This design comes from an exercise in tuning for small area, a short achievable clock period and few clock cycles on the open sky130 flow, not from production work. Only simulation tests tie the RTL to the original design; equivalence was not proved. Some runs may be left out. An edit can pass the tests and still lose a function that they never use. Power and IR drop assume default switching activity.

==> run_1/final_congestion.png <==
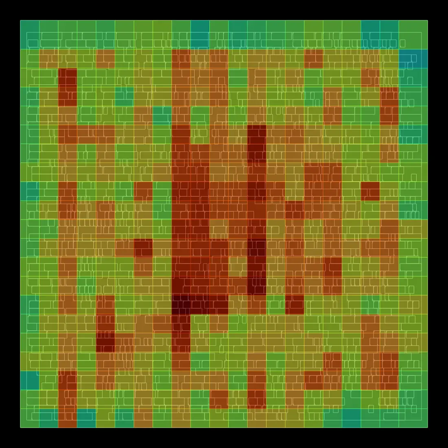
==> run_1/met2.png <==
Cells faint in the background.
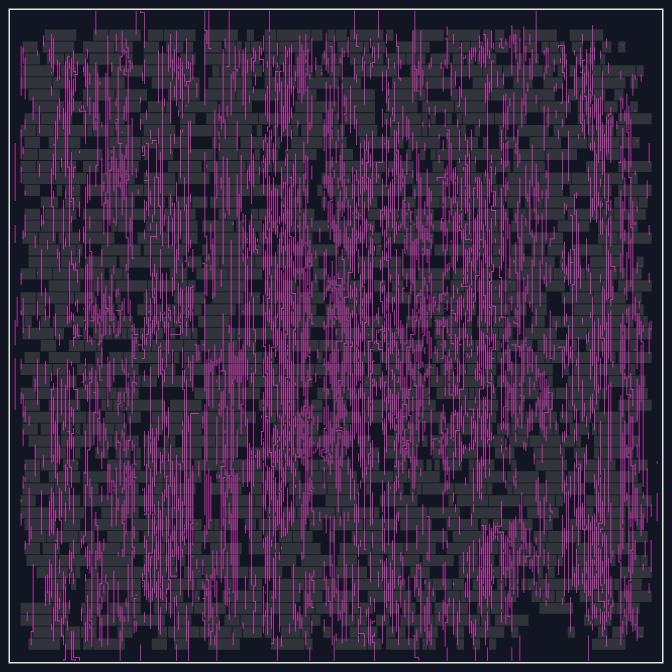
==> run_1/gate_families.png <==
Bar = 50 microns.
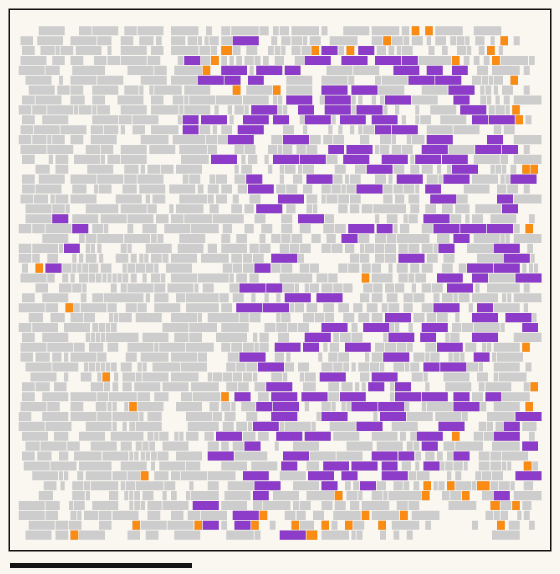
File: design/flow/flow/run.sh
#!/bin/bash
set -euo pipefail
bash standard.sh SETUP_SLACK_MARGIN=9 finish > standard_flow.log 2>&1
File: design/flow/standard.sh
#!/bin/bash
# synth_recipe.tcl (not shown) runs the flow's synth.tcl, then flattens the netlist and writes it again
# the make line also repeats each setting of config.mk as NAME=value (left out here)
make -C /OpenROAD-flow-scripts/flow DESIGN_CONFIG=/design/flow/config.mk WORK_HOME=/design/flow/orfs CLKGATE_MAP_FILE= SYNTH_SCRIPT=/design/flow/synth_recipe.tcl "${@:-finish}"
File: design/flow/config.mk
export PLATFORM = sky130hd
export DESIGN_NAME = CONVCOR
export DESIGN_NICKNAME = CONVCOR
export VERILOG_FILES = /design/flow/design.v
export SDC_FILE = /design/flow/constraint.sdc
export NUM_CORES = 4
export LEC_CHECK = 0
export CAP_MARGIN = 20
export CORE_MARGIN = 2
export CORE_UTILIZATION = 70
export CTS_BUF_LIST = sky130_fd_sc_hd__clkbuf_16
export CTS_CLUSTER_DIAMETER = 120
export CTS_CLUSTER_SIZE = 25
export SLEW_MARGIN = 20
File: design/flow/constraint.sdc
create_clock -name core_clock -period 12.5 [get_ports {clk}]
set_input_delay 2.5000 -clock core_clock [delete_from_list [all_inputs] [get_ports {clk}]]
set_output_delay 2.5000 -clock core_clock [all_outputs]
set_load 0.01 [all_outputs]
File: design/flow/design.v
module CONVCOR(clk, rst_n, in_valid, in_a, in_b, in_mode, out_valid, out);
input clk, rst_n, in_valid, in_mode;
input [15:0] in_a, in_b;
output reg out_valid;
output reg signed [35:0] out;
reg m;
reg [3:0] cnt;
reg acc;
wire idle = (cnt == 4'd0);
wire mm = idle ? in_mode : m;
wire last = m ? (cnt == 4'd5) : (cnt == 4'd11);
wire [3:0] ncnt = idle ? {3'd0, in_valid} : (last ? 4'd0 : cnt + 4'd1);
reg [15:0] A1, A2, A3, B1, B2, B3;
wire shift = (cnt[3:2] == 2'b00) && (cnt[1:0] != 2'b11);
always @(posedge clk) begin
  A1 <= shift ? in_a : A3; A2 <= A1; A3 <= A2;
  B1 <= shift ? in_b : B3; B2 <= B1; B3 <= B2;
end
reg [2:0] nax, nay;
reg npx, npy, nacc, nvalid;
always @(*) begin
  nax = 3'b000; nay = 3'b000; npx = 1'b1; npy = 1'b1; nacc = 1'b0; nvalid = 1'b0;
  if (m) begin
    nacc = (cnt == 4'd1) || (cnt == 4'd2);
    nvalid = (cnt == 4'd4);
  end else begin
    case (cnt)
      4'd1: begin npx = 1'b0; npy = 1'b0; nax = 3'b001; nay = 3'b010; end
      4'd2: begin npx = 1'b0; npy = 1'b0; nax = 3'b100; nay = 3'b001; end
      4'd3: begin npx = 1'b0; npy = 1'b0; nax = 3'b100; nay = 3'b100; end
      4'd4: begin npx = 1'b0; npy = 1'b0; nax = 3'b100; nay = 3'b010; end
      4'd5: begin npx = 1'b0; npy = 1'b0; nax = 3'b010; nay = 3'b001; end
      4'd6: begin npx = 1'b0; npy = 1'b0; nax = 3'b010; nay = 3'b100; end
      4'd7: begin npx = 1'b0; npy = 1'b0; nax = 3'b100; nay = 3'b100; end
      default: ;
    endcase
    nacc = (cnt == 4'd2) || (cnt == 4'd4) || (cnt == 4'd5) || (cnt == 4'd7);
    nvalid = (cnt == 4'd2) || (cnt == 4'd4) || (cnt == 4'd7) || (cnt == 4'd9) || (cnt == 4'd10);
  end
  if (idle) begin
    nax = 3'b000; nay = 3'b000; npx = 1'b1; npy = 1'b1; nacc = 1'b0; nvalid = 1'b0;
  end
end
reg [2:0] ax, ay;
reg px, py;
always @(posedge clk) begin
  if (!rst_n) begin
    px <= 1'b1; py <= 1'b1; ax <= 3'b000; ay <= 3'b000;
  end else if (idle) begin
    px <= 1'b1; py <= 1'b1; ax <= 3'b000; ay <= 3'b000;
    if (in_valid && !in_mode) begin px <= 1'b0; ax <= 3'b001; end
  end else begin
    px <= npx; py <= npy; ax <= nax; ay <= nay;
  end
end
wire [15:0] sx = ({16{ax[0]}} & A1) | ({16{ax[1]}} & A2) | ({16{ax[2]}} & A3);
wire [15:0] sy = ({16{ay[0]}} & B1) | ({16{ay[1]}} & B2) | ({16{ay[2]}} & B3);
function [11:0] benc(input [7:0] y);    
  integer k;
  reg ym;
  begin
    for (k = 0; k < 4; k = k + 1) begin
      ym = (k == 0) ? 1'b0 : y[2*k-1];
      benc[k] = y[2*k] ^ ym;
      benc[4+k] = (y[2*k+1] & ~y[2*k] & ~ym) | (~y[2*k+1] & y[2*k] & ym);
      benc[8+k] = y[2*k+1];
    end
  end
endfunction
wire [11:0] er_pin = benc(in_b[15:8]), ei_pin = benc(in_b[7:0]);
wire [11:0] er_st = benc(sy[15:8]), ei_st = benc(sy[7:0]);
wire [11:0] ner = py ? er_pin : er_st;
wire [11:0] nei = py ? ei_pin : ei_st;
wire [15:0] nx = px ? in_a : sx;
reg [7:0] xr, xi;
reg [3:0] r_one, r_two, r_neg, i_one, i_two, i_nre, i_nim;
always @(posedge clk) begin
  xr <= nx[15:8]; xi <= nx[7:0];
  r_one <= ner[3:0]; r_two <= ner[7:4]; r_neg <= ner[11:8];
  i_one <= nei[3:0]; i_two <= nei[7:4];
  i_nre <= nei[11:8] ^ {4{~mm}};
  i_nim <= nei[11:8] ^ {4{mm}};
end
always @(posedge clk) begin
  if (!rst_n) begin
    cnt <= 4'd0;
    out_valid <= 1'b0;
    acc <= 1'b0;
  end else begin
    cnt <= ncnt;
    m <= mm;
    out_valid <= nvalid;
    acc <= nacc;
  end
end
reg [17:0] cre0, cre1, cim0, cim1;
reg acc2;
wire prr_p0_0 = (r_one[0] & xr[0]) ^ r_neg[0];
wire prr_p0_1 = ((r_one[0] & xr[1]) | (r_two[0] & xr[0])) ^ r_neg[0];
wire prr_p0_2 = ((r_one[0] & xr[2]) | (r_two[0] & xr[1])) ^ r_neg[0];
wire prr_p0_3 = ((r_one[0] & xr[3]) | (r_two[0] & xr[2])) ^ r_neg[0];
wire prr_p0_4 = ((r_one[0] & xr[4]) | (r_two[0] & xr[3])) ^ r_neg[0];
wire prr_p0_5 = ((r_one[0] & xr[5]) | (r_two[0] & xr[4])) ^ r_neg[0];
wire prr_p0_6 = ((r_one[0] & xr[6]) | (r_two[0] & xr[5])) ^ r_neg[0];
wire prr_p0_7 = ((r_one[0] & xr[7]) | (r_two[0] & xr[6])) ^ r_neg[0];
wire prr_p0_8 = ((r_one[0] & xr[7]) | (r_two[0] & xr[7])) ^ r_neg[0];
wire prr_p1_0 = (r_one[1] & xr[0]) ^ r_neg[1];
wire prr_p1_1 = ((r_one[1] & xr[1]) | (r_two[1] & xr[0])) ^ r_neg[1];
wire prr_p1_2 = ((r_one[1] & xr[2]) | (r_two[1] & xr[1])) ^ r_neg[1];
wire prr_p1_3 = ((r_one[1] & xr[3]) | (r_two[1] & xr[2])) ^ r_neg[1];
wire prr_p1_4 = ((r_one[1] & xr[4]) | (r_two[1] & xr[3])) ^ r_neg[1];
wire prr_p1_5 = ((r_one[1] & xr[5]) | (r_two[1] & xr[4])) ^ r_neg[1];
wire prr_p1_6 = ((r_one[1] & xr[6]) | (r_two[1] & xr[5])) ^ r_neg[1];
wire prr_p1_7 = ((r_one[1] & xr[7]) | (r_two[1] & xr[6])) ^ r_neg[1];
wire prr_p1_8 = ((r_one[1] & xr[7]) | (r_two[1] & xr[7])) ^ r_neg[1];
wire prr_p2_0 = (r_one[2] & xr[0]) ^ r_neg[2];
wire prr_p2_1 = ((r_one[2] & xr[1]) | (r_two[2] & xr[0])) ^ r_neg[2];
wire prr_p2_2 = ((r_one[2] & xr[2]) | (r_two[2] & xr[1])) ^ r_neg[2];
wire prr_p2_3 = ((r_one[2] & xr[3]) | (r_two[2] & xr[2])) ^ r_neg[2];
wire prr_p2_4 = ((r_one[2] & xr[4]) | (r_two[2] & xr[3])) ^ r_neg[2];
wire prr_p2_5 = ((r_one[2] & xr[5]) | (r_two[2] & xr[4])) ^ r_neg[2];
wire prr_p2_6 = ((r_one[2] & xr[6]) | (r_two[2] & xr[5])) ^ r_neg[2];
wire prr_p2_7 = ((r_one[2] & xr[7]) | (r_two[2] & xr[6])) ^ r_neg[2];
wire prr_p2_8 = ((r_one[2] & xr[7]) | (r_two[2] & xr[7])) ^ r_neg[2];
wire prr_p3_0 = (r_one[3] & xr[0]) ^ r_neg[3];
wire prr_p3_1 = ((r_one[3] & xr[1]) | (r_two[3] & xr[0])) ^ r_neg[3];
wire prr_p3_2 = ((r_one[3] & xr[2]) | (r_two[3] & xr[1])) ^ r_neg[3];
wire prr_p3_3 = ((r_one[3] & xr[3]) | (r_two[3] & xr[2])) ^ r_neg[3];
wire prr_p3_4 = ((r_one[3] & xr[4]) | (r_two[3] & xr[3])) ^ r_neg[3];
wire prr_p3_5 = ((r_one[3] & xr[5]) | (r_two[3] & xr[4])) ^ r_neg[3];
wire prr_p3_6 = ((r_one[3] & xr[6]) | (r_two[3] & xr[5])) ^ r_neg[3];
wire prr_p3_7 = ((r_one[3] & xr[7]) | (r_two[3] & xr[6])) ^ r_neg[3];
wire prr_p3_8 = ((r_one[3] & xr[7]) | (r_two[3] & xr[7])) ^ r_neg[3];
wire pii_p0_0 = (i_one[0] & xi[0]) ^ i_nre[0];
wire pii_p0_1 = ((i_one[0] & xi[1]) | (i_two[0] & xi[0])) ^ i_nre[0];
wire pii_p0_2 = ((i_one[0] & xi[2]) | (i_two[0] & xi[1])) ^ i_nre[0];
wire pii_p0_3 = ((i_one[0] & xi[3]) | (i_two[0] & xi[2])) ^ i_nre[0];
wire pii_p0_4 = ((i_one[0] & xi[4]) | (i_two[0] & xi[3])) ^ i_nre[0];
wire pii_p0_5 = ((i_one[0] & xi[5]) | (i_two[0] & xi[4])) ^ i_nre[0];
wire pii_p0_6 = ((i_one[0] & xi[6]) | (i_two[0] & xi[5])) ^ i_nre[0];
wire pii_p0_7 = ((i_one[0] & xi[7]) | (i_two[0] & xi[6])) ^ i_nre[0];
wire pii_p0_8 = ((i_one[0] & xi[7]) | (i_two[0] & xi[7])) ^ i_nre[0];
wire pii_p1_0 = (i_one[1] & xi[0]) ^ i_nre[1];
wire pii_p1_1 = ((i_one[1] & xi[1]) | (i_two[1] & xi[0])) ^ i_nre[1];
wire pii_p1_2 = ((i_one[1] & xi[2]) | (i_two[1] & xi[1])) ^ i_nre[1];
wire pii_p1_3 = ((i_one[1] & xi[3]) | (i_two[1] & xi[2])) ^ i_nre[1];
wire pii_p1_4 = ((i_one[1] & xi[4]) | (i_two[1] & xi[3])) ^ i_nre[1];
wire pii_p1_5 = ((i_one[1] & xi[5]) | (i_two[1] & xi[4])) ^ i_nre[1];
wire pii_p1_6 = ((i_one[1] & xi[6]) | (i_two[1] & xi[5])) ^ i_nre[1];
wire pii_p1_7 = ((i_one[1] & xi[7]) | (i_two[1] & xi[6])) ^ i_nre[1];
wire pii_p1_8 = ((i_one[1] & xi[7]) | (i_two[1] & xi[7])) ^ i_nre[1];
wire pii_p2_0 = (i_one[2] & xi[0]) ^ i_nre[2];
wire pii_p2_1 = ((i_one[2] & xi[1]) | (i_two[2] & xi[0])) ^ i_nre[2];
wire pii_p2_2 = ((i_one[2] & xi[2]) | (i_two[2] & xi[1])) ^ i_nre[2];
wire pii_p2_3 = ((i_one[2] & xi[3]) | (i_two[2] & xi[2])) ^ i_nre[2];
wire pii_p2_4 = ((i_one[2] & xi[4]) | (i_two[2] & xi[3])) ^ i_nre[2];
wire pii_p2_5 = ((i_one[2] & xi[5]) | (i_two[2] & xi[4])) ^ i_nre[2];
wire pii_p2_6 = ((i_one[2] & xi[6]) | (i_two[2] & xi[5])) ^ i_nre[2];
wire pii_p2_7 = ((i_one[2] & xi[7]) | (i_two[2] & xi[6])) ^ i_nre[2];
wire pii_p2_8 = ((i_one[2] & xi[7]) | (i_two[2] & xi[7])) ^ i_nre[2];
wire pii_p3_0 = (i_one[3] & xi[0]) ^ i_nre[3];
wire pii_p3_1 = ((i_one[3] & xi[1]) | (i_two[3] & xi[0])) ^ i_nre[3];
wire pii_p3_2 = ((i_one[3] & xi[2]) | (i_two[3] & xi[1])) ^ i_nre[3];
wire pii_p3_3 = ((i_one[3] & xi[3]) | (i_two[3] & xi[2])) ^ i_nre[3];
wire pii_p3_4 = ((i_one[3] & xi[4]) | (i_two[3] & xi[3])) ^ i_nre[3];
wire pii_p3_5 = ((i_one[3] & xi[5]) | (i_two[3] & xi[4])) ^ i_nre[3];
wire pii_p3_6 = ((i_one[3] & xi[6]) | (i_two[3] & xi[5])) ^ i_nre[3];
wire pii_p3_7 = ((i_one[3] & xi[7]) | (i_two[3] & xi[6])) ^ i_nre[3];
wire pii_p3_8 = ((i_one[3] & xi[7]) | (i_two[3] & xi[7])) ^ i_nre[3];
wire pri_p0_0 = (i_one[0] & xr[0]) ^ i_nim[0];
wire pri_p0_1 = ((i_one[0] & xr[1]) | (i_two[0] & xr[0])) ^ i_nim[0];
wire pri_p0_2 = ((i_one[0] & xr[2]) | (i_two[0] & xr[1])) ^ i_nim[0];
wire pri_p0_3 = ((i_one[0] & xr[3]) | (i_two[0] & xr[2])) ^ i_nim[0];
wire pri_p0_4 = ((i_one[0] & xr[4]) | (i_two[0] & xr[3])) ^ i_nim[0];
wire pri_p0_5 = ((i_one[0] & xr[5]) | (i_two[0] & xr[4])) ^ i_nim[0];
wire pri_p0_6 = ((i_one[0] & xr[6]) | (i_two[0] & xr[5])) ^ i_nim[0];
wire pri_p0_7 = ((i_one[0] & xr[7]) | (i_two[0] & xr[6])) ^ i_nim[0];
wire pri_p0_8 = ((i_one[0] & xr[7]) | (i_two[0] & xr[7])) ^ i_nim[0];
wire pri_p1_0 = (i_one[1] & xr[0]) ^ i_nim[1];
wire pri_p1_1 = ((i_one[1] & xr[1]) | (i_two[1] & xr[0])) ^ i_nim[1];
wire pri_p1_2 = ((i_one[1] & xr[2]) | (i_two[1] & xr[1])) ^ i_nim[1];
wire pri_p1_3 = ((i_one[1] & xr[3]) | (i_two[1] & xr[2])) ^ i_nim[1];
wire pri_p1_4 = ((i_one[1] & xr[4]) | (i_two[1] & xr[3])) ^ i_nim[1];
wire pri_p1_5 = ((i_one[1] & xr[5]) | (i_two[1] & xr[4])) ^ i_nim[1];
wire pri_p1_6 = ((i_one[1] & xr[6]) | (i_two[1] & xr[5])) ^ i_nim[1];
wire pri_p1_7 = ((i_one[1] & xr[7]) | (i_two[1] & xr[6])) ^ i_nim[1];
wire pri_p1_8 = ((i_one[1] & xr[7]) | (i_two[1] & xr[7])) ^ i_nim[1];
wire pri_p2_0 = (i_one[2] & xr[0]) ^ i_nim[2];
wire pri_p2_1 = ((i_one[2] & xr[1]) | (i_two[2] & xr[0])) ^ i_nim[2];
wire pri_p2_2 = ((i_one[2] & xr[2]) | (i_two[2] & xr[1])) ^ i_nim[2];
wire pri_p2_3 = ((i_one[2] & xr[3]) | (i_two[2] & xr[2])) ^ i_nim[2];
wire pri_p2_4 = ((i_one[2] & xr[4]) | (i_two[2] & xr[3])) ^ i_nim[2];
wire pri_p2_5 = ((i_one[2] & xr[5]) | (i_two[2] & xr[4])) ^ i_nim[2];
wire pri_p2_6 = ((i_one[2] & xr[6]) | (i_two[2] & xr[5])) ^ i_nim[2];
wire pri_p2_7 = ((i_one[2] & xr[7]) | (i_two[2] & xr[6])) ^ i_nim[2];
wire pri_p2_8 = ((i_one[2] & xr[7]) | (i_two[2] & xr[7])) ^ i_nim[2];
wire pri_p3_0 = (i_one[3] & xr[0]) ^ i_nim[3];
wire pri_p3_1 = ((i_one[3] & xr[1]) | (i_two[3] & xr[0])) ^ i_nim[3];
wire pri_p3_2 = ((i_one[3] & xr[2]) | (i_two[3] & xr[1])) ^ i_nim[3];
wire pri_p3_3 = ((i_one[3] & xr[3]) | (i_two[3] & xr[2])) ^ i_nim[3];
wire pri_p3_4 = ((i_one[3] & xr[4]) | (i_two[3] & xr[3])) ^ i_nim[3];
wire pri_p3_5 = ((i_one[3] & xr[5]) | (i_two[3] & xr[4])) ^ i_nim[3];
wire pri_p3_6 = ((i_one[3] & xr[6]) | (i_two[3] & xr[5])) ^ i_nim[3];
wire pri_p3_7 = ((i_one[3] & xr[7]) | (i_two[3] & xr[6])) ^ i_nim[3];
wire pri_p3_8 = ((i_one[3] & xr[7]) | (i_two[3] & xr[7])) ^ i_nim[3];
wire pir_p0_0 = (r_one[0] & xi[0]) ^ r_neg[0];
wire pir_p0_1 = ((r_one[0] & xi[1]) | (r_two[0] & xi[0])) ^ r_neg[0];
wire pir_p0_2 = ((r_one[0] & xi[2]) | (r_two[0] & xi[1])) ^ r_neg[0];
wire pir_p0_3 = ((r_one[0] & xi[3]) | (r_two[0] & xi[2])) ^ r_neg[0];
wire pir_p0_4 = ((r_one[0] & xi[4]) | (r_two[0] & xi[3])) ^ r_neg[0];
wire pir_p0_5 = ((r_one[0] & xi[5]) | (r_two[0] & xi[4])) ^ r_neg[0];
wire pir_p0_6 = ((r_one[0] & xi[6]) | (r_two[0] & xi[5])) ^ r_neg[0];
wire pir_p0_7 = ((r_one[0] & xi[7]) | (r_two[0] & xi[6])) ^ r_neg[0];
wire pir_p0_8 = ((r_one[0] & xi[7]) | (r_two[0] & xi[7])) ^ r_neg[0];
wire pir_p1_0 = (r_one[1] & xi[0]) ^ r_neg[1];
wire pir_p1_1 = ((r_one[1] & xi[1]) | (r_two[1] & xi[0])) ^ r_neg[1];
wire pir_p1_2 = ((r_one[1] & xi[2]) | (r_two[1] & xi[1])) ^ r_neg[1];
wire pir_p1_3 = ((r_one[1] & xi[3]) | (r_two[1] & xi[2])) ^ r_neg[1];
wire pir_p1_4 = ((r_one[1] & xi[4]) | (r_two[1] & xi[3])) ^ r_neg[1];
wire pir_p1_5 = ((r_one[1] & xi[5]) | (r_two[1] & xi[4])) ^ r_neg[1];
wire pir_p1_6 = ((r_one[1] & xi[6]) | (r_two[1] & xi[5])) ^ r_neg[1];
wire pir_p1_7 = ((r_one[1] & xi[7]) | (r_two[1] & xi[6])) ^ r_neg[1];
wire pir_p1_8 = ((r_one[1] & xi[7]) | (r_two[1] & xi[7])) ^ r_neg[1];
wire pir_p2_0 = (r_one[2] & xi[0]) ^ r_neg[2];
wire pir_p2_1 = ((r_one[2] & xi[1]) | (r_two[2] & xi[0])) ^ r_neg[2];
wire pir_p2_2 = ((r_one[2] & xi[2]) | (r_two[2] & xi[1])) ^ r_neg[2];
wire pir_p2_3 = ((r_one[2] & xi[3]) | (r_two[2] & xi[2])) ^ r_neg[2];
wire pir_p2_4 = ((r_one[2] & xi[4]) | (r_two[2] & xi[3])) ^ r_neg[2];
wire pir_p2_5 = ((r_one[2] & xi[5]) | (r_two[2] & xi[4])) ^ r_neg[2];
wire pir_p2_6 = ((r_one[2] & xi[6]) | (r_two[2] & xi[5])) ^ r_neg[2];
wire pir_p2_7 = ((r_one[2] & xi[7]) | (r_two[2] & xi[6])) ^ r_neg[2];
wire pir_p2_8 = ((r_one[2] & xi[7]) | (r_two[2] & xi[7])) ^ r_neg[2];
wire pir_p3_0 = (r_one[3] & xi[0]) ^ r_neg[3];
wire pir_p3_1 = ((r_one[3] & xi[1]) | (r_two[3] & xi[0])) ^ r_neg[3];
wire pir_p3_2 = ((r_one[3] & xi[2]) | (r_two[3] & xi[1])) ^ r_neg[3];
wire pir_p3_3 = ((r_one[3] & xi[3]) | (r_two[3] & xi[2])) ^ r_neg[3];
wire pir_p3_4 = ((r_one[3] & xi[4]) | (r_two[3] & xi[3])) ^ r_neg[3];
wire pir_p3_5 = ((r_one[3] & xi[5]) | (r_two[3] & xi[4])) ^ r_neg[3];
wire pir_p3_6 = ((r_one[3] & xi[6]) | (r_two[3] & xi[5])) ^ r_neg[3];
wire pir_p3_7 = ((r_one[3] & xi[7]) | (r_two[3] & xi[6])) ^ r_neg[3];
wire pir_p3_8 = ((r_one[3] & xi[7]) | (r_two[3] & xi[7])) ^ r_neg[3];
wire tre_w1 = prr_p0_6 ^ prr_p1_4;
wire tre_w2 = prr_p0_6 & prr_p1_4;
wire tre_w3 = prr_p0_4 ^ prr_p1_2 ^ prr_p2_0;
wire tre_w4 = (prr_p0_4 & prr_p1_2) | (prr_p0_4 & prr_p2_0) | (prr_p1_2 & prr_p2_0);
wire tre_w5 = prr_p0_5 ^ prr_p1_3;
wire tre_w6 = prr_p0_5 & prr_p1_3;
wire tre_w7 = tre_w1 ^ prr_p2_2 ^ prr_p3_0;
wire tre_w8 = (tre_w1 & prr_p2_2) | (tre_w1 & prr_p3_0) | (prr_p2_2 & prr_p3_0);
wire tre_w9 = r_neg[3] ^ pii_p0_6 ^ pii_p1_4;
wire tre_w10 = (r_neg[3] & pii_p0_6) | (r_neg[3] & pii_p1_4) | (pii_p0_6 & pii_p1_4);
wire tre_w11 = tre_w2 ^ prr_p0_7 ^ prr_p1_5;
wire tre_w12 = (tre_w2 & prr_p0_7) | (tre_w2 & prr_p1_5) | (prr_p0_7 & prr_p1_5);
wire tre_w13 = prr_p2_3 ^ prr_p3_1 ^ pii_p0_7;
wire tre_w14 = (prr_p2_3 & prr_p3_1) | (prr_p2_3 & pii_p0_7) | (prr_p3_1 & pii_p0_7);
wire tre_w15 = pii_p1_5 ^ pii_p2_3;
wire tre_w16 = pii_p1_5 & pii_p2_3;
wire tre_w17 = ~(prr_p0_8) ^ prr_p1_6 ^ prr_p2_4;
wire tre_w18 = (~(prr_p0_8) & prr_p1_6) | (~(prr_p0_8) & prr_p2_4) | (prr_p1_6 & prr_p2_4);
wire tre_w19 = prr_p3_2 ^ ~(pii_p0_8) ^ pii_p1_6;
wire tre_w20 = (prr_p3_2 & ~(pii_p0_8)) | (prr_p3_2 & pii_p1_6) | (~(pii_p0_8) & pii_p1_6);
wire tre_w21 = pii_p2_4 ^ pii_p3_2;
wire tre_w22 = pii_p2_4 & pii_p3_2;
wire tre_w23 = prr_p1_7 ^ prr_p2_5 ^ prr_p3_3;
wire tre_w24 = (prr_p1_7 & prr_p2_5) | (prr_p1_7 & prr_p3_3) | (prr_p2_5 & prr_p3_3);
wire tre_w25 = pii_p1_7 ^ pii_p2_5 ^ pii_p3_3;
wire tre_w26 = (pii_p1_7 & pii_p2_5) | (pii_p1_7 & pii_p3_3) | (pii_p2_5 & pii_p3_3);
wire tre_w27 = ~(prr_p1_8) ^ prr_p2_6 ^ prr_p3_4;
wire tre_w28 = (~(prr_p1_8) & prr_p2_6) | (~(prr_p1_8) & prr_p3_4) | (prr_p2_6 & prr_p3_4);
wire tre_w29 = ~(pii_p1_8) ^ pii_p2_6;
wire tre_w30 = ~(pii_p1_8) & pii_p2_6;
wire tre_w31 = prr_p0_2 ^ prr_p1_0 ^ r_neg[1];
wire tre_w32 = (prr_p0_2 & prr_p1_0) | (prr_p0_2 & r_neg[1]) | (prr_p1_0 & r_neg[1]);
wire tre_w33 = prr_p0_3 ^ prr_p1_1;
wire tre_w34 = prr_p0_3 & prr_p1_1;
wire tre_w35 = tre_w3 ^ r_neg[2] ^ pii_p0_4;
wire tre_w36 = (tre_w3 & r_neg[2]) | (tre_w3 & pii_p0_4) | (r_neg[2] & pii_p0_4);
wire tre_w37 = pii_p1_2 ^ pii_p2_0;
wire tre_w38 = pii_p1_2 & pii_p2_0;
wire tre_w39 = tre_w4 ^ tre_w5 ^ prr_p2_1;
wire tre_w40 = (tre_w4 & tre_w5) | (tre_w4 & prr_p2_1) | (tre_w5 & prr_p2_1);
wire tre_w41 = pii_p0_5 ^ pii_p1_3 ^ pii_p2_1;
wire tre_w42 = (pii_p0_5 & pii_p1_3) | (pii_p0_5 & pii_p2_1) | (pii_p1_3 & pii_p2_1);
wire tre_w43 = tre_w6 ^ tre_w7 ^ tre_w9;
wire tre_w44 = (tre_w6 & tre_w7) | (tre_w6 & tre_w9) | (tre_w7 & tre_w9);
wire tre_w45 = pii_p2_2 ^ pii_p3_0 ^ i_nre[3];
wire tre_w46 = (pii_p2_2 & pii_p3_0) | (pii_p2_2 & i_nre[3]) | (pii_p3_0 & i_nre[3]);
wire tre_w47 = tre_w8 ^ tre_w10 ^ tre_w11;
wire tre_w48 = (tre_w8 & tre_w10) | (tre_w8 & tre_w11) | (tre_w10 & tre_w11);
wire tre_w49 = tre_w13 ^ tre_w15 ^ pii_p3_1;
wire tre_w50 = (tre_w13 & tre_w15) | (tre_w13 & pii_p3_1) | (tre_w15 & pii_p3_1);
wire tre_w51 = tre_w12 ^ tre_w14 ^ tre_w16;
wire tre_w52 = (tre_w12 & tre_w14) | (tre_w12 & tre_w16) | (tre_w14 & tre_w16);
wire tre_w53 = tre_w17 ^ tre_w19 ^ tre_w21;
wire tre_w54 = (tre_w17 & tre_w19) | (tre_w17 & tre_w21) | (tre_w19 & tre_w21);
wire tre_w55 = tre_w18 ^ tre_w20 ^ tre_w22;
wire tre_w56 = (tre_w18 & tre_w20) | (tre_w18 & tre_w22) | (tre_w20 & tre_w22);
wire tre_w57 = tre_w23 ^ tre_w25 ^ 1'b1;
wire tre_w58 = (tre_w23 & tre_w25) | (tre_w23 & 1'b1) | (tre_w25 & 1'b1);
wire tre_w59 = tre_w24 ^ tre_w26 ^ tre_w27;
wire tre_w60 = (tre_w24 & tre_w26) | (tre_w24 & tre_w27) | (tre_w26 & tre_w27);
wire tre_w61 = tre_w29 ^ pii_p3_4 ^ 1'b1;
wire tre_w62 = (tre_w29 & pii_p3_4) | (tre_w29 & 1'b1) | (pii_p3_4 & 1'b1);
wire tre_w63 = tre_w28 ^ tre_w30 ^ prr_p2_7;
wire tre_w64 = (tre_w28 & tre_w30) | (tre_w28 & prr_p2_7) | (tre_w30 & prr_p2_7);
wire tre_w65 = prr_p3_5 ^ pii_p2_7 ^ pii_p3_5;
wire tre_w66 = (prr_p3_5 & pii_p2_7) | (prr_p3_5 & pii_p3_5) | (pii_p2_7 & pii_p3_5);
wire tre_w67 = ~(prr_p2_8) ^ prr_p3_6 ^ ~(pii_p2_8);
wire tre_w68 = (~(prr_p2_8) & prr_p3_6) | (~(prr_p2_8) & ~(pii_p2_8)) | (prr_p3_6 & ~(pii_p2_8));
wire tre_w69 = pii_p3_6 ^ 1'b1;
wire tre_w70 = pii_p3_6 & 1'b1;
wire tre_w71 = prr_p0_0 ^ r_neg[0];
wire tre_w72 = prr_p0_0 & r_neg[0];
wire tre_w73 = tre_w31 ^ pii_p0_2;
wire tre_w74 = tre_w31 & pii_p0_2;
wire tre_w75 = tre_w32 ^ tre_w33 ^ pii_p0_3;
wire tre_w76 = (tre_w32 & tre_w33) | (tre_w32 & pii_p0_3) | (tre_w33 & pii_p0_3);
wire tre_w77 = tre_w34 ^ tre_w35 ^ tre_w37;
wire tre_w78 = (tre_w34 & tre_w35) | (tre_w34 & tre_w37) | (tre_w35 & tre_w37);
wire tre_w79 = tre_w36 ^ tre_w38 ^ tre_w39;
wire tre_w80 = (tre_w36 & tre_w38) | (tre_w36 & tre_w39) | (tre_w38 & tre_w39);
wire tre_w81 = tre_w40 ^ tre_w42 ^ tre_w43;
wire tre_w82 = (tre_w40 & tre_w42) | (tre_w40 & tre_w43) | (tre_w42 & tre_w43);
wire tre_w83 = tre_w44 ^ tre_w46 ^ tre_w47;
wire tre_w84 = (tre_w44 & tre_w46) | (tre_w44 & tre_w47) | (tre_w46 & tre_w47);
wire tre_w85 = tre_w48 ^ tre_w50 ^ tre_w51;
wire tre_w86 = (tre_w48 & tre_w50) | (tre_w48 & tre_w51) | (tre_w50 & tre_w51);
wire tre_w87 = tre_w52 ^ tre_w54 ^ tre_w55;
wire tre_w88 = (tre_w52 & tre_w54) | (tre_w52 & tre_w55) | (tre_w54 & tre_w55);
wire tre_w89 = tre_w56 ^ tre_w58 ^ tre_w59;
wire tre_w90 = (tre_w56 & tre_w58) | (tre_w56 & tre_w59) | (tre_w58 & tre_w59);
wire tre_w91 = tre_w60 ^ tre_w62 ^ tre_w63;
wire tre_w92 = (tre_w60 & tre_w62) | (tre_w60 & tre_w63) | (tre_w62 & tre_w63);
wire tre_w93 = tre_w64 ^ tre_w66 ^ tre_w67;
wire tre_w94 = (tre_w64 & tre_w66) | (tre_w64 & tre_w67) | (tre_w66 & tre_w67);
wire tre_w95 = tre_w68 ^ tre_w70 ^ prr_p3_7;
wire tre_w96 = (tre_w68 & tre_w70) | (tre_w68 & prr_p3_7) | (tre_w70 & prr_p3_7);
wire tre_w97 = ~(prr_p3_8) ^ ~(pii_p3_8);
wire tre_w98 = ~(prr_p3_8) & ~(pii_p3_8);
wire tre_w99 = tre_w71 ^ pii_p0_0;
wire tre_w100 = tre_w71 & pii_p0_0;
wire tre_w101 = tre_w72 ^ prr_p0_1 ^ pii_p0_1;
wire tre_w102 = (tre_w72 & prr_p0_1) | (tre_w72 & pii_p0_1) | (prr_p0_1 & pii_p0_1);
wire tre_w103 = tre_w73 ^ pii_p1_0 ^ i_nre[1];
wire tre_w104 = (tre_w73 & pii_p1_0) | (tre_w73 & i_nre[1]) | (pii_p1_0 & i_nre[1]);
wire tre_w105 = tre_w74 ^ tre_w75 ^ pii_p1_1;
wire tre_w106 = (tre_w74 & tre_w75) | (tre_w74 & pii_p1_1) | (tre_w75 & pii_p1_1);
wire tre_w107 = tre_w76 ^ tre_w77 ^ i_nre[2];
wire tre_w108 = (tre_w76 & tre_w77) | (tre_w76 & i_nre[2]) | (tre_w77 & i_nre[2]);
wire tre_w109 = tre_w78 ^ tre_w79 ^ tre_w41;
wire tre_w110 = (tre_w78 & tre_w79) | (tre_w78 & tre_w41) | (tre_w79 & tre_w41);
wire tre_w111 = tre_w80 ^ tre_w81 ^ tre_w45;
wire tre_w112 = (tre_w80 & tre_w81) | (tre_w80 & tre_w45) | (tre_w81 & tre_w45);
wire tre_w113 = tre_w82 ^ tre_w83 ^ tre_w49;
wire tre_w114 = (tre_w82 & tre_w83) | (tre_w82 & tre_w49) | (tre_w83 & tre_w49);
wire tre_w115 = tre_w84 ^ tre_w85 ^ tre_w53;
wire tre_w116 = (tre_w84 & tre_w85) | (tre_w84 & tre_w53) | (tre_w85 & tre_w53);
wire tre_w117 = tre_w86 ^ tre_w87 ^ tre_w57;
wire tre_w118 = (tre_w86 & tre_w87) | (tre_w86 & tre_w57) | (tre_w87 & tre_w57);
wire tre_w119 = tre_w88 ^ tre_w89 ^ tre_w61;
wire tre_w120 = (tre_w88 & tre_w89) | (tre_w88 & tre_w61) | (tre_w89 & tre_w61);
wire tre_w121 = tre_w90 ^ tre_w91 ^ tre_w65;
wire tre_w122 = (tre_w90 & tre_w91) | (tre_w90 & tre_w65) | (tre_w91 & tre_w65);
wire tre_w123 = tre_w92 ^ tre_w93 ^ tre_w69;
wire tre_w124 = (tre_w92 & tre_w93) | (tre_w92 & tre_w69) | (tre_w93 & tre_w69);
wire tre_w125 = tre_w94 ^ tre_w95 ^ pii_p3_7;
wire tre_w126 = (tre_w94 & tre_w95) | (tre_w94 & pii_p3_7) | (tre_w95 & pii_p3_7);
wire tre_w127 = tre_w96 ^ tre_w97 ^ 1'b1;
wire tre_w128 = (tre_w96 & tre_w97) | (tre_w96 & 1'b1) | (tre_w97 & 1'b1);
wire [17:0] tre_r0 = {1'b1, 1'b1, tre_w128, tre_w126, tre_w124, tre_w122, tre_w120, tre_w118, tre_w116, tre_w114, tre_w112, tre_w110, tre_w108, tre_w106, tre_w104, tre_w102, tre_w100, tre_w99};
wire [17:0] tre_r1 = {1'b0, 1'b0, tre_w98, tre_w127, tre_w125, tre_w123, tre_w121, tre_w119, tre_w117, tre_w115, tre_w113, tre_w111, tre_w109, tre_w107, tre_w105, tre_w103, tre_w101, i_nre[0]};
wire tim_w1 = pri_p0_6 ^ pri_p1_4;
wire tim_w2 = pri_p0_6 & pri_p1_4;
wire tim_w3 = pri_p0_4 ^ pri_p1_2 ^ pri_p2_0;
wire tim_w4 = (pri_p0_4 & pri_p1_2) | (pri_p0_4 & pri_p2_0) | (pri_p1_2 & pri_p2_0);
wire tim_w5 = pri_p0_5 ^ pri_p1_3;
wire tim_w6 = pri_p0_5 & pri_p1_3;
wire tim_w7 = tim_w1 ^ pri_p2_2 ^ pri_p3_0;
wire tim_w8 = (tim_w1 & pri_p2_2) | (tim_w1 & pri_p3_0) | (pri_p2_2 & pri_p3_0);
wire tim_w9 = i_nim[3] ^ pir_p0_6 ^ pir_p1_4;
wire tim_w10 = (i_nim[3] & pir_p0_6) | (i_nim[3] & pir_p1_4) | (pir_p0_6 & pir_p1_4);
wire tim_w11 = tim_w2 ^ pri_p0_7 ^ pri_p1_5;
wire tim_w12 = (tim_w2 & pri_p0_7) | (tim_w2 & pri_p1_5) | (pri_p0_7 & pri_p1_5);
wire tim_w13 = pri_p2_3 ^ pri_p3_1 ^ pir_p0_7;
wire tim_w14 = (pri_p2_3 & pri_p3_1) | (pri_p2_3 & pir_p0_7) | (pri_p3_1 & pir_p0_7);
wire tim_w15 = pir_p1_5 ^ pir_p2_3;
wire tim_w16 = pir_p1_5 & pir_p2_3;
wire tim_w17 = ~(pri_p0_8) ^ pri_p1_6 ^ pri_p2_4;
wire tim_w18 = (~(pri_p0_8) & pri_p1_6) | (~(pri_p0_8) & pri_p2_4) | (pri_p1_6 & pri_p2_4);
wire tim_w19 = pri_p3_2 ^ ~(pir_p0_8) ^ pir_p1_6;
wire tim_w20 = (pri_p3_2 & ~(pir_p0_8)) | (pri_p3_2 & pir_p1_6) | (~(pir_p0_8) & pir_p1_6);
wire tim_w21 = pir_p2_4 ^ pir_p3_2;
wire tim_w22 = pir_p2_4 & pir_p3_2;
wire tim_w23 = pri_p1_7 ^ pri_p2_5 ^ pri_p3_3;
wire tim_w24 = (pri_p1_7 & pri_p2_5) | (pri_p1_7 & pri_p3_3) | (pri_p2_5 & pri_p3_3);
wire tim_w25 = pir_p1_7 ^ pir_p2_5 ^ pir_p3_3;
wire tim_w26 = (pir_p1_7 & pir_p2_5) | (pir_p1_7 & pir_p3_3) | (pir_p2_5 & pir_p3_3);
wire tim_w27 = ~(pri_p1_8) ^ pri_p2_6 ^ pri_p3_4;
wire tim_w28 = (~(pri_p1_8) & pri_p2_6) | (~(pri_p1_8) & pri_p3_4) | (pri_p2_6 & pri_p3_4);
wire tim_w29 = ~(pir_p1_8) ^ pir_p2_6;
wire tim_w30 = ~(pir_p1_8) & pir_p2_6;
wire tim_w31 = pri_p0_2 ^ pri_p1_0 ^ i_nim[1];
wire tim_w32 = (pri_p0_2 & pri_p1_0) | (pri_p0_2 & i_nim[1]) | (pri_p1_0 & i_nim[1]);
wire tim_w33 = pri_p0_3 ^ pri_p1_1;
wire tim_w34 = pri_p0_3 & pri_p1_1;
wire tim_w35 = tim_w3 ^ i_nim[2] ^ pir_p0_4;
wire tim_w36 = (tim_w3 & i_nim[2]) | (tim_w3 & pir_p0_4) | (i_nim[2] & pir_p0_4);
wire tim_w37 = pir_p1_2 ^ pir_p2_0;
wire tim_w38 = pir_p1_2 & pir_p2_0;
wire tim_w39 = tim_w4 ^ tim_w5 ^ pri_p2_1;
wire tim_w40 = (tim_w4 & tim_w5) | (tim_w4 & pri_p2_1) | (tim_w5 & pri_p2_1);
wire tim_w41 = pir_p0_5 ^ pir_p1_3 ^ pir_p2_1;
wire tim_w42 = (pir_p0_5 & pir_p1_3) | (pir_p0_5 & pir_p2_1) | (pir_p1_3 & pir_p2_1);
wire tim_w43 = tim_w6 ^ tim_w7 ^ tim_w9;
wire tim_w44 = (tim_w6 & tim_w7) | (tim_w6 & tim_w9) | (tim_w7 & tim_w9);
wire tim_w45 = pir_p2_2 ^ pir_p3_0 ^ r_neg[3];
wire tim_w46 = (pir_p2_2 & pir_p3_0) | (pir_p2_2 & r_neg[3]) | (pir_p3_0 & r_neg[3]);
wire tim_w47 = tim_w8 ^ tim_w10 ^ tim_w11;
wire tim_w48 = (tim_w8 & tim_w10) | (tim_w8 & tim_w11) | (tim_w10 & tim_w11);
wire tim_w49 = tim_w13 ^ tim_w15 ^ pir_p3_1;
wire tim_w50 = (tim_w13 & tim_w15) | (tim_w13 & pir_p3_1) | (tim_w15 & pir_p3_1);
wire tim_w51 = tim_w12 ^ tim_w14 ^ tim_w16;
wire tim_w52 = (tim_w12 & tim_w14) | (tim_w12 & tim_w16) | (tim_w14 & tim_w16);
wire tim_w53 = tim_w17 ^ tim_w19 ^ tim_w21;
wire tim_w54 = (tim_w17 & tim_w19) | (tim_w17 & tim_w21) | (tim_w19 & tim_w21);
wire tim_w55 = tim_w18 ^ tim_w20 ^ tim_w22;
wire tim_w56 = (tim_w18 & tim_w20) | (tim_w18 & tim_w22) | (tim_w20 & tim_w22);
wire tim_w57 = tim_w23 ^ tim_w25 ^ 1'b1;
wire tim_w58 = (tim_w23 & tim_w25) | (tim_w23 & 1'b1) | (tim_w25 & 1'b1);
wire tim_w59 = tim_w24 ^ tim_w26 ^ tim_w27;
wire tim_w60 = (tim_w24 & tim_w26) | (tim_w24 & tim_w27) | (tim_w26 & tim_w27);
wire tim_w61 = tim_w29 ^ pir_p3_4 ^ 1'b1;
wire tim_w62 = (tim_w29 & pir_p3_4) | (tim_w29 & 1'b1) | (pir_p3_4 & 1'b1);
wire tim_w63 = tim_w28 ^ tim_w30 ^ pri_p2_7;
wire tim_w64 = (tim_w28 & tim_w30) | (tim_w28 & pri_p2_7) | (tim_w30 & pri_p2_7);
wire tim_w65 = pri_p3_5 ^ pir_p2_7 ^ pir_p3_5;
wire tim_w66 = (pri_p3_5 & pir_p2_7) | (pri_p3_5 & pir_p3_5) | (pir_p2_7 & pir_p3_5);
wire tim_w67 = ~(pri_p2_8) ^ pri_p3_6 ^ ~(pir_p2_8);
wire tim_w68 = (~(pri_p2_8) & pri_p3_6) | (~(pri_p2_8) & ~(pir_p2_8)) | (pri_p3_6 & ~(pir_p2_8));
wire tim_w69 = pir_p3_6 ^ 1'b1;
wire tim_w70 = pir_p3_6 & 1'b1;
wire tim_w71 = pri_p0_0 ^ i_nim[0];
wire tim_w72 = pri_p0_0 & i_nim[0];
wire tim_w73 = tim_w31 ^ pir_p0_2;
wire tim_w74 = tim_w31 & pir_p0_2;
wire tim_w75 = tim_w32 ^ tim_w33 ^ pir_p0_3;
wire tim_w76 = (tim_w32 & tim_w33) | (tim_w32 & pir_p0_3) | (tim_w33 & pir_p0_3);
wire tim_w77 = tim_w34 ^ tim_w35 ^ tim_w37;
wire tim_w78 = (tim_w34 & tim_w35) | (tim_w34 & tim_w37) | (tim_w35 & tim_w37);
wire tim_w79 = tim_w36 ^ tim_w38 ^ tim_w39;
wire tim_w80 = (tim_w36 & tim_w38) | (tim_w36 & tim_w39) | (tim_w38 & tim_w39);
wire tim_w81 = tim_w40 ^ tim_w42 ^ tim_w43;
wire tim_w82 = (tim_w40 & tim_w42) | (tim_w40 & tim_w43) | (tim_w42 & tim_w43);
wire tim_w83 = tim_w44 ^ tim_w46 ^ tim_w47;
wire tim_w84 = (tim_w44 & tim_w46) | (tim_w44 & tim_w47) | (tim_w46 & tim_w47);
wire tim_w85 = tim_w48 ^ tim_w50 ^ tim_w51;
wire tim_w86 = (tim_w48 & tim_w50) | (tim_w48 & tim_w51) | (tim_w50 & tim_w51);
wire tim_w87 = tim_w52 ^ tim_w54 ^ tim_w55;
wire tim_w88 = (tim_w52 & tim_w54) | (tim_w52 & tim_w55) | (tim_w54 & tim_w55);
wire tim_w89 = tim_w56 ^ tim_w58 ^ tim_w59;
wire tim_w90 = (tim_w56 & tim_w58) | (tim_w56 & tim_w59) | (tim_w58 & tim_w59);
wire tim_w91 = tim_w60 ^ tim_w62 ^ tim_w63;
wire tim_w92 = (tim_w60 & tim_w62) | (tim_w60 & tim_w63) | (tim_w62 & tim_w63);
wire tim_w93 = tim_w64 ^ tim_w66 ^ tim_w67;
wire tim_w94 = (tim_w64 & tim_w66) | (tim_w64 & tim_w67) | (tim_w66 & tim_w67);
wire tim_w95 = tim_w68 ^ tim_w70 ^ pri_p3_7;
wire tim_w96 = (tim_w68 & tim_w70) | (tim_w68 & pri_p3_7) | (tim_w70 & pri_p3_7);
wire tim_w97 = ~(pri_p3_8) ^ ~(pir_p3_8);
wire tim_w98 = ~(pri_p3_8) & ~(pir_p3_8);
wire tim_w99 = tim_w71 ^ pir_p0_0;
wire tim_w100 = tim_w71 & pir_p0_0;
wire tim_w101 = tim_w72 ^ pri_p0_1 ^ pir_p0_1;
wire tim_w102 = (tim_w72 & pri_p0_1) | (tim_w72 & pir_p0_1) | (pri_p0_1 & pir_p0_1);
wire tim_w103 = tim_w73 ^ pir_p1_0 ^ r_neg[1];
wire tim_w104 = (tim_w73 & pir_p1_0) | (tim_w73 & r_neg[1]) | (pir_p1_0 & r_neg[1]);
wire tim_w105 = tim_w74 ^ tim_w75 ^ pir_p1_1;
wire tim_w106 = (tim_w74 & tim_w75) | (tim_w74 & pir_p1_1) | (tim_w75 & pir_p1_1);
wire tim_w107 = tim_w76 ^ tim_w77 ^ r_neg[2];
wire tim_w108 = (tim_w76 & tim_w77) | (tim_w76 & r_neg[2]) | (tim_w77 & r_neg[2]);
wire tim_w109 = tim_w78 ^ tim_w79 ^ tim_w41;
wire tim_w110 = (tim_w78 & tim_w79) | (tim_w78 & tim_w41) | (tim_w79 & tim_w41);
wire tim_w111 = tim_w80 ^ tim_w81 ^ tim_w45;
wire tim_w112 = (tim_w80 & tim_w81) | (tim_w80 & tim_w45) | (tim_w81 & tim_w45);
wire tim_w113 = tim_w82 ^ tim_w83 ^ tim_w49;
wire tim_w114 = (tim_w82 & tim_w83) | (tim_w82 & tim_w49) | (tim_w83 & tim_w49);
wire tim_w115 = tim_w84 ^ tim_w85 ^ tim_w53;
wire tim_w116 = (tim_w84 & tim_w85) | (tim_w84 & tim_w53) | (tim_w85 & tim_w53);
wire tim_w117 = tim_w86 ^ tim_w87 ^ tim_w57;
wire tim_w118 = (tim_w86 & tim_w87) | (tim_w86 & tim_w57) | (tim_w87 & tim_w57);
wire tim_w119 = tim_w88 ^ tim_w89 ^ tim_w61;
wire tim_w120 = (tim_w88 & tim_w89) | (tim_w88 & tim_w61) | (tim_w89 & tim_w61);
wire tim_w121 = tim_w90 ^ tim_w91 ^ tim_w65;
wire tim_w122 = (tim_w90 & tim_w91) | (tim_w90 & tim_w65) | (tim_w91 & tim_w65);
wire tim_w123 = tim_w92 ^ tim_w93 ^ tim_w69;
wire tim_w124 = (tim_w92 & tim_w93) | (tim_w92 & tim_w69) | (tim_w93 & tim_w69);
wire tim_w125 = tim_w94 ^ tim_w95 ^ pir_p3_7;
wire tim_w126 = (tim_w94 & tim_w95) | (tim_w94 & pir_p3_7) | (tim_w95 & pir_p3_7);
wire tim_w127 = tim_w96 ^ tim_w97 ^ 1'b1;
wire tim_w128 = (tim_w96 & tim_w97) | (tim_w96 & 1'b1) | (tim_w97 & 1'b1);
wire [17:0] tim_r0 = {1'b1, 1'b1, tim_w128, tim_w126, tim_w124, tim_w122, tim_w120, tim_w118, tim_w116, tim_w114, tim_w112, tim_w110, tim_w108, tim_w106, tim_w104, tim_w102, tim_w100, tim_w99};
wire [17:0] tim_r1 = {1'b0, 1'b0, tim_w98, tim_w127, tim_w125, tim_w123, tim_w121, tim_w119, tim_w117, tim_w115, tim_w113, tim_w111, tim_w109, tim_w107, tim_w105, tim_w103, tim_w101, r_neg[0]};
always @(posedge clk) begin
  cre0 <= tre_r0; cre1 <= tre_r1;
  cim0 <= tim_r0; cim1 <= tim_r1;
  acc2 <= acc;
end
wire [17:0] are = acc2 ? out[35:18] : 18'd0;
wire [17:0] aim = acc2 ? out[17:0] : 18'd0;
wire [17:0] sre = cre0 + cre1 + are;
wire [17:0] sim = cim0 + cim1 + aim;
always @(posedge clk) out <= {sre, sim};
endmodule
==> results.toml, run 1 <==
[clock_network]
cts_buffer_depth = 3
cts_tree = "done"
cts.clk_slew.worst_paths_ps = 110
postCtsHoldBufs = 0
htree_levels = 1

[sta]
hold_viol = 0
finClkSkew_ps = 20.02
final_max_slew_viol_count = 0
finalCriticalPeriod_ps = 3478
relSlewSlack = 0.3584

[floorplanning]
dieArea_sq_um = 22060
die_width_microns = 148.5
core_area_sq_um = 20360
ios = 73

[synth]
synthTopCellsByCount = "dfxtp_1 (255), inv_1 (148), fa_1 (126), xnor2_1 (119), a22oi_1 (117)"
syn_area_sq_um = 14620
ys_seq_area_frac = 0.3512
async_flop_share = 0
synth_cells = 1413
synth_top_area_share = 0.3492
synth_enable_flop_cells = 1
synthMostInstantiatedCell = "dfxtp_1"
ys_warn_count = 1
syn_nets = 1637

[pwr]
p_int_uw = 2287
power_frac_comb = 0.556
switching_power_uw = 1624
seqPwrFrac = 0.323
peakVddDrop_mv = 0.1326
p_leak_uw = 0.006935

[final_layout]
fill_cells = 1390
drive_gt1_frac = 0.1279
finalNetCount = 1646
top_register = "out"
antenna_cells = 0
seqCellArea_sq_um = 5229

[global_route]
first_global_vias = 10300
grt_max_degree = 39
grt_pass1_wl_mm = 51.83
gr-total-overflow = 0
antenna_found_initial = 1

[routing]
wire_per_inst_microns = 18.72
ant_nets = 0
drt_iter0_drc = 834
vias_per_cell = 5.994
dr.pass1.iters = 8
drcViolationCount = 0

[critical_path]
critPathArrivalTime_ps = 980
crit_family = "flip-flops"
crit_fanout = 2
critPathCaptureType = "primary output"
path_cells = "buf_2"
cpPeakStageDelay_ps = 330

[place]
dpl.hpwl_mm = 21.85
dpl.cell_count = 1666
io_buffers = 72

[flow_run]
drv_cap = 0

[outcome]
status = "timing/DRC/antenna clean"
Testbench counts for the RTL of run 1, summed over its fixed seeds: cycles 14,544.
About final_congestion.png:
busiest grt layer: met2
met3 Track Usage GR: 0.04018
Tot GR Track Use: 0.2912
GR Util met2: 0.4829

About met2.png:
longest straight run: 58.6 microns
nets with wire on the layer: 1411
share of all routed wire: 47%
wire length on this layer: 15000 microns
main direction: vertical
Total Wirelength: 31.70 mm
vias post-DR: 10150

About gate_families.png:
[adder and majority cells] purple | cells: 188
[AND and OR gates] orange | cells: 53 | where: all over the die
fin cells: 1693
commonest non-fill, non-tap cell in the layout: dfxtp_1
fraction of area in multi-input gates: 0.5424

==> run 1: per-layer routing <==
metal | GRT usage | share of wire
met1 | 0.3990 | 0.42
met5 | 0 | 0.00044
met4 | 0.09476 | 0.031
met3 | 0.04018 | 0.076
met2 | 0.4829 | 0.47
==> run 1: cell families (layout without fill, tap and decap cells) <==
kind of cell | Yosys count | count (layout) | synth area share
AOI/OAI and AO/OA | 281 | 281 | 0.1356
adders and majority gates | 188 | 188 | 0.2256
DFF | 256 | 256 | 0.3512
muxes | 65 | 65 | 0.04775
buffers and inverters | 245 | 255 | 0.06316
and+or+nand+nor | 193 | 193 | 0.06581
xor gates and xnor gates | 185 | 185 | 0.1108
==> run 1: power groups by stage <==
stage / sequential [uW] / clock (uW) / combinational, uW
5_1_grt: 1290 / 513 / 2520
6_report: 1260 / 477 / 2170
4_1_cts: 1260 / 485 / 2170
3_5_place_dp: 1270 / 0 / 2200
3_3_place_gp: 1260 / 0 / 2120
2_1_floorplan: 1210 / 0 / 1660
==> run 1: stage by stage <==
step,setup WS (ps),utilization,instance area [sq um],hold WS (ps),power [uW]
floorplan,8939,-,14630,309.6,2869
global placement,8693,0.7550,15380,310.6,3380
detailed placement,8644,0.7550,15380,312.1,3468
CTS,8931,0.7709,15700,332.9,3918
global route,8932,0.7760,15800,343.2,4323
finish,9022,0.7760,15800,332.4,3911
==> run 1: worst paths after layout <==
path                            startpoint      end  slack, ps  cells after the start
worst min-delay path                   acc     acc2        330                      0
worst max-delay path               out[34]  out[34]       9020                      1
worst max register to register    i_nim[1]  cim1[6]       9070                     10
worst min register to register         acc     acc2        330                      0
==> run 1: cell usage in the layout (no fill, tap or decap), types with 5 or more instances in the layout <==
master	instances
and3_1	13
a22oi_1	117
fa_1	126
a222oi_1	28
nor2b_1	7
a211oi_1	7
and2_1	34
clkdlybuf4s50_1	35
o21a_1	5
nand3_1	6
inv_1	149
ha_1	62
buf_4	16
nand2_1	64
o21ai_0	41
mux2i_1	27
a21oi_1	43
dfxtp_1	190
nor3_1	7
clkbuf_16	15
dfxtp_4	5
xor2_1	66
xnor2_1	119
mux2_2	38
nand2b_1	5
buf_2	34
nor2_1	38
dfxtp_2	60
a21o_1	10
==> run 1: cell type report <==
type                            count  area share
Clock buffer                       14     0.02217
Timing Repair Buffer               90     0.04553
Clock inverter                      3    0.002534
Inverter                          148     0.03515
Multi-Input combinational cell    912      0.5424
Tap cell                          270     0.02138
Sequential cell                   256      0.3309
==> run 1: repair_timing <==
item / 4_1_cts / 5_1_grt
cloned: 0 / 1
setup endpoints to repair: 47 / 21
setup buffers: 5 / 4
resized for setup: 202 / 23
pin swaps: 0 / 2
==> inputs of run 2 (changes only) <==
--- a/design/flow/config.mk
+++ b/design/flow/config.mk
@@ -5,9 +5,10 @@
 export SDC_FILE = /design/flow/constraint.sdc
 export NUM_CORES = 4
 export LEC_CHECK = 0
+export ABC_AREA = 1
 export CAP_MARGIN = 20
 export CORE_MARGIN = 2
-export CORE_UTILIZATION = 70
+export CORE_UTILIZATION = 60
 export CTS_BUF_LIST = sky130_fd_sc_hd__clkbuf_16
 export CTS_CLUSTER_DIAMETER = 120
 export CTS_CLUSTER_SIZE = 25
==> run 2 against run 1 <==
Still clean on timing, DRC and antenna; combinational power up 36%; die area up 22%; hold slack worse by 4.7 ps; via count up 18%; area after synthesis up 4.7%; sequential share of layout area down 2.6 points; critical path depth unchanged; wire length up 14%; cell area up 8.0%; flip-flop and latch count unchanged; largest cell class unchanged; largest power group unchanged.
==> results.toml, run 2 <==
[outcome]
status = "timing/DRC/antenna clean"

[sta]
final_max_slew_viol_count = 0
finalCriticalPeriod_ps = 3469
relSlewSlack = 0.5278
hold_viol = 0
whs_ps = 327.8

[pwr]
switching_power_uw = 2175
power_frac_comb = 0.625
p_int_uw = 2542
peakVddDrop_mv = 0.1881
seqPwrFrac = 0.273

[floorplanning]
dieArea_sq_um = 26810
core_area_sq_um = 25110
die_width_microns = 163.7

[critical_path]
critPathArrivalTime_ps = 970
critPathCaptureType = "primary output"
cpPeakStageDelay_ps = 350
path_cells = "buf_2"
crit_family = "flip-flops"
crit_fanout = 3

[routing]
wl_mm = 36.25
vias_per_cell = 5.292
dr.pass1.iters = 9
vias = 11990
drt_iter0_drc = 1159
wire_per_inst_microns = 16.00

[synth]
syn_area_sq_um = 15310
syn_nets = 2068
ys_warn_count = 1
async_flop_share = 0
synth_top_area_share = 0.3334
synth_cells = 1844
ys_seq_area_frac = 0.3354

[global_route]
antenna_found_initial = 0
grt_max_degree = 65
first_global_vias = 11460
gr-total-overflow = 0
grt_pass1_wl_mm = 57.82

[place]
dpl.cell_count = 2177
io_buffers = 72

[final_layout]
top_register = "out"

[flow_run]
drv_cap = 0

[clock_network]
htree_levels = 1
cts.clk_slew.worst_paths_ps = 90
cts_buffer_depth = 3
==> run 2: cell count changes after synthesis, moves of 46 or more <==
| cell | change |
|---|---|
| nand2_1 | +365 |
| inv_1 | +199 |
| a22oi_1 | -117 |
| xnor2_1 | -113 |
| o22ai_1 | +107 |
| xor2_1 | +81 |
| clkbuf_1 | -66 |
| nand3_1 | +46 |
==> run 2: timing repair <==
item	4_1_cts	5_1_grt
pin swaps	0	3
gates resized for setup	200	35
endpoints found under the setup margin	50	27
buffers inserted	30	38
gates cloned	0	2
==> run 2: metal layers <==
layer  share of wire  GRT usage  routed length [microns]  up-vias
met5               0          0                        0        -
li1                -          -                        -     5873
met4           0.029    0.07057                     1058        0
met1            0.44     0.3728                    15850     5507
met3           0.082    0.04773                     2956      114
met2            0.45     0.4471                    16380      492
==> run 2: power by group through the flow <==
stage	Clock [uW]	Combinational, uW	Sequential, uW
after global placement	0	2860	1290
after CTS	499	2940	1280
final	480	2950	1290
after floorplan	0	2160	1260
after detailed placement	0	2940	1290
after global routing	527	3460	1310
==> run 2: path summary, 6_finish.rpt <==
check             startpoint       to  slack (ps)  cells past startpoint
hold reg to reg          acc     acc2         330                      0
hold / removal           acc     acc2         330                      0
setup reg to reg       xi[4]  cre1[6]        9060                      9
setup / recovery     out[16]  out[16]        9030                      1
==> run 2: cell type report <==
type | instances | area, sq um
clock buffers | 15 | 375.4
fillers | 2156 | 8036
repair buffers | 145 | 1109
inverters | 352 | 1414
flip-flops and latches | 256 | 5206
multi-input cells | 1162 | 8517
well taps | 330 | 412.9
repair inverters | 2 | 10.01
clock inverters | 3 | 28.78
==> run 2: kinds of logic (layout without fill, tap and decap cells) <==
| family | after synthesis | in the layout | share of synthesized area |
|---|---|---|---|
| buffers and inverters | 426 | 517 | 0.1095 |
| and+or+nand+nor | 559 | 559 | 0.1497 |
| DFF | 256 | 256 | 0.3354 |
| muxes | 1 | 1 | 0.0007354 |
| AOI/OAI and AO/OA | 259 | 259 | 0.09962 |
| xor gates and xnor gates | 155 | 155 | 0.08965 |
| adders and majority gates | 188 | 188 | 0.2154 |
==> run 2: through the flow <==
stage / util / area [sq um] / setup WS (ps) / power, uW
6_report: 0.6799 / 17070 / 9031 / 4717
5_1_grt: 0.6799 / 17070 / 8990 / 5299
4_1_cts: 0.6642 / 16680 / 8880 / 4723
3_5_place_dp: 0.6425 / 16130 / 8769 / 4235
3_3_place_gp: 0.6425 / 16130 / 8804 / 4143
2_1_floorplan: - / 15310 / 9053 / 3420
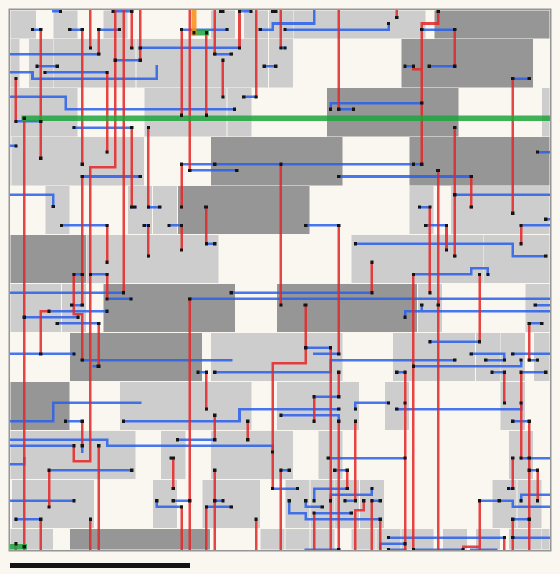
(run_2/zoom.png)
Bar = 10 microns. Region (108, 26) to (138, 56) microns. Cells in grey, sequential cells in the stronger grey; small squares are vias.
[met4] orange
[met3] green
[met2] red
[met1] blue
cells with their middle in the window: 58
sequential cells in the window: 10
netlist names of flops here include: cim0 (4), cim1 (4), out (2)
most frequent: inv_1 (19), nand2_1 (11), fa_1 (10)

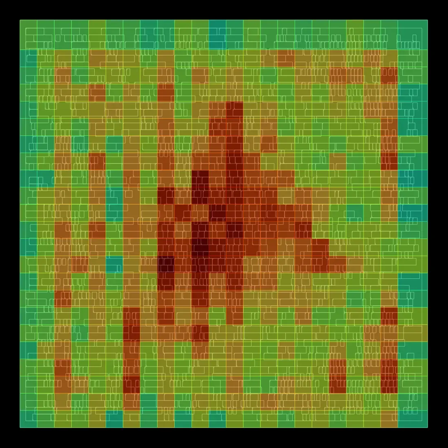
(run_2/final_congestion.png)
GR Util met2: 0.4471
Tot GR Track Use: 0.2716

==> inputs of run 3 (changes only) <==
--- a/design/flow/config.mk
+++ b/design/flow/config.mk
@@ -5,7 +5,6 @@
 export SDC_FILE = /design/flow/constraint.sdc
 export NUM_CORES = 4
 export LEC_CHECK = 0
-export ABC_AREA = 1
 export CAP_MARGIN = 20
 export CORE_MARGIN = 2
 export CORE_UTILIZATION = 60
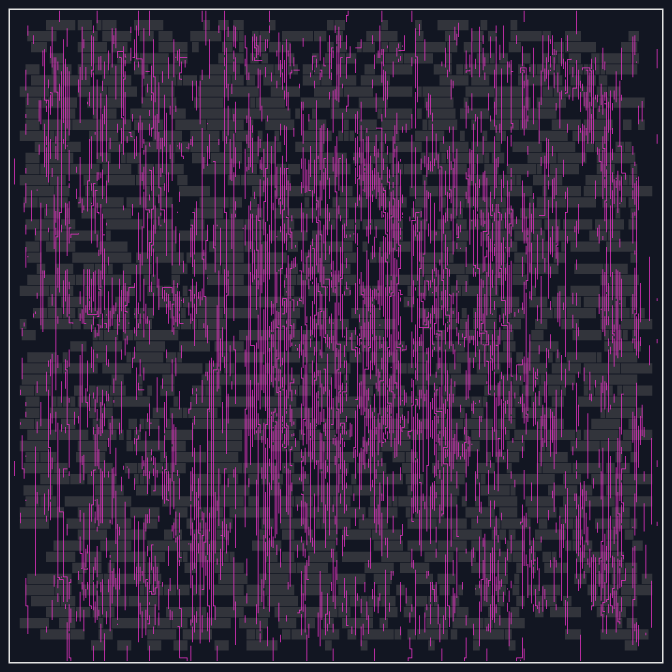
(run_3/met2.png)
Cells faint in the background.
nets with wire on the layer: 1404
share of all routed wire: 47%
Total Wirelength: 31.76 mm
GR Util met2: 0.4136
vias post-DR: 10020

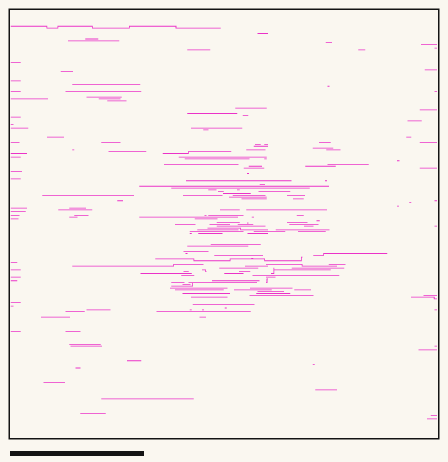
(run_3/met3.png)
Bar = 50 microns.
share of all routed wire: 6.3%
nets with wire on the layer: 120
met3 Track Usage GR: 0.03195

==> run 3 against run 2 <==
Still clean on timing, DRC and antenna; synthesized cell count fell by 23%; register-to-register slack gained 50 ps; cell area shrank 6.8%; maximum frequency about the same; worst setup slack better by 2.4 ps; wire length decreased by 12%; sequential share of layout area increased by 2.5 points; utilization shrank 2.0 points; critical path type unchanged; largest cell class unchanged; highest routed layer unchanged.
==> results.toml, run 3 <==
[outcome]
status = "timing/DRC/antenna clean"

[flow_run]
drv_cap = 0

[critical_path]
cpPeakStageDelay_ps = 340
crit_family = "flip-flops"
crit_buf_inv = 1
path_cells = "buf_2"
critPathCaptureType = "primary output"
crit_slowest_cell = "dfxtp_2"
crit_fanout = 2
critPathArrivalTime_ps = 970

[pwr]
switching_power_uw = 1611
peakVddDrop_mv = 0.1260
power_uw = 3910
seqPwrFrac = 0.323
power_density_nw_per_um2 = 245.8
power_frac_comb = 0.556
p_leak_uw = 0.006945

[place]
io_buffers = 72
dpl.hpwl_mm = 22.40

[sta]
whs_ps = 328.5
relSlewSlack = 0.3369

[final_layout]
antenna_cells = 0
top_register = "out"
drive_gt1_frac = 0.1293
final_common_cell = "dfxtp_1"
design_area_sq_um = 15910
finalNetCount = 1646
layout_common_cells = "dfxtp_1 (189), inv_1 (149), fa_1 (125)"

[clock_network]
cts_buffer_depth = 3
cts_tree = "done"
cts.clk_slew.worst_paths_ps = 100
htree_levels = 1

[synth]
synth_top_area_share = 0.3492
ys_warn_count = 1
ys_seq_area_frac = 0.3512
synthMostInstantiatedCell = "dfxtp_1"
async_flop_share = 0
synth_cells = 1413

[global_route]
grt_pass1_wl_mm = 51.54
antenna_found_initial = 0
grt_use_total = 0.2486
gr-total-overflow = 0
grt_max_degree = 39
first_global_vias = 10140

[routing]
wire_per_inst_microns = 18.18
ant_nets = 0
drt_iter0_drc = 946
dr.pass1.iters = 6
drcViolationCount = 0

[floorplanning]
ios = 73
die_width_microns = 160.1
dieArea_sq_um = 25630
core_area_sq_um = 24110
run 3: cells by family (layout without fill, tap and decap cells):
group                      count (synthesis)  in the layout  share of synthesized area
adders and majority gates                188            188                     0.2256
buffers and inverters                    245            255                    0.06316
xor gates and xnor gates                 185            185                     0.1108
muxes                                     65             65                    0.04775
AOI/OAI and AO/OA                        281            281                     0.1356
DFF                                      256            256                     0.3512
and+or+nand+nor                          193            193                    0.06581
run 3: area by class of cell:
class,count,area [sq um]
multi-input cells,912,8573
fillers,2029,8194
flip-flops and latches,256,5243
repair buffers,90,744.5
inverters,148,555.5
well taps,324,405.4
clock buffers,14,350.3
clock inverters,3,40.04
run 3: final timing paths:
| check | to | startpoint | cells after the start | slack, ps |
|---|---|---|---|---|
| max | out[13] | out[13] | 1 | 9030 |
| max reg2reg | cre1[6] | xr[5] | 11 | 9110 |
| min reg2reg | acc2 | acc | 0 | 330 |
| min | acc2 | acc | 0 | 330 |
run 3: per-stage QoR:
stage	instances	setup WS, ps
after floorplan	1413	8939
after global placement	1720	8674
after detailed placement	1720	8652
after CTS	1743	9017
after global routing	1747	8993
final	1747	9034
run 3: metal layers:
metal  track usage  routed length (microns)  vias up  share of wire
met5             0                        0        -              0
met1        0.3487                    14210     4887           0.45
met3       0.03195                     1987       52          0.063
li1              -                        -     4747              -
met2        0.4136                    14800      331           0.47
met4       0.05856                      762        0          0.024
run 3: timing repair:
item / 4_1_cts / 5_1_grt
gates cloned: 0 / 1
resized for setup: 204 / 33
setup endpoints to repair: 50 / 25
hold buffers: 0 / 0
pin swaps: 0 / 1
buffers inserted: 6 / 3
run 3: power groups by stage:
stage          logic, uW  clock network [uW]  registers [uW]
3_5_place_dp        2220                   0            1270
4_1_cts             2190                 491            1260
5_1_grt             2550                 523            1290
6_report            2170                 475            1260
3_3_place_gp        2160                   0            1260
2_1_floorplan       1660                   0            1210
==> inputs of run 4 (changes only) <==
==> design/flow/flow/run.sh (replaced) <==
#!/bin/bash
set -euo pipefail
bash standard.sh SETUP_SLACK_MARGIN=9.2 finish > standard_flow.log 2>&1
==> run 4 against run 3 <==
Non-clock buffer count grew 32; sequential share of layout area shrank 0.98 points; hold slack gained 1.3 ps; wire length grew 0.93%; combinational power grew 6%; utilization grew 2.4 points; cell count grew 1.8%; die area is the same.
==> results.toml, run 4 <==
[synth]
synth_top_area_share = 0.3492
ys_warn_count = 1
synthMuxAreaShare = 0.04775
synth_cells = 1413
synthTopCellsByCount = "dfxtp_1 (255), inv_1 (148), fa_1 (126), xnor2_1 (119), a22oi_1 (117)"
syn_area_sq_um = 14620
async_flop_share = 0
synthMostInstantiatedCell = "dfxtp_1"
synth_enable_flop_cells = 1
synthSimpleGateAreaFrac = 0.06581
ys_seq_area_frac = 0.3512
synth_adder_area_share = 0.2256
syn_nets = 1637

[floorplanning]
die_width_microns = 160.1
dieArea_sq_um = 25630
core_area_sq_um = 24110

[final_layout]
finalNetCount = 1678
drive_gt1_frac = 0.1595
antenna_cells = 0
final_common_cell = "dfxtp_1"
layout_common_cells = "dfxtp_1 (185), inv_1 (148), fa_1 (124)"
top_register = "out"
fill_cells = 1969
design_area_sq_um = 16490
fin_cells = 1779

[global_route]
grt_use_total = 0.2534
first_global_vias = 10230
gr-total-overflow = 0
antenna_found_initial = 0
grt_max_degree = 39

[place]
dpl.cell_count = 1720
io_buffers = 72
postPlaceCellArea_sq_um = 15460

[sta]
final_max_slew_viol_count = 0
hold_viol = 0
finClkSkew_ps = 20.81
relSlewSlack = 0.3139
layout_setup_ws_ps = 9042
finalCriticalPeriod_ps = 3458

[routing]
ant_nets = 0
drcViolationCount = 0
vias_per_cell = 5.703
wire_per_inst_microns = 18.02

[outcome]
status = "timing/DRC/antenna clean"

[pwr]
p_int_uw = 2393
power_density_nw_per_um2 = 245.2
power_frac_comb = 0.570
p_leak_uw = 0.007205
switching_power_uw = 1651
peakVddDrop_mv = 0.1314

[critical_path]
critPathCaptureType = "primary output"
crit_slowest_cell = "dfxtp_2"
crit_fanout = 2
crit_buf_inv = 1
crit_family = "flip-flops"
cpPeakStageDelay_ps = 340
path_cells = "buf_6"

[flow_run]
drv_cap = 0

[clock_network]
cts_tree = "done"
postCtsHoldBufs = 0
[run 4: per-stage QoR]
stage / power, uW / hold WS (ps)
floorplan: 2873 / 309.6
global placement: 3422 / 316.9
detailed placement: 3482 / 315.4
CTS: 4041 / 331.0
global route: 4498 / 339.6
finish: 4044 / 329.8
[run 4: path summary, 6_finish.rpt]
check	start	to	slack (ps)	depth (start not counted)
max reg2reg	i_one[1]	cim1[6]	9300	11
max	out[16]	out[16]	9040	1
min reg2reg	acc	acc2	330	0
min	acc	acc2	330	0
[run 4: cell type report]
type	count	area [sq um]	area share
flip-flops and latches	256	5273	0.3197
inverters	148	555.5	0.03368
clock buffers	14	350.3	0.02124
multi-input cells	912	8653	0.5246
repair buffers	122	1217	0.07381
well taps	324	405.4	0.02458
clock inverters	3	40.04	0.002427
[run 4: cell families after synthesis]
kind of cell | after synthesis
flops | 256
mux | 65
xor+xnor | 185
simple gates | 193
fa+ha+maj | 188
buf+inv | 245
compound gates | 281
[run 4: power by group through the flow]
stage,Combinational [uW],Sequential [uW],Clock (uW)
after floorplan,1670,1210,0
after global placement,2160,1260,0
after detailed placement,2220,1270,0
after CTS,2280,1270,491
after global routing,2680,1300,522
final,2300,1270,473
[run 4: layer usage]
layer  wire length [microns]  global-route usage  share of wire  vias to the layer above
li1                        -                   -              -                     4804
met1                   14090              0.3528           0.44                     4951
met2                   15310              0.4250           0.48                      348
met3                    1979             0.03013          0.062                       41
met4                     618             0.05938          0.019                        2
met5                      55             0.01705         0.0017                        -
[run 4: timing repair]
action | CTS | global route
gates cloned | 1 | 0
buffers inserted | 8 | 33
resized for setup | 274 | 26
pin swaps | 5 | 16
setup endpoints to repair | 74 | 52
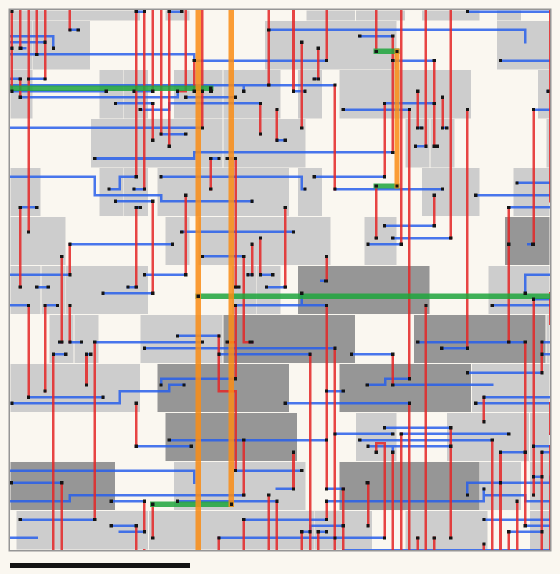
(run_4/zoom.png)
Bar = 10 microns. Region (105, 25) to (135, 55) microns. Cells in grey, sequential cells in the stronger grey; small squares are vias.

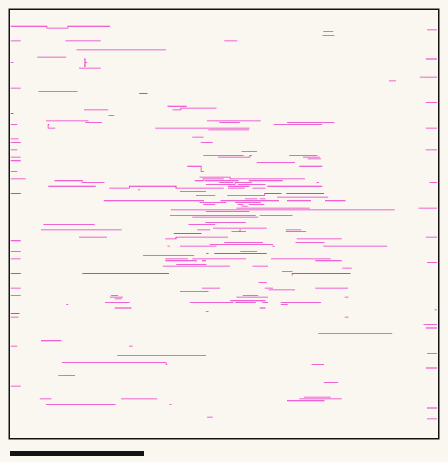
(run_4/met3.png)
Bar = 50 microns.
Total Wirelength: 32.05 mm
met3 Track Usage GR: 0.03013
vias post-DR: 10150

==> inputs of run 5 (changes only) <==
==> design/flow/flow/run.sh (replaced) <==
#!/bin/bash
set -euo pipefail
bash standard.sh SETUP_SLACK_MARGIN=8.9 finish > standard_flow.log 2>&1
==> run 5 against run 4 <==
Maximum frequency fell by 2.7%; clock skew shrank 1.1 ps; hold slack improved by 3.2 ps; clock-buffer cell count did not move; worst setup slack worse by 97 ps; wire length down 2.5%; cell count is 2.2% lower; critical path depth stayed put; register-to-register slack worse by 280 ps; first-iteration DRC count is 3.6% lower; die area unchanged; utilization decreased by 3.1 points; largest power group unchanged.
==> results.toml, run 5 <==
[synth]
synth_cells = 1413
ys_warn_count = 1
synthTopCellsByCount = "dfxtp_1 (255), inv_1 (148), fa_1 (126), xnor2_1 (119), a22oi_1 (117)"
synth_top_area_share = 0.3492
syn_nets = 1637
synth_enable_flop_cells = 1
ys_seq_area_frac = 0.3512
synthMostInstantiatedCell = "dfxtp_1"
async_flop_share = 0

[final_layout]
seqCellArea_sq_um = 5181
drive_gt1_frac = 0.1011
multi_input_area_sq_um = 8567
fill_cells = 2036
finalNetCount = 1638
antenna_cells = 0
layout_common_cells = "dfxtp_1 (220), inv_1 (149), fa_1 (126)"

[global_route]
first_global_vias = 10060
grt_use_total = 0.2483
grt_pass1_wl_mm = 51.68
gr-total-overflow = 0
grt_max_degree = 39
antenna_found_initial = 0

[critical_path]
crit_slowest_cell = "dfxtp_2"
critPathCaptureType = "primary output"
critPathLaunch = "out[13]"
r2r-start = "xr[6]"
reg2regPathDepth = 11
crit_family = "flip-flops"
crit_fanout = 2
cpPeakStageDelay_ps = 350
regToRegSetupSlack_ps = 9020
critPathArrivalTime_ps = 1050

[pwr]
peakVddDrop_mv = 0.1248
p_leak_uw = 0.006895
power_density_nw_per_um2 = 245.8

[hold_path]
min_from = "acc"
hold_end = "acc2"
whs_path_depth = 0

[sta]
finClkSkew_ps = 19.74
hold_viol = 0
finalCriticalPeriod_ps = 3555
final_max_slew_viol_count = 0

[routing]
ant_nets = 0
drt_iter0_drc = 811
drcViolationCount = 0
dr.pass1.iters = 6

[place]
dpl.hpwl_mm = 22.23
io_buffers = 72
dpl.cell_count = 1720

[floorplanning]
die_width_microns = 160.1
core_area_sq_um = 24110
ios = 73

[clock_network]
cts_buffer_depth = 3
postCtsHoldBufs = 0

[outcome]
status = "timing/DRC/antenna clean"
## run 5: cell counts after synthesis
No cell type changed its count.
## run 5: routing by layer
layer / global-route usage / share of wire
met4: 0.06020 / 0.027
met2: 0.4134 / 0.46
met3: 0.03662 / 0.067
met1: 0.3443 / 0.44
met5: 0 / 0
## run 5: logic make-up after synthesis
| family | synth area share |
|---|---|
| AO/OA/AOI/OAI | 0.1356 |
| XOR/XNOR | 0.1108 |
| adder cells (fa/ha/maj) | 0.2256 |
| buffers and inverters | 0.06316 |
| flip-flops | 0.3512 |
| multiplexers | 0.04775 |
| AND/OR/NAND/NOR | 0.06581 |
## run 5: final cells by class
type	count	area share
timing repair buffer	82	0.04161
clock inverter	3	0.002541
sequential	256	0.3289
multi-input combinational	912	0.5438
clock buffer	14	0.02224
tap	324	0.02573
inverter	148	0.03526
## run 5: worst max-delay path by stage
| stage | endpoint | slack (ps) | cells past startpoint |
|---|---|---|---|
| finish | out[13] | 8950 | 1 |
| detailed placement | i_nim[0] | 8670 | 4 |
| global placement | i_nim[1] | 8670 | 4 |
| CTS | out[34] | 8890 | 1 |
| global route | cim1[6] | 8900 | 11 |
| floorplan | cim1[6] | 8920 | 13 |
## run 5: where the power goes
group          switching [uW]  internal (uW)  total, uW
registers                 179           1070       1250
clock network             264            209        473
logic                    1160            987       2150
total                    1600           2270       3870
## run 5: stage by stage
step                hold WS [ps]  setup WS, ps  area [sq um]  utilization
finish                     333.1          8945         15760       0.6536
global route               340.9          8899         15760       0.6536
CTS                        333.1          8886         15870       0.6583
detailed placement         312.1          8667         15440       0.6407
global placement           312.8          8668         15440       0.6407
floorplan                  309.6          8919         14620            -
## run 5: what timing repair did
action | 4_1_cts | 5_1_grt
gates resized for setup | 102 | 50
buffers inserted | 0 | 2
pin swaps | 0 | 0
endpoints found under the setup margin | 42 | 46
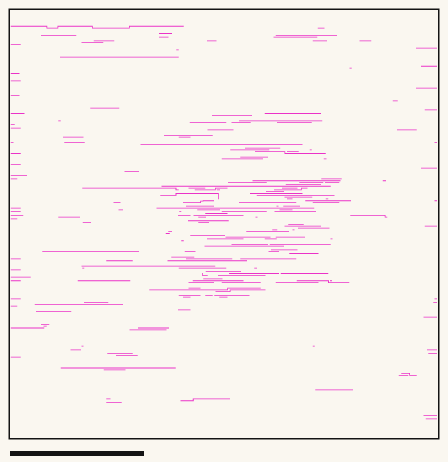
(run_5/met3.png)
Bar = 50 microns.
met3 Track Usage GR: 0.03662
Total Wirelength: 31.25 mm
vias post-DR: 9994

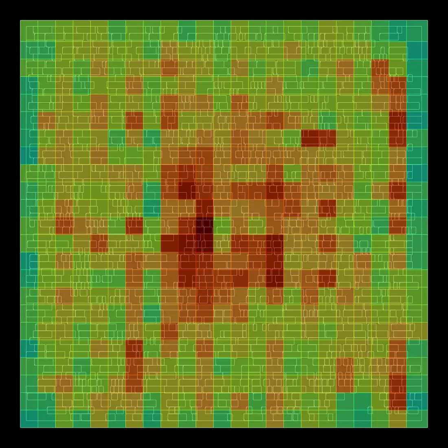
(run_5/final_congestion.png)
post-layout util: 0.6536
GR Util met2: 0.4134
WL/cell: 17.97 microns
grt met1 use: 0.3443

==> inputs of run 6 (changes only) <==
==> design/flow/flow/run.sh (replaced) <==
#!/bin/bash
set -euo pipefail
bash standard.sh SETUP_SLACK_MARGIN=9 "BUFFER_PORTS_ARGS=-buffer_cell sky130_fd_sc_hd__buf_1" finish > standard_flow.log 2>&1
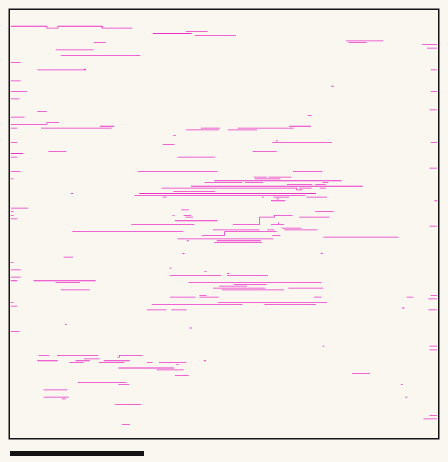
(run_6/met3.png)
Bar = 50 microns.
nets with wire on the layer: 112
longest straight run: 65.8 microns
main direction: horizontal
Total Wirelength: 30.97 mm
met3 Track Usage GR: 0.03299
vias post-DR: 9908

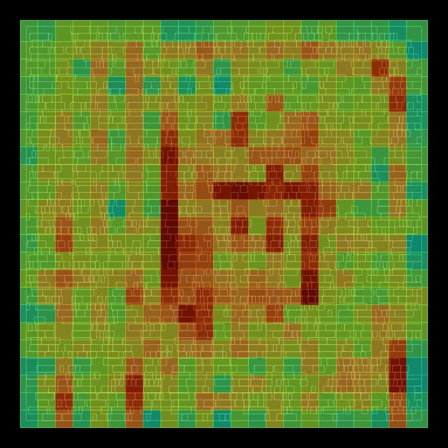
(run_6/final_congestion.png)
Tot GR Track Use: 0.2472
grt met1 use: 0.3493

==> run 6 against run 5 <==
Clock skew hardly changed; maximum frequency is 2.6% higher; register-to-register slack better by 70 ps; sequential power hardly changed; still clean on timing, DRC and antenna; combinational power hardly changed; critical path depth stayed put; largest power group unchanged; utilization is 0.62 points lower; flip-flop and latch count stayed put; wire length is 0.91% lower; cell area is 0.95% lower.
==> results.toml, run 6 <==
[final_layout]
fill_cells = 2007
top_register = "out"
drive_gt1_frac = 0.1171
layout_common_cells = "dfxtp_1 (202), inv_1 (149), fa_1 (126)"
finalNetCount = 1641
final_common_cell = "dfxtp_1"
antenna_cells = 0

[critical_path]
path_cells = "buf_2"
crit_slowest_cell = "dfxtp_1"
crit_end = "out[11]"
crit_family = "flip-flops"
critPathCaptureType = "primary output"
critPathArrivalTime_ps = 960
regToRegSetupSlack_ps = 9090
cpPeakStageDelay_ps = 340
critPathLaunch = "out[11]"
crit_buf_inv = 1
r2r-start = "i_nim[0]"
cp.depth = 1

[floorplanning]
dieArea_sq_um = 25630
die_width_microns = 160.1
die_y_microns = 160.1
std_cell_rows = 57

[pwr]
power_density_nw_per_um2 = 247.2
p_leak_uw = 0.006817
peakVddDrop_mv = 0.1468

[synth]
ys_seq_area_frac = 0.3512
synthTopCellsByCount = "dfxtp_1 (255), inv_1 (148), fa_1 (126), xnor2_1 (119), a22oi_1 (117)"
syn_nets = 1637
synth_top_area_share = 0.3492
synth_enable_flop_cells = 1
async_flop_share = 0
syn_area_sq_um = 14620
synth_cells = 1413
ys_warn_count = 1

[sta]
whs_ps = 340.6
final_max_slew_viol_count = 0
layout_setup_ws_ps = 9035
finClkSkew_ps = 19.73
finalCriticalPeriod_ps = 3465
relSlewSlack = 0.3547

[outcome]
status = "timing/DRC/antenna clean"

[place]
dpl.hpwl_mm = 22.42
place_ws_ps = 8774

[global_route]
first_global_vias = 9931
antenna_found_initial = 0
grtUsageMet2 = 0.3983
gr-total-overflow = 0
grt_max_degree = 39
grt_pass1_wl_mm = 51.10
grt.busiest_layer = "met2"

[clock_network]
htree_levels = 1
postCtsHoldBufs = 0

[flow_run]
drv_cap = 0

[routing]
dr.pass1.iters = 6
drt_iter0_drc = 887
vias_per_cell = 5.688
wire_per_inst_microns = 17.78
## run 6: changes by cell type in the layout (fill, tap and decap cells not counted), sizes merged
cell / previous run / this run
clkdlybuf4s50: 35 / 0
clkdlybuf4s15: 6 / 0
clkbuf: 42 / 30
buf: 13 / 69
## run 6: worst min path at each step
| stage | start | endpoint | cells after the start |
|---|---|---|---|
| after floorplan | acc | acc2 | 0 |
| after global placement | acc | acc2 | 0 |
| after detailed placement | acc | acc2 | 0 |
| after CTS | acc | acc2 | 0 |
| after global routing | B1[4] | B2[4] | 0 |
| final | acc | acc2 | 0 |
## run 6: cell type report
class	count	area, sq um	share of cell area
Clock buffer	14	350.3	0.02245
Sequential cell	256	5229	0.3350
Clock inverter	3	40.04	0.002566
Inverter	148	555.5	0.03560
Tap cell	324	405.4	0.02598
Multi-Input combinational cell	912	8574	0.5494
Timing Repair Buffer	85	451.7	0.02894
## run 6: logic make-up (layout without fill, tap and decap cells)
family                   after synthesis  in the layout  share of synthesized area
multiplexers                          65             65                    0.04775
AND/OR/NAND/NOR                      193            193                    0.06581
buffers and inverters                245            250                    0.06316
AO/OA/AOI/OAI                        281            281                     0.1356
XOR/XNOR                             185            185                     0.1108
adder cells (fa/ha/maj)              188            188                     0.2256
flip-flops                           256            256                     0.3512
## run 6: what timing repair did
item | CTS | global route
gates resized for setup | 40 | 71
pin swaps | 0 | 1
setup endpoints to repair | 32 | 48
setup buffers | 2 | 4
## run 6: metal layers
layer  up-vias  part of all wire
met5         -                 0
met4         0             0.031
met3        55             0.055
met2       282              0.46
met1      4833              0.45
li1       4738                 -
## run 6: metrics by stage
step | power [uW] | cells | cell area, sq um
6_report | 3857 | 1742 | 15610
5_1_grt | 4306 | 1742 | 15610
4_1_cts | 3879 | 1738 | 15440
3_5_place_dp | 3375 | 1719 | 14990
3_3_place_gp | 3336 | 1719 | 14990
2_1_floorplan | 2869 | 1413 | 14630
## run 6: power breakdown
| part | leakage, uW | internal, uW | total (uW) | switching (uW) |
|---|---|---|---|---|
| sequential | 0.00216 | 1080 | 1250 | 175 |
| combinational | 0.00446 | 972 | 2130 | 1160 |
| clock | 0.000195 | 209 | 472 | 263 |
| total | 0.00682 | 2260 | 3860 | 1600 |
==> run_6/gate_families.png <==
Bar = 50 microns.
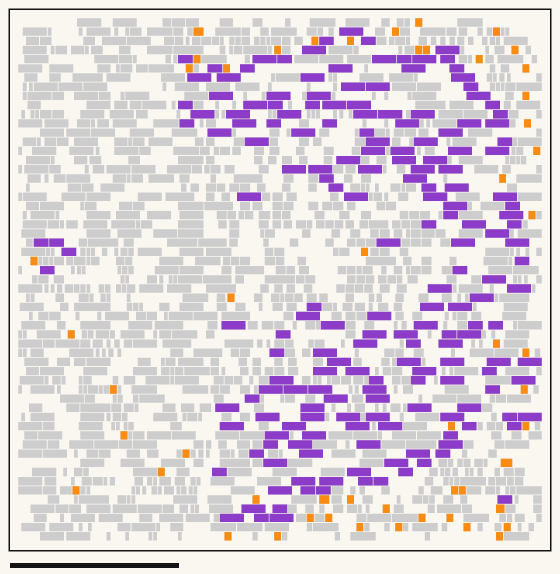

==> inputs of run 7 (changes only) <==
--- a/design/flow/config.mk
+++ b/design/flow/config.mk
@@ -9,6 +9,6 @@
 export CORE_MARGIN = 2
 export CORE_UTILIZATION = 60
 export CTS_BUF_LIST = sky130_fd_sc_hd__clkbuf_16
-export CTS_CLUSTER_DIAMETER = 120
-export CTS_CLUSTER_SIZE = 25
+export CTS_CLUSTER_DIAMETER = 90
+export CTS_CLUSTER_SIZE = 30
 export SLEW_MARGIN = 20
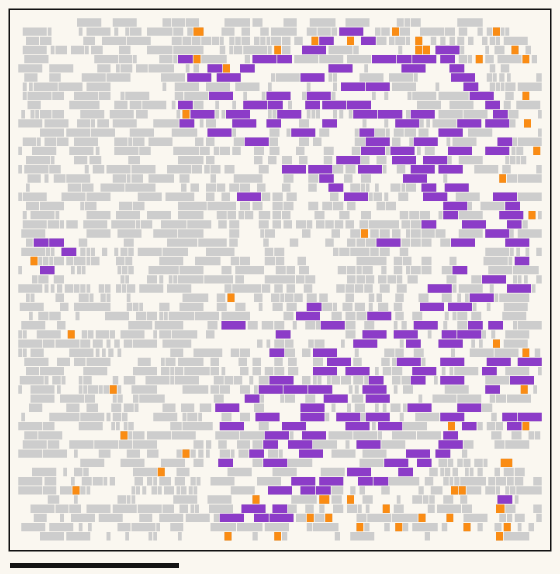
(run_7/gate_families.png)
Bar = 50 microns.
[adder and majority cells] purple | cells: 188
[AND and OR gates] orange | cells: 53 | where: all over the die
fin cells: 1741
fraction of area in multi-input gates: 0.5506

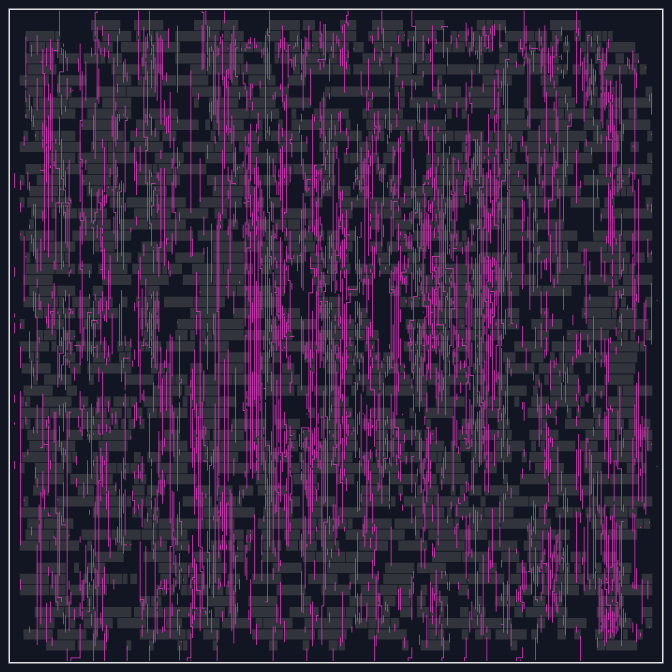
(run_7/met2.png)
Cells faint in the background.
Total Wirelength: 31.39 mm
GR Util met2: 0.3949
vias post-DR: 9894

==> run 7 against run 6 <==
Still clean; register-to-register slack gained 20 ps; clock skew grew 11 ps; flip-flop and latch count is the same; utilization shrank 0.17 points; critical path depth is the same; maximum frequency is essentially flat; non-clock buffer count is the same; via count shrank 0.14%; die area is the same; cell area shrank 0.26%; sequential power is essentially flat; critical path type unchanged; critical endpoint is now out[17]; largest power group unchanged.
==> results.toml, run 7 <==
[outcome]
status = "timing/DRC/antenna clean"

[routing]
ant_nets = 0
drt_iter0_drc = 829
dr.pass1.iters = 6

[synth]
syn_area_sq_um = 14620
ys_warn_count = 1
synthTopCellsByCount = "dfxtp_1 (255), inv_1 (148), fa_1 (126), xnor2_1 (119), a22oi_1 (117)"
syn_nets = 1637
synth_enable_flop_cells = 1

[final_layout]
antenna_cells = 0
fill_cells = 1997
drive_gt1_frac = 0.1087
finalNetCount = 1639
layout_common_cells = "dfxtp_1 (205), inv_1 (151), fa_1 (126)"
top_register = "out"
final_common_cell = "dfxtp_1"

[critical_path]
critPathArrivalTime_ps = 960
crit_slowest_cell = "dfxtp_2"
cpPeakStageDelay_ps = 340
regToRegSetupSlack_ps = 9110
crit_fanout = 2

[flow_run]
drv_cap = 0

[sta]
hold_viol = 0
finClkSkew_ps = 30.38
final_max_slew_viol_count = 0
relSlewSlack = 0.3474

[place]
dpl.hpwl_mm = 22.42
io_buffers = 72

[pwr]
peakVddDrop_mv = 0.1405

[clock_network]
htree_levels = 1
postCtsHoldBufs = 0
cts_tree = "done"

[floorplanning]
std_cell_rows = 57
core_area_sq_um = 24110
dieArea_sq_um = 25630
ios = 73
die_y_microns = 160.1
die_width_microns = 160.1

[global_route]
grt_pass1_wl_mm = 50.80
antenna_found_initial = 0
grt_max_degree = 39
## run 7: cell types whose count changed in the layout (fill, tap and decap cells not counted), sizes merged
| cell | previous run | this run |
|---|---|---|
| inv | 150 | 151 |
| buf | 69 | 66 |
| clkbuf | 30 | 31 |
## run 7: cell type report
| cell class | instances | area (sq um) | area share |
|---|---|---|---|
| clock buffers | 12 | 300.3 | 0.01929 |
| clock inverters | 4 | 27.53 | 0.001768 |
| inverters | 148 | 555.5 | 0.03569 |
| multi-input cells | 912 | 8571 | 0.5506 |
| flip-flops and latches | 256 | 5230 | 0.3360 |
| well taps | 324 | 405.4 | 0.02605 |
| repair buffers | 85 | 475.5 | 0.03055 |
## run 7: report_power, final
| group | switching (uW) | total [uW] | internal, uW |
|---|---|---|---|
| clock | 250 | 429 | 178 |
| sequential | 177 | 1250 | 1080 |
| combinational | 1160 | 2130 | 973 |
| total | 1590 | 3820 | 2230 |
## run 7: timing repair
item                                   4_1_cts  5_1_grt
buffers inserted                             1        4
setup endpoints to repair                   26       52
pin swaps                                    0        2
resized for setup                           37       69
endpoints found under the hold margin        0        0
cloned                                       0        1
## run 7: final timing paths
path / start / end / cells after the start
setup / recovery: out[17] / out[17] / 1
hold / removal: acc / acc2 / 0
setup reg to reg: acc2 / out[35] / 12
hold reg to reg: acc / acc2 / 0
## run 7: worst reg2reg max path, stage by stage, from the launching register on
cell and delay (ps):
dfxtp_2 430, buf_12 180, and2_1 160, fa_1 410, ha_1 230, fa_1 470, a21o_1 190, a21oi_2 180
o21ai_2 120, a22oi_2 170, a21oi_2 100, or4_1 490, and3_1 170
## run 7: kinds of logic (layout without fill, tap and decap cells)
| kind of cell | count (synthesis) | after routing | share of synthesized area |
|---|---|---|---|
| xor+xnor | 185 | 185 | 0.1108 |
| fa+ha+maj | 188 | 188 | 0.2256 |
| buf+inv | 245 | 249 | 0.06316 |
| simple gates | 193 | 193 | 0.06581 |
| mux | 65 | 65 | 0.04775 |
| flops | 256 | 256 | 0.3512 |
| compound gates | 281 | 281 | 0.1356 |
## run 7: metrics by stage
stage / worst slack (ps) / cells / hold slack, ps / instance area [sq um] / utilization
detailed placement: 8774 / 1719 / 312.1 / 14990 / 0.6217
finish: 9035 / 1741 / 332.4 / 15560 / 0.6457
global route: 8984 / 1741 / 338.7 / 15560 / 0.6457
floorplan: 8939 / 1413 / 309.6 / 14630 / -
global placement: 8800 / 1719 / 312.3 / 14990 / 0.6217
CTS: 9000 / 1736 / 336.3 / 15370 / 0.6376
## run 7: metal layers
layer | GRT usage | wire (microns)
met1 | 0.3491 | 14050
met2 | 0.3949 | 14390
met3 | 0.03351 | 2006
met4 | 0.07330 | 939
met5 | 0 | 0
==> inputs of run 8 (changes only) <==
--- a/design/flow/config.mk
+++ b/design/flow/config.mk
@@ -9,6 +9,6 @@
 export CORE_MARGIN = 2
 export CORE_UTILIZATION = 60
 export CTS_BUF_LIST = sky130_fd_sc_hd__clkbuf_16
-export CTS_CLUSTER_DIAMETER = 90
-export CTS_CLUSTER_SIZE = 30
+export CTS_CLUSTER_DIAMETER = 150
+export CTS_CLUSTER_SIZE = 20
 export SLEW_MARGIN = 20
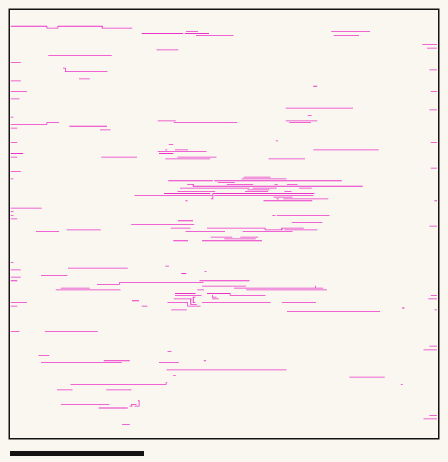
(run_8/met3.png)
Bar = 50 microns.
main direction: horizontal
longest straight run: 63.2 microns
wire length on this layer: 1720 microns
nets with wire on the layer: 114
vias post-DR: 9861
met3 Track Usage GR: 0.03455
Total Wirelength: 31.10 mm

==> run 8 against run 7 <==
Still clean on timing, DRC and antenna; clock-buffer cell count up 5; first-iteration DRC count up 4.9%; clock skew down 16 ps; combinational power about the same; synthesized cell count unchanged; maximum frequency down 0.13%; worst setup slack worse by 4.7 ps; flip-flop and latch count unchanged; area after synthesis unchanged; hold slack better by 1.6 ps; total power up 2.0%; via count down 0.33%; highest routed layer unchanged.
==> results.toml, run 8 <==
[place]
dpl.hpwl_mm = 22.42
io_buffers = 72

[outcome]
status = "timing/DRC/antenna clean"

[pwr]
peakVddDrop_mv = 0.1390
swShare = 0.4093
power_frac_comb = 0.544
power_density_nw_per_um2 = 249.3
power_uw = 3892
p_clk_frac = 0.134
switching_power_uw = 1593
seqPwrFrac = 0.322

[clock_network]
postCtsHoldBufs = 0
cts_buffer_depth = 3
htree_levels = 1
cts_tree = "done"

[critical_path]
crit_family = "flip-flops"
crit_fanout = 2
crit_slowest_cell = "dfxtp_2"
critPathArrivalTime_ps = 970
crit_buf_inv = 1
cpPeakStageDelay_ps = 350

[floorplanning]
ios = 73
die_width_microns = 160.1
core_area_sq_um = 24110
dieArea_sq_um = 25630

[global_route]
use_met1 = 0.3515
grtUsageMet2 = 0.4026
antenna_found_initial = 0
grt_max_degree = 39
first_global_vias = 9934
grt_pass1_wl_mm = 51.16

[sta]
finClkSkew_ps = 13.90
hold_viol = 0
final_max_slew_viol_count = 0
finalCriticalPeriod_ps = 3469
relSlewSlack = 0.3448

[synth]
synth_enable_flop_cells = 1
synth_top_area_share = 0.3492
async_flop_share = 0
syn_nets = 1637
synth_cells = 1413
ys_seq_area_frac = 0.3512
synthTopCellsByCount = "dfxtp_1 (255), inv_1 (148), fa_1 (126), xnor2_1 (119), a22oi_1 (117)"

[final_layout]
multi_input_area_sq_um = 8571
fill_cells = 2003
final_common_cell = "dfxtp_1"
fin_cells = 1741
layout_common_cells = "dfxtp_1 (212), inv_1 (149), fa_1 (126)"
top_register = "out"
drive_gt1_frac = 0.1066
antenna_cells = 0

[routing]
dr.pass1.iters = 6
drcViolationCount = 0
vias_per_cell = 5.664
drt_iter0_drc = 870
wire_per_inst_microns = 17.86
ant_nets = 0
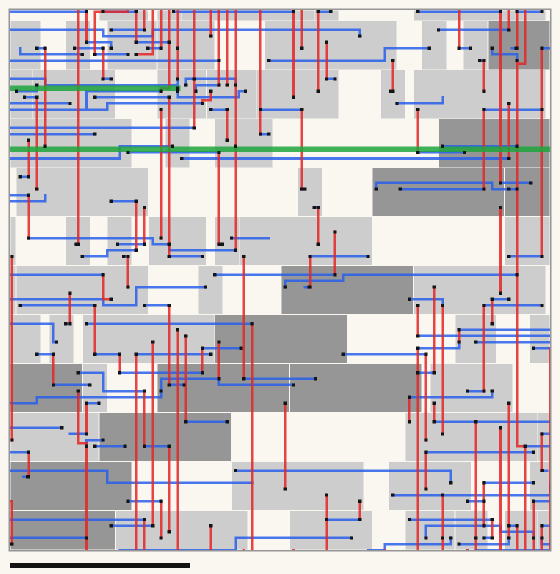
(run_8/zoom.png)
Bar = 10 microns. Region (105, 25) to (135, 55) microns. Cells in grey, sequential cells in the stronger grey; small squares are vias.

-- run 8: layer usage --
layer / wire length, microns / part of all wire
met5: 0 / 0
met4: 592 / 0.019
met2: 14500 / 0.47
met3: 1716 / 0.055
met1: 14290 / 0.46
-- run 8: path summary, 6_finish.rpt --
path	from	end	slack, ps	cells past startpoint
min reg2reg	acc	acc2	330	0
max	out[28]	out[28]	9030	1
max reg2reg	i_nim[0]	cim1[6]	9100	10
min	acc	acc2	330	0
-- run 8: worst register-to-register path: cells and delay by family (launching register included) --
family,cells,cell delay [ps]
fa+ha+maj,5,2230
xor+xnor,1,160
flops,1,690
buf+inv,4,200
-- run 8: repair_timing --
item,in CTS,in global routing
pin swaps,0,1
gates resized for setup,24,70
setup buffers,0,3
endpoints found under the setup margin,18,52
-- run 8: power by group through the flow --
stage          Combinational [uW]  Sequential [uW]  Clock [uW]
2_1_floorplan                1660             1210           0
3_3_place_gp                 2080             1260           0
3_5_place_dp                 2110             1270           0
4_1_cts                      2130             1250         537
5_1_grt                      2480             1280         567
6_report                     2120             1250         523
-- run 8: metrics by stage --
step	hold slack, ps	utilization	setup slack (ps)	area (sq um)
2_1_floorplan	309.6	-	8939	14630
3_3_place_gp	312.3	0.6217	8800	14990
3_5_place_dp	312.1	0.6217	8774	14990
4_1_cts	330.9	0.6421	8974	15480
5_1_grt	341.8	0.6477	8951	15610
6_report	334.0	0.6477	9031	15610
-- run 8: area by class of cell --
cell class              instances  share of cell area
multi-input cells             912              0.5489
flip-flops and latches        256              0.3341
repair buffers                 82             0.02604
inverters                     148             0.03558
clock inverters                 2            0.002164
clock buffers                  17             0.02725
well taps                     324             0.02596
-- run 8: logic make-up (layout without fill, tap and decap cells) --
kind of cell | Yosys count | count (layout) | synth area share
xor gates and xnor gates | 185 | 185 | 0.1108
and+or+nand+nor | 193 | 193 | 0.06581
muxes | 65 | 65 | 0.04775
buffers and inverters | 245 | 249 | 0.06316
DFF | 256 | 256 | 0.3512
AOI/OAI and AO/OA | 281 | 281 | 0.1356
adders and majority gates | 188 | 188 | 0.2256
==> run_8/final_congestion.png <==
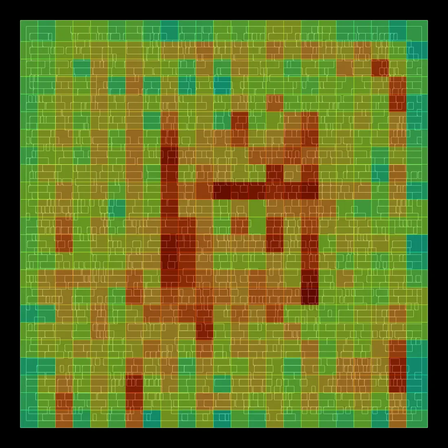

==> inputs of run 9 (changes only) <==
--- a/design/flow/design.v
+++ b/design/flow/design.v
@@ -67,10 +67,9 @@
     end
   end
 endfunction
-wire [11:0] er_pin = benc(in_b[15:8]), ei_pin = benc(in_b[7:0]);
-wire [11:0] er_st = benc(sy[15:8]), ei_st = benc(sy[7:0]);
-wire [11:0] ner = py ? er_pin : er_st;
-wire [11:0] nei = py ? ei_pin : ei_st;
+wire [15:0] ny = py ? in_b : sy;
+wire [11:0] ner = benc(ny[15:8]);
+wire [11:0] nei = benc(ny[7:0]);
 wire [15:0] nx = px ? in_a : sx;
 reg [7:0] xr, xi;
 reg [3:0] r_one, r_two, r_neg, i_one, i_two, i_nre, i_nim;
--- a/design/flow/config.mk
+++ b/design/flow/config.mk
@@ -7,7 +7,7 @@
 export LEC_CHECK = 0
 export CAP_MARGIN = 20
 export CORE_MARGIN = 2
-export CORE_UTILIZATION = 60
+export CORE_UTILIZATION = 70
 export CTS_BUF_LIST = sky130_fd_sc_hd__clkbuf_16
 export CTS_CLUSTER_DIAMETER = 150
 export CTS_CLUSTER_SIZE = 20
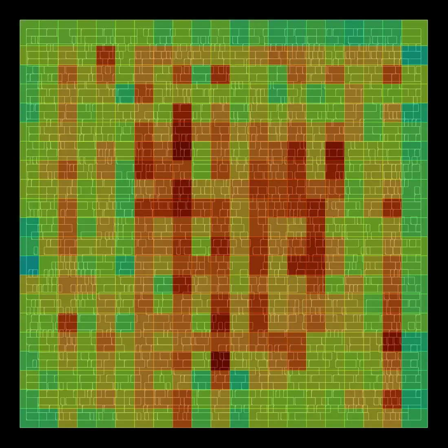
(run_9/final_congestion.png)
GR Util met2: 0.4696
WL/cell: 18.08 microns
Tot GR Track Use: 0.2778

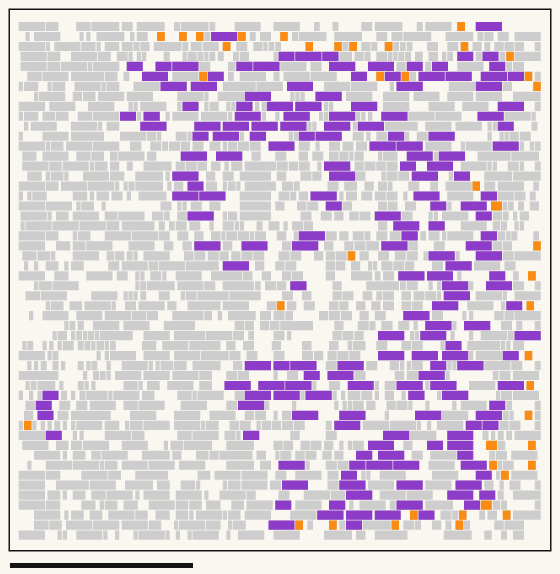
(run_9/gate_families.png)
Bar = 50 microns.
[adder and majority cells] purple | cells: 188
[AND and OR gates] orange | cells: 42 | where: all over the die
fin cells: 1638
fraction of area in multi-input gates: 0.5414

==> run 9 against run 8 <==
Non-clock buffer count unchanged; clock skew increased by 8.1 ps; die area decreased by 15%; cell count decreased by 5.9%; hold slack got worse by 1.3 ps; cell area decreased by 2.0%; worst setup slack got worse by 0.93 ps; clock-buffer cell count decreased by 1; first-iteration DRC count increased by 2.2%; maximum frequency about the same; area after synthesis decreased by 1.7%; critical path type unchanged; total power increased by 5.6%.
==> results.toml, run 9 <==
[floorplanning]
ios = 73
dieArea_sq_um = 21700
core_area_sq_um = 20170
die_width_microns = 147.3
die_y_microns = 147.3

[synth]
ys_seq_area_frac = 0.3572
async_flop_share = 0
syn_area_sq_um = 14380
synth_enable_flop_cells = 1
syn_nets = 1586
synthTopCellsByCount = "dfxtp_1 (255), inv_1 (159), fa_1 (126), a22oi_1 (113), xnor2_1 (113)"

[critical_path]
critPathCaptureType = "primary output"
crit_slowest_cell = "dfxtp_2"
path_cells = "buf_2"
crit_end = "out[17]"
r2r-start = "i_nim[1]"
reg2regPathDepth = 10
rr_endpoint = "cim1[6]"
crit_fanout = 2
regToRegSetupSlack_ps = 9100
critPathArrivalTime_ps = 970
cpPeakStageDelay_ps = 340

[routing]
dr.pass1.iters = 8
wl_mm = 29.61
drcViolationCount = 0
vias_per_cell = 5.888
drt_iter0_drc = 889
ant_nets = 0

[global_route]
use_met3 = 0.03478
grt_max_degree = 37
first_global_vias = 9597
use_met1 = 0.3742
antenna_found_initial = 0
grt.busiest_layer = "met2"

[sta]
final_max_slew_viol_count = 0
relSlewSlack = 0.3316
hold_viol = 0
finClkSkew_ps = 21.96
finalCriticalPeriod_ps = 3470

[final_layout]
finalNetCount = 1591
antenna_cells = 0
top_register = "out"
drive_gt1_frac = 0.1118
layout_common_cells = "dfxtp_1 (208), inv_1 (160), fa_1 (126)"
final_common_cell = "dfxtp_1"

[place]
postPlaceCellArea_sq_um = 14680
io_buffers = 72
dpl.hpwl_mm = 21.14

[pwr]
power_frac_comb = 0.565
switching_power_uw = 1727
p_leak_uw = 0.006782
peakVddDrop_mv = 0.1432
p_int_uw = 2384
p_clk_frac = 0.125
seqPwrFrac = 0.310

[clock_network]
cts_tree = "done"
postCtsHoldBufs = 0
cts.clk_slew.worst_paths_ps = 80

[flow_run]
drv_cap = 0

[outcome]
status = "timing/DRC/antenna clean"
Testbench counts for the RTL of run 9, summed over its fixed seeds: cycles 14,544.
run 9: cell types whose count changed after synthesis, moves of 6 or more:
cell      change
clkbuf_1     -11
nor2_1       -12
inv_1        +11
xnor2_1       -6
a21oi_1      -10
mux2_2        -7
nand2_1      -10
buf_2        +11
mux2i_1       +9
and3_1        -8
run 9: metrics by stage:
step	setup WS (ps)	std cells	util	hold WS (ps)	total power, uW
floorplan	9026	1362	-	309.6	3015
global placement	8786	1617	0.7276	310.4	3485
detailed placement	8705	1617	0.7276	313.5	3583
CTS	9000	1637	0.7522	333.0	4116
global route	8945	1638	0.7584	342.6	4568
finish	9030	1638	0.7584	332.7	4111
run 9: power groups by stage:
stage	registers (uW)	clock network (uW)	logic, uW
4_1_cts	1270	527	2320
3_3_place_gp	1280	0	2210
2_1_floorplan	1220	0	1800
5_1_grt	1300	554	2710
3_5_place_dp	1280	0	2300
6_report	1270	514	2320
run 9: layer usage:
metal	up-vias	wire, microns	share of wire
met3	53	1622	0.055
met1	4746	12730	0.43
li1	4533	-	-
met2	312	14420	0.49
met5	-	0	0
met4	0	838	0.028
run 9: how the worst min path moves through the flow:
stage | slack, ps | cells after the start | to | from
2_1_floorplan | 310 | 0 | acc2 | acc
3_3_place_gp | 310 | 0 | acc2 | acc
3_5_place_dp | 310 | 0 | acc2 | acc
4_1_cts | 330 | 0 | acc2 | acc
5_1_grt | 340 | 0 | acc2 | acc
6_report | 330 | 0 | acc2 | acc
run 9: repair_timing:
| action | in CTS | in global routing |
|---|---|---|
| pin swaps | 0 | 0 |
| endpoints found under the hold margin | 0 | 0 |
| endpoints found under the setup margin | 21 | 49 |
| buffers inserted | 1 | 1 |
| gates resized for setup | 31 | 69 |
run 9: cells by family (layout without fill, tap and decap cells):
group | count (synthesis) | count (layout) | share of synthesized area
AO/OA/AOI/OAI | 259 | 259 | 0.1300
XOR/XNOR | 183 | 183 | 0.1115
adder cells (fa/ha/maj) | 188 | 188 | 0.2294
buffers and inverters | 254 | 260 | 0.06754
flip-flops | 256 | 256 | 0.3572
multiplexers | 71 | 71 | 0.05265
AND/OR/NAND/NOR | 151 | 151 | 0.05170
run 9: cell type report:
type                            instances  area (sq um)
Multi-Input combinational cell        852          8282
Sequential cell                       256          5229
Fill cell                            1468          4872
Inverter                              159         596.8
Timing Repair Buffer                   82         401.6
Clock buffer                           16         400.4
Tap cell                              270         337.8
Clock inverter                          3         50.05
==> run_9/zoom.png <==
Bar = 10 microns. Region (95, 22) to (125, 52) microns. Cells in grey, sequential cells in the stronger grey; small squares are vias.
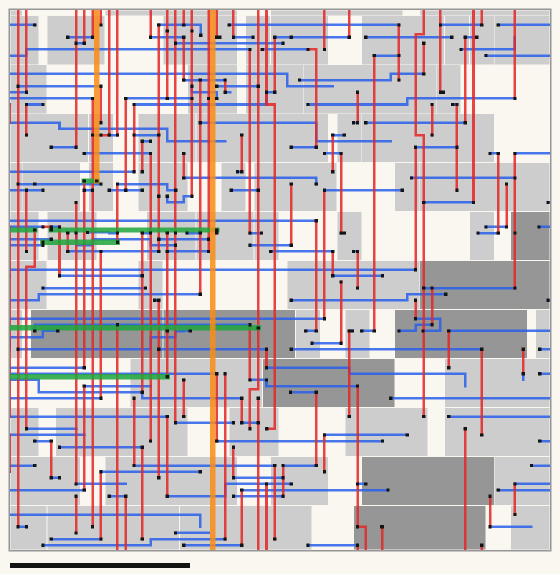

==> inputs of run 10 (changes only) <==
--- a/design/flow/config.mk
+++ b/design/flow/config.mk
@@ -7,8 +7,9 @@
 export LEC_CHECK = 0
 export CAP_MARGIN = 20
 export CORE_MARGIN = 2
-export CORE_UTILIZATION = 70
+export CORE_UTILIZATION = 60
 export CTS_BUF_LIST = sky130_fd_sc_hd__clkbuf_16
 export CTS_CLUSTER_DIAMETER = 150
 export CTS_CLUSTER_SIZE = 20
+export GPL_TIMING_DRIVEN = 0
 export SLEW_MARGIN = 20
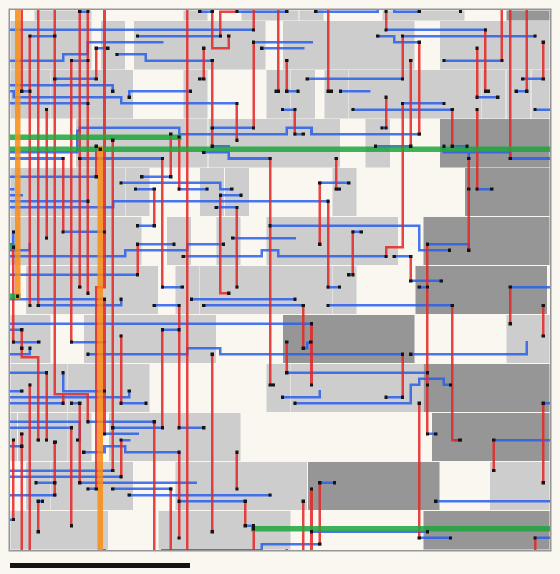
(run_10/zoom.png)
Bar = 10 microns. Region (104, 25) to (134, 55) microns. Cells in grey, sequential cells in the stronger grey; small squares are vias.

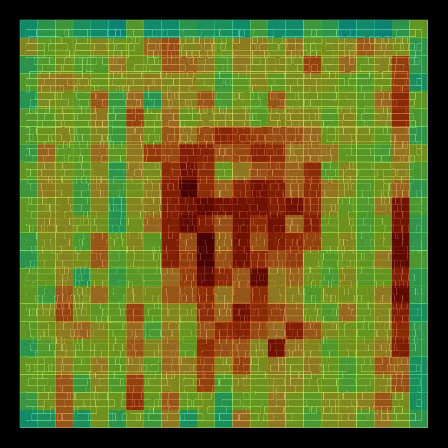
(run_10/final_congestion.png)
grt met1 use: 0.3608
post-layout util: 0.6784
WL/cell: 19.11 microns
GR Util met2: 0.4418

==> run 10 against run 9 <==
Flip-flop and latch count unchanged; sequential share of layout area decreased by 1.7 points; combinational power increased by 5%; via count increased by 6.0%; global-route usage decreased by 0.51 points; critical path depth unchanged; synthesized cell count unchanged; utilization decreased by 8.0 points; non-clock buffer count increased by 89; wire length increased by 15%; critical path type unchanged; critical endpoint is now out[24]; largest cell class unchanged; highest routed layer unchanged.
==> results.toml, run 10 <==
[outcome]
status = "timing/DRC/antenna clean"

[critical_path]
cp.depth = 1
cpPeakStageDelay_ps = 330
crit_slowest_cell = "dfxtp_1"
rr_endpoint = "cim1[6]"
crit_fanout = 2
crit_buf_inv = 1
crit_family = "flip-flops"
r2r-start = "i_one[1]"

[clock_network]
postCtsHoldBufs = 0
cts.clk_slew.worst_paths_ps = 80
cts_buffer_depth = 3
htree_levels = 1
cts_tree = "done"

[floorplanning]
std_cell_rows = 56
ios = 73

[place]
io_buffers = 72
dpl.cell_count = 1753

[pwr]
swShare = 0.4199
power_frac_comb = 0.586
power_density_nw_per_um2 = 261.1
power_uw = 4158
switching_power_uw = 1746
peakVddDrop_mv = 0.1551
p_clk_frac = 0.126
seqPwrFrac = 0.288

[synth]
synth_top_area_share = 0.3551
syn_area_sq_um = 14380
async_flop_share = 0
synth_enable_flop_cells = 1
syn_nets = 1586
synth_cells = 1362
ys_seq_area_frac = 0.3572

[final_layout]
finalNetCount = 1680
fill_cells = 1887
layout_common_cells = "dfxtp_1 (230), inv_1 (160), fa_1 (126)"

[sta]
final_max_slew_viol_count = 0
relSlewSlack = 0.4759
hold_viol = 0

[global_route]
grt.busiest_layer = "met2"
grt_max_degree = 22
first_global_vias = 10440
grt_pass1_wl_mm = 54.95

[routing]
vias_per_cell = 5.756
vias = 10220
wl_mm = 33.93
dr.pass1.iters = 6
ant_nets = 0
[run 10: area by class of cell]
| cell class | count | area (sq um) | area share |
|---|---|---|---|
| Buffer | 95 | 653.1 | 0.04102 |
| Clock buffer | 17 | 425.4 | 0.02672 |
| Clock inverter | 2 | 33.78 | 0.002122 |
| Inverter | 159 | 596.8 | 0.03748 |
| Multi-Input combinational cell | 852 | 8302 | 0.5214 |
| Sequential cell | 256 | 5176 | 0.3251 |
| Tap cell | 319 | 399.1 | 0.02507 |
| Timing Repair Buffer | 76 | 336.6 | 0.02114 |
[run 10: metal layers]
metal | wire length (microns) | vias up | part of all wire
met5 | 0 | - | 0
met4 | 1549 | 0 | 0.046
met3 | 2876 | 110 | 0.085
met2 | 15320 | 472 | 0.45
met1 | 14190 | 4922 | 0.42
li1 | - | 4718 | -
[run 10: what timing repair did]
action | CTS | global route
setup buffers | 0 | 4
resized for setup | 106 | 89
endpoints found under the hold margin | 0 | 0
pin swaps | 0 | 8
gates cloned | 0 | 0
setup endpoints to repair | 62 | 54
[run 10: per-stage QoR]
step / cell area [sq um] / setup slack [ps] / hold slack (ps)
2_1_floorplan: 14390 / 9026 / 309.6
3_3_place_gp: 15060 / 8356 / 313.3
3_5_place_dp: 15060 / 8353 / 320.5
4_1_cts: 15780 / 8942 / 334.6
5_1_grt: 15920 / 8927 / 348.6
6_report: 15920 / 9033 / 330.5
[run 10: power groups by stage]
stage / logic (uW) / clock network, uW / registers (uW)
after floorplan: 1800 / 0 / 1220
after global placement: 2350 / 0 / 1210
after detailed placement: 2400 / 0 / 1220
after CTS: 2440 / 538 / 1200
after global routing: 2850 / 568 / 1220
final: 2440 / 523 / 1200
[run 10: worst min path at each step]
stage                     startpoint   end  slack, ps  depth (start not counted)
final                            acc  acc2        330                          0
after global routing             acc  acc2        350                          0
after CTS                        acc  acc2        330                          0
after detailed placement         acc  acc2        320                          0
after global placement           acc  acc2        310                          0
after floorplan                  acc  acc2        310                          0
[run 10: cells by family (layout without fill, tap and decap cells)]
family                     Yosys count  after routing  synth area share
adders and majority gates          188            188            0.2294
AOI/OAI and AO/OA                  259            259            0.1300
and+or+nand+nor                    151            151           0.05170
DFF                                256            256            0.3572
xor gates and xnor gates           183            183            0.1115
muxes                               71             71           0.05265
buffers and inverters              254            349           0.06754
==> inputs of run 11 (changes only) <==
--- a/design/flow/config.mk
+++ b/design/flow/config.mk
@@ -11,5 +11,4 @@
 export CTS_BUF_LIST = sky130_fd_sc_hd__clkbuf_16
 export CTS_CLUSTER_DIAMETER = 150
 export CTS_CLUSTER_SIZE = 20
-export GPL_TIMING_DRIVEN = 0
 export SLEW_MARGIN = 20
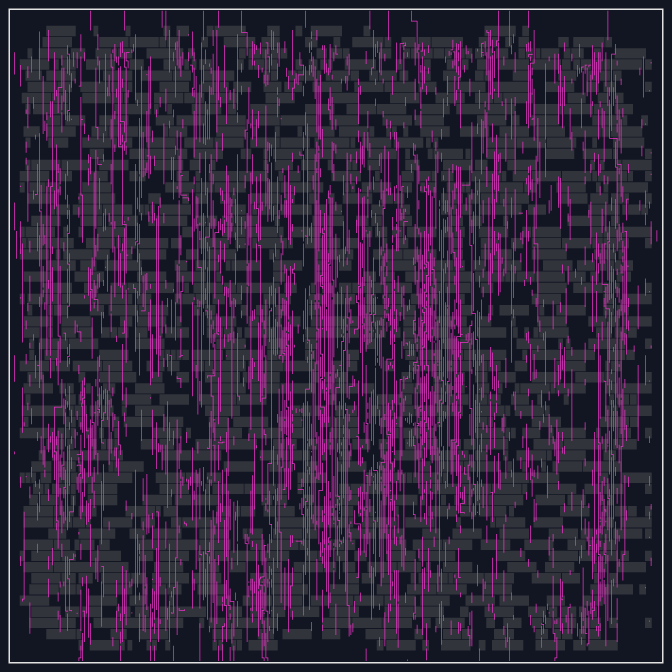
(run_11/met2.png)
Cells faint in the background.
share of all routed wire: 47%
nets with wire on the layer: 1335
main direction: vertical
longest straight run: 62.6 microns
vias post-DR: 9595
Total Wirelength: 29.90 mm
GR Util met2: 0.4010

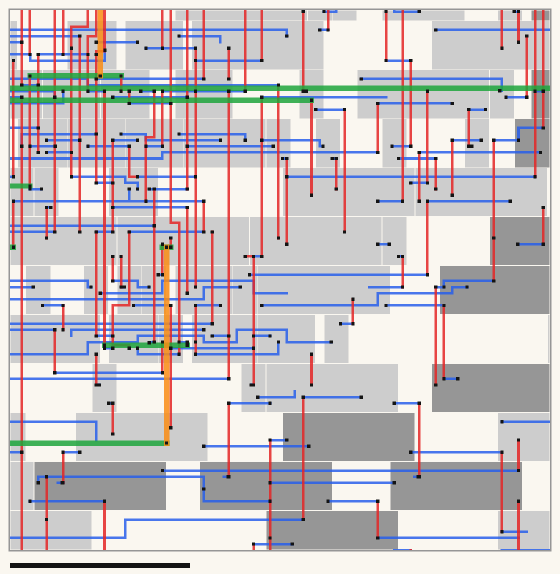
(run_11/zoom.png)
Bar = 10 microns. Region (104, 25) to (134, 55) microns. Cells in grey, sequential cells in the stronger grey; small squares are vias.
[met4] orange
[met2] red
[met1] blue
[met3] green
netlist names of flops here include: cre0 (4), cre1 (3)
cells with their middle in the window: 50
sequential cells in the window: 7
most frequent: inv_1 (16), fa_1 (12)

==> run 11 against run 10 <==
Sequential power is 6% higher; non-clock buffer count is 91 lower; maximum frequency hardly changed; clock power is 1% lower; combinational power is 7% lower; total power is 2.0% lower; critical path type unchanged; highest routed layer unchanged.
==> results.toml, run 11 <==
[synth]
ys_warn_count = 1
synth_top_area_share = 0.3551
synth_cells = 1362
synth_enable_flop_cells = 1
syn_nets = 1586

[sta]
finClkSkew_ps = 12.94
whs_ps = 340.3
relSlewSlack = 0.3138

[floorplanning]
ios = 73
dieArea_sq_um = 25210
core_area_sq_um = 23470

[outcome]
status = "timing/DRC/antenna clean"

[critical_path]
path_cells = "buf_2"
crit_buf_inv = 1
critPathArrivalTime_ps = 970
rr_endpoint = "cre1[6]"
regToRegSetupSlack_ps = 9100
crit_fanout = 3
critPathCaptureType = "primary output"
cp.depth = 1

[pwr]
p_clk_frac = 0.127
swShare = 0.4190

[routing]
wire_per_inst_microns = 17.75
drt_iter0_drc = 779
ant_nets = 0
drcViolationCount = 0

[final_layout]
layout_common_cells = "dfxtp_1 (204), inv_1 (160), fa_1 (126)"
multi_input_area_sq_um = 8282
top_register = "out"
fill_cells = 1921
final_common_cell = "dfxtp_1"
seqCellArea_sq_um = 5224
drive_gt1_frac = 0.1135

[clock_network]
postCtsHoldBufs = 0
cts_tree = "done"
htree_levels = 1

[global_route]
grt_pass1_wl_mm = 49.06
antenna_found_initial = 0

[flow_run]
drv_cap = 0

[place]
dpl.cell_count = 1666
-- run 11: cell types whose count changed in the layout (fill, tap and decap cells not counted), sizes merged --
| cell | change |
|---|---|
| buf | -20 |
| clkinv | +1 |
| clkbuf | -72 |
-- run 11: final cells by class --
| class | instances | share of cell area |
|---|---|---|
| repair buffers | 80 | 0.02481 |
| inverters | 159 | 0.03893 |
| clock buffers | 16 | 0.02611 |
| clock inverters | 3 | 0.003264 |
| well taps | 319 | 0.02603 |
| flip-flops and latches | 256 | 0.3407 |
| multi-input cells | 852 | 0.5402 |
-- run 11: stage by stage --
stage            util  total power [uW]  setup slack [ps]  area (sq um)
6_report       0.6532              4075              9035         15330
3_5_place_dp   0.6281              3593              8758         14740
3_3_place_gp   0.6281              3530              8769         14740
2_1_floorplan       -              3015              9026         14390
4_1_cts        0.6496              4127              8941         15250
5_1_grt        0.6532              4539              8949         15330
-- run 11: worst min path at each step --
stage	from	endpoint	slack, ps	depth (start not counted)
finish	A1[15]	A2[15]	340	0
detailed placement	A1[15]	A2[15]	340	0
floorplan	acc	acc2	310	0
global route	A2[13]	A3[13]	350	0
global placement	A2[15]	A3[15]	330	0
CTS	A1[15]	A2[15]	340	0
-- run 11: logic make-up (layout without fill, tap and decap cells) --
| kind of cell | Yosys count | after routing | synth area share |
|---|---|---|---|
| and+or+nand+nor | 151 | 151 | 0.05170 |
| buffers and inverters | 254 | 258 | 0.06754 |
| DFF | 256 | 256 | 0.3572 |
| xor gates and xnor gates | 183 | 183 | 0.1115 |
| muxes | 71 | 71 | 0.05265 |
| AOI/OAI and AO/OA | 259 | 259 | 0.1300 |
| adders and majority gates | 188 | 188 | 0.2294 |
-- run 11: power by group through the flow --
stage / logic (uW) / clock network, uW / registers, uW
CTS: 2330 / 534 / 1270
floorplan: 1800 / 0 / 1220
detailed placement: 2310 / 0 / 1290
global placement: 2250 / 0 / 1280
global route: 2680 / 560 / 1300
finish: 2280 / 518 / 1270
-- run 11: metal layers --
| metal | share of wire | global-route usage |
|---|---|---|
| met1 | 0.45 | 0.3248 |
| met2 | 0.47 | 0.4010 |
| met3 | 0.057 | 0.03344 |
| met4 | 0.027 | 0.07006 |
| met5 | 0 | 0 |

## port drivers added, routing unchanged
In the flow no input, the clock included, has a driving cell. The finished layouts below were timed again as built, in two steps.
Step 1 sets driving cells, clkbuf_16 on the clock port and buf_2 on the other inputs (assumed; they add their load-dependent delay and slew).
Step 2 also shifts input and output timing later by t, the mid clock arrival at the registers, as if the neighbouring blocks saw the same clock.
Slacks: ideal / step 1 / step 2; pairs: ideal / step 1.
| run | t, ns | slack for setup (ns) | hold slack, ns | latest minus earliest clock arrival (ns) | worst slew at a driven data input, ns |
|---|---|---|---|---|---|
| run 1 | 0.552 | 9.022 / 8.974 / 8.635 | 0.332 / 0.332 / 0.332 | 0.021 / 0.022 | 0.03 |
| run 2 | 0.536 | 9.031 / 8.982 / 8.776 | 0.328 / 0.328 / 0.328 | 0.015 / 0.015 | 0.03 |
| run 3 | 0.542 | 9.034 / 8.984 / 8.674 | 0.329 / 0.329 / 0.329 | 0.024 / 0.023 | 0.04 |
| run 4 | 0.542 | 9.042 / 8.994 / 8.785 | 0.330 / 0.330 / 0.330 | 0.021 / 0.021 | 0.04 |
| run 5 | 0.540 | 8.945 / 8.898 / 8.648 | 0.333 / 0.333 / 0.333 | 0.026 / 0.026 | 0.03 |
| run 6 | 0.540 | 9.035 / 8.988 / 8.954 | 0.341 / 0.341 / 0.341 | 0.021 / 0.021 | 0.04 |
| run 7 | 0.540 | 9.035 / 8.987 / 9.007 | 0.332 / 0.332 / 0.332 | 0.030 / 0.030 | 0.04 |
| run 8 | 0.534 | 9.031 / 8.984 / 9.004 | 0.334 / 0.334 / 0.334 | 0.015 / 0.015 | 0.04 |
| run 9 | 0.550 | 9.030 / 8.978 / 8.916 | 0.333 / 0.333 / 0.333 | 0.022 / 0.023 | 0.05 |
| run 10 | 0.538 | 9.033 / 8.983 / 8.792 | 0.331 / 0.331 / 0.331 | 0.012 / 0.013 | 0.05 |
| run 11 | 0.542 | 9.035 / 8.987 / 8.951 | 0.340 / 0.340 / 0.340 | 0.014 / 0.014 | 0.05 |
After both steps every run listed still meets setup and hold. The setup slack of run 1, which loses most, moves by -0.048 ns with the drivers and by -0.387 ns with both steps.
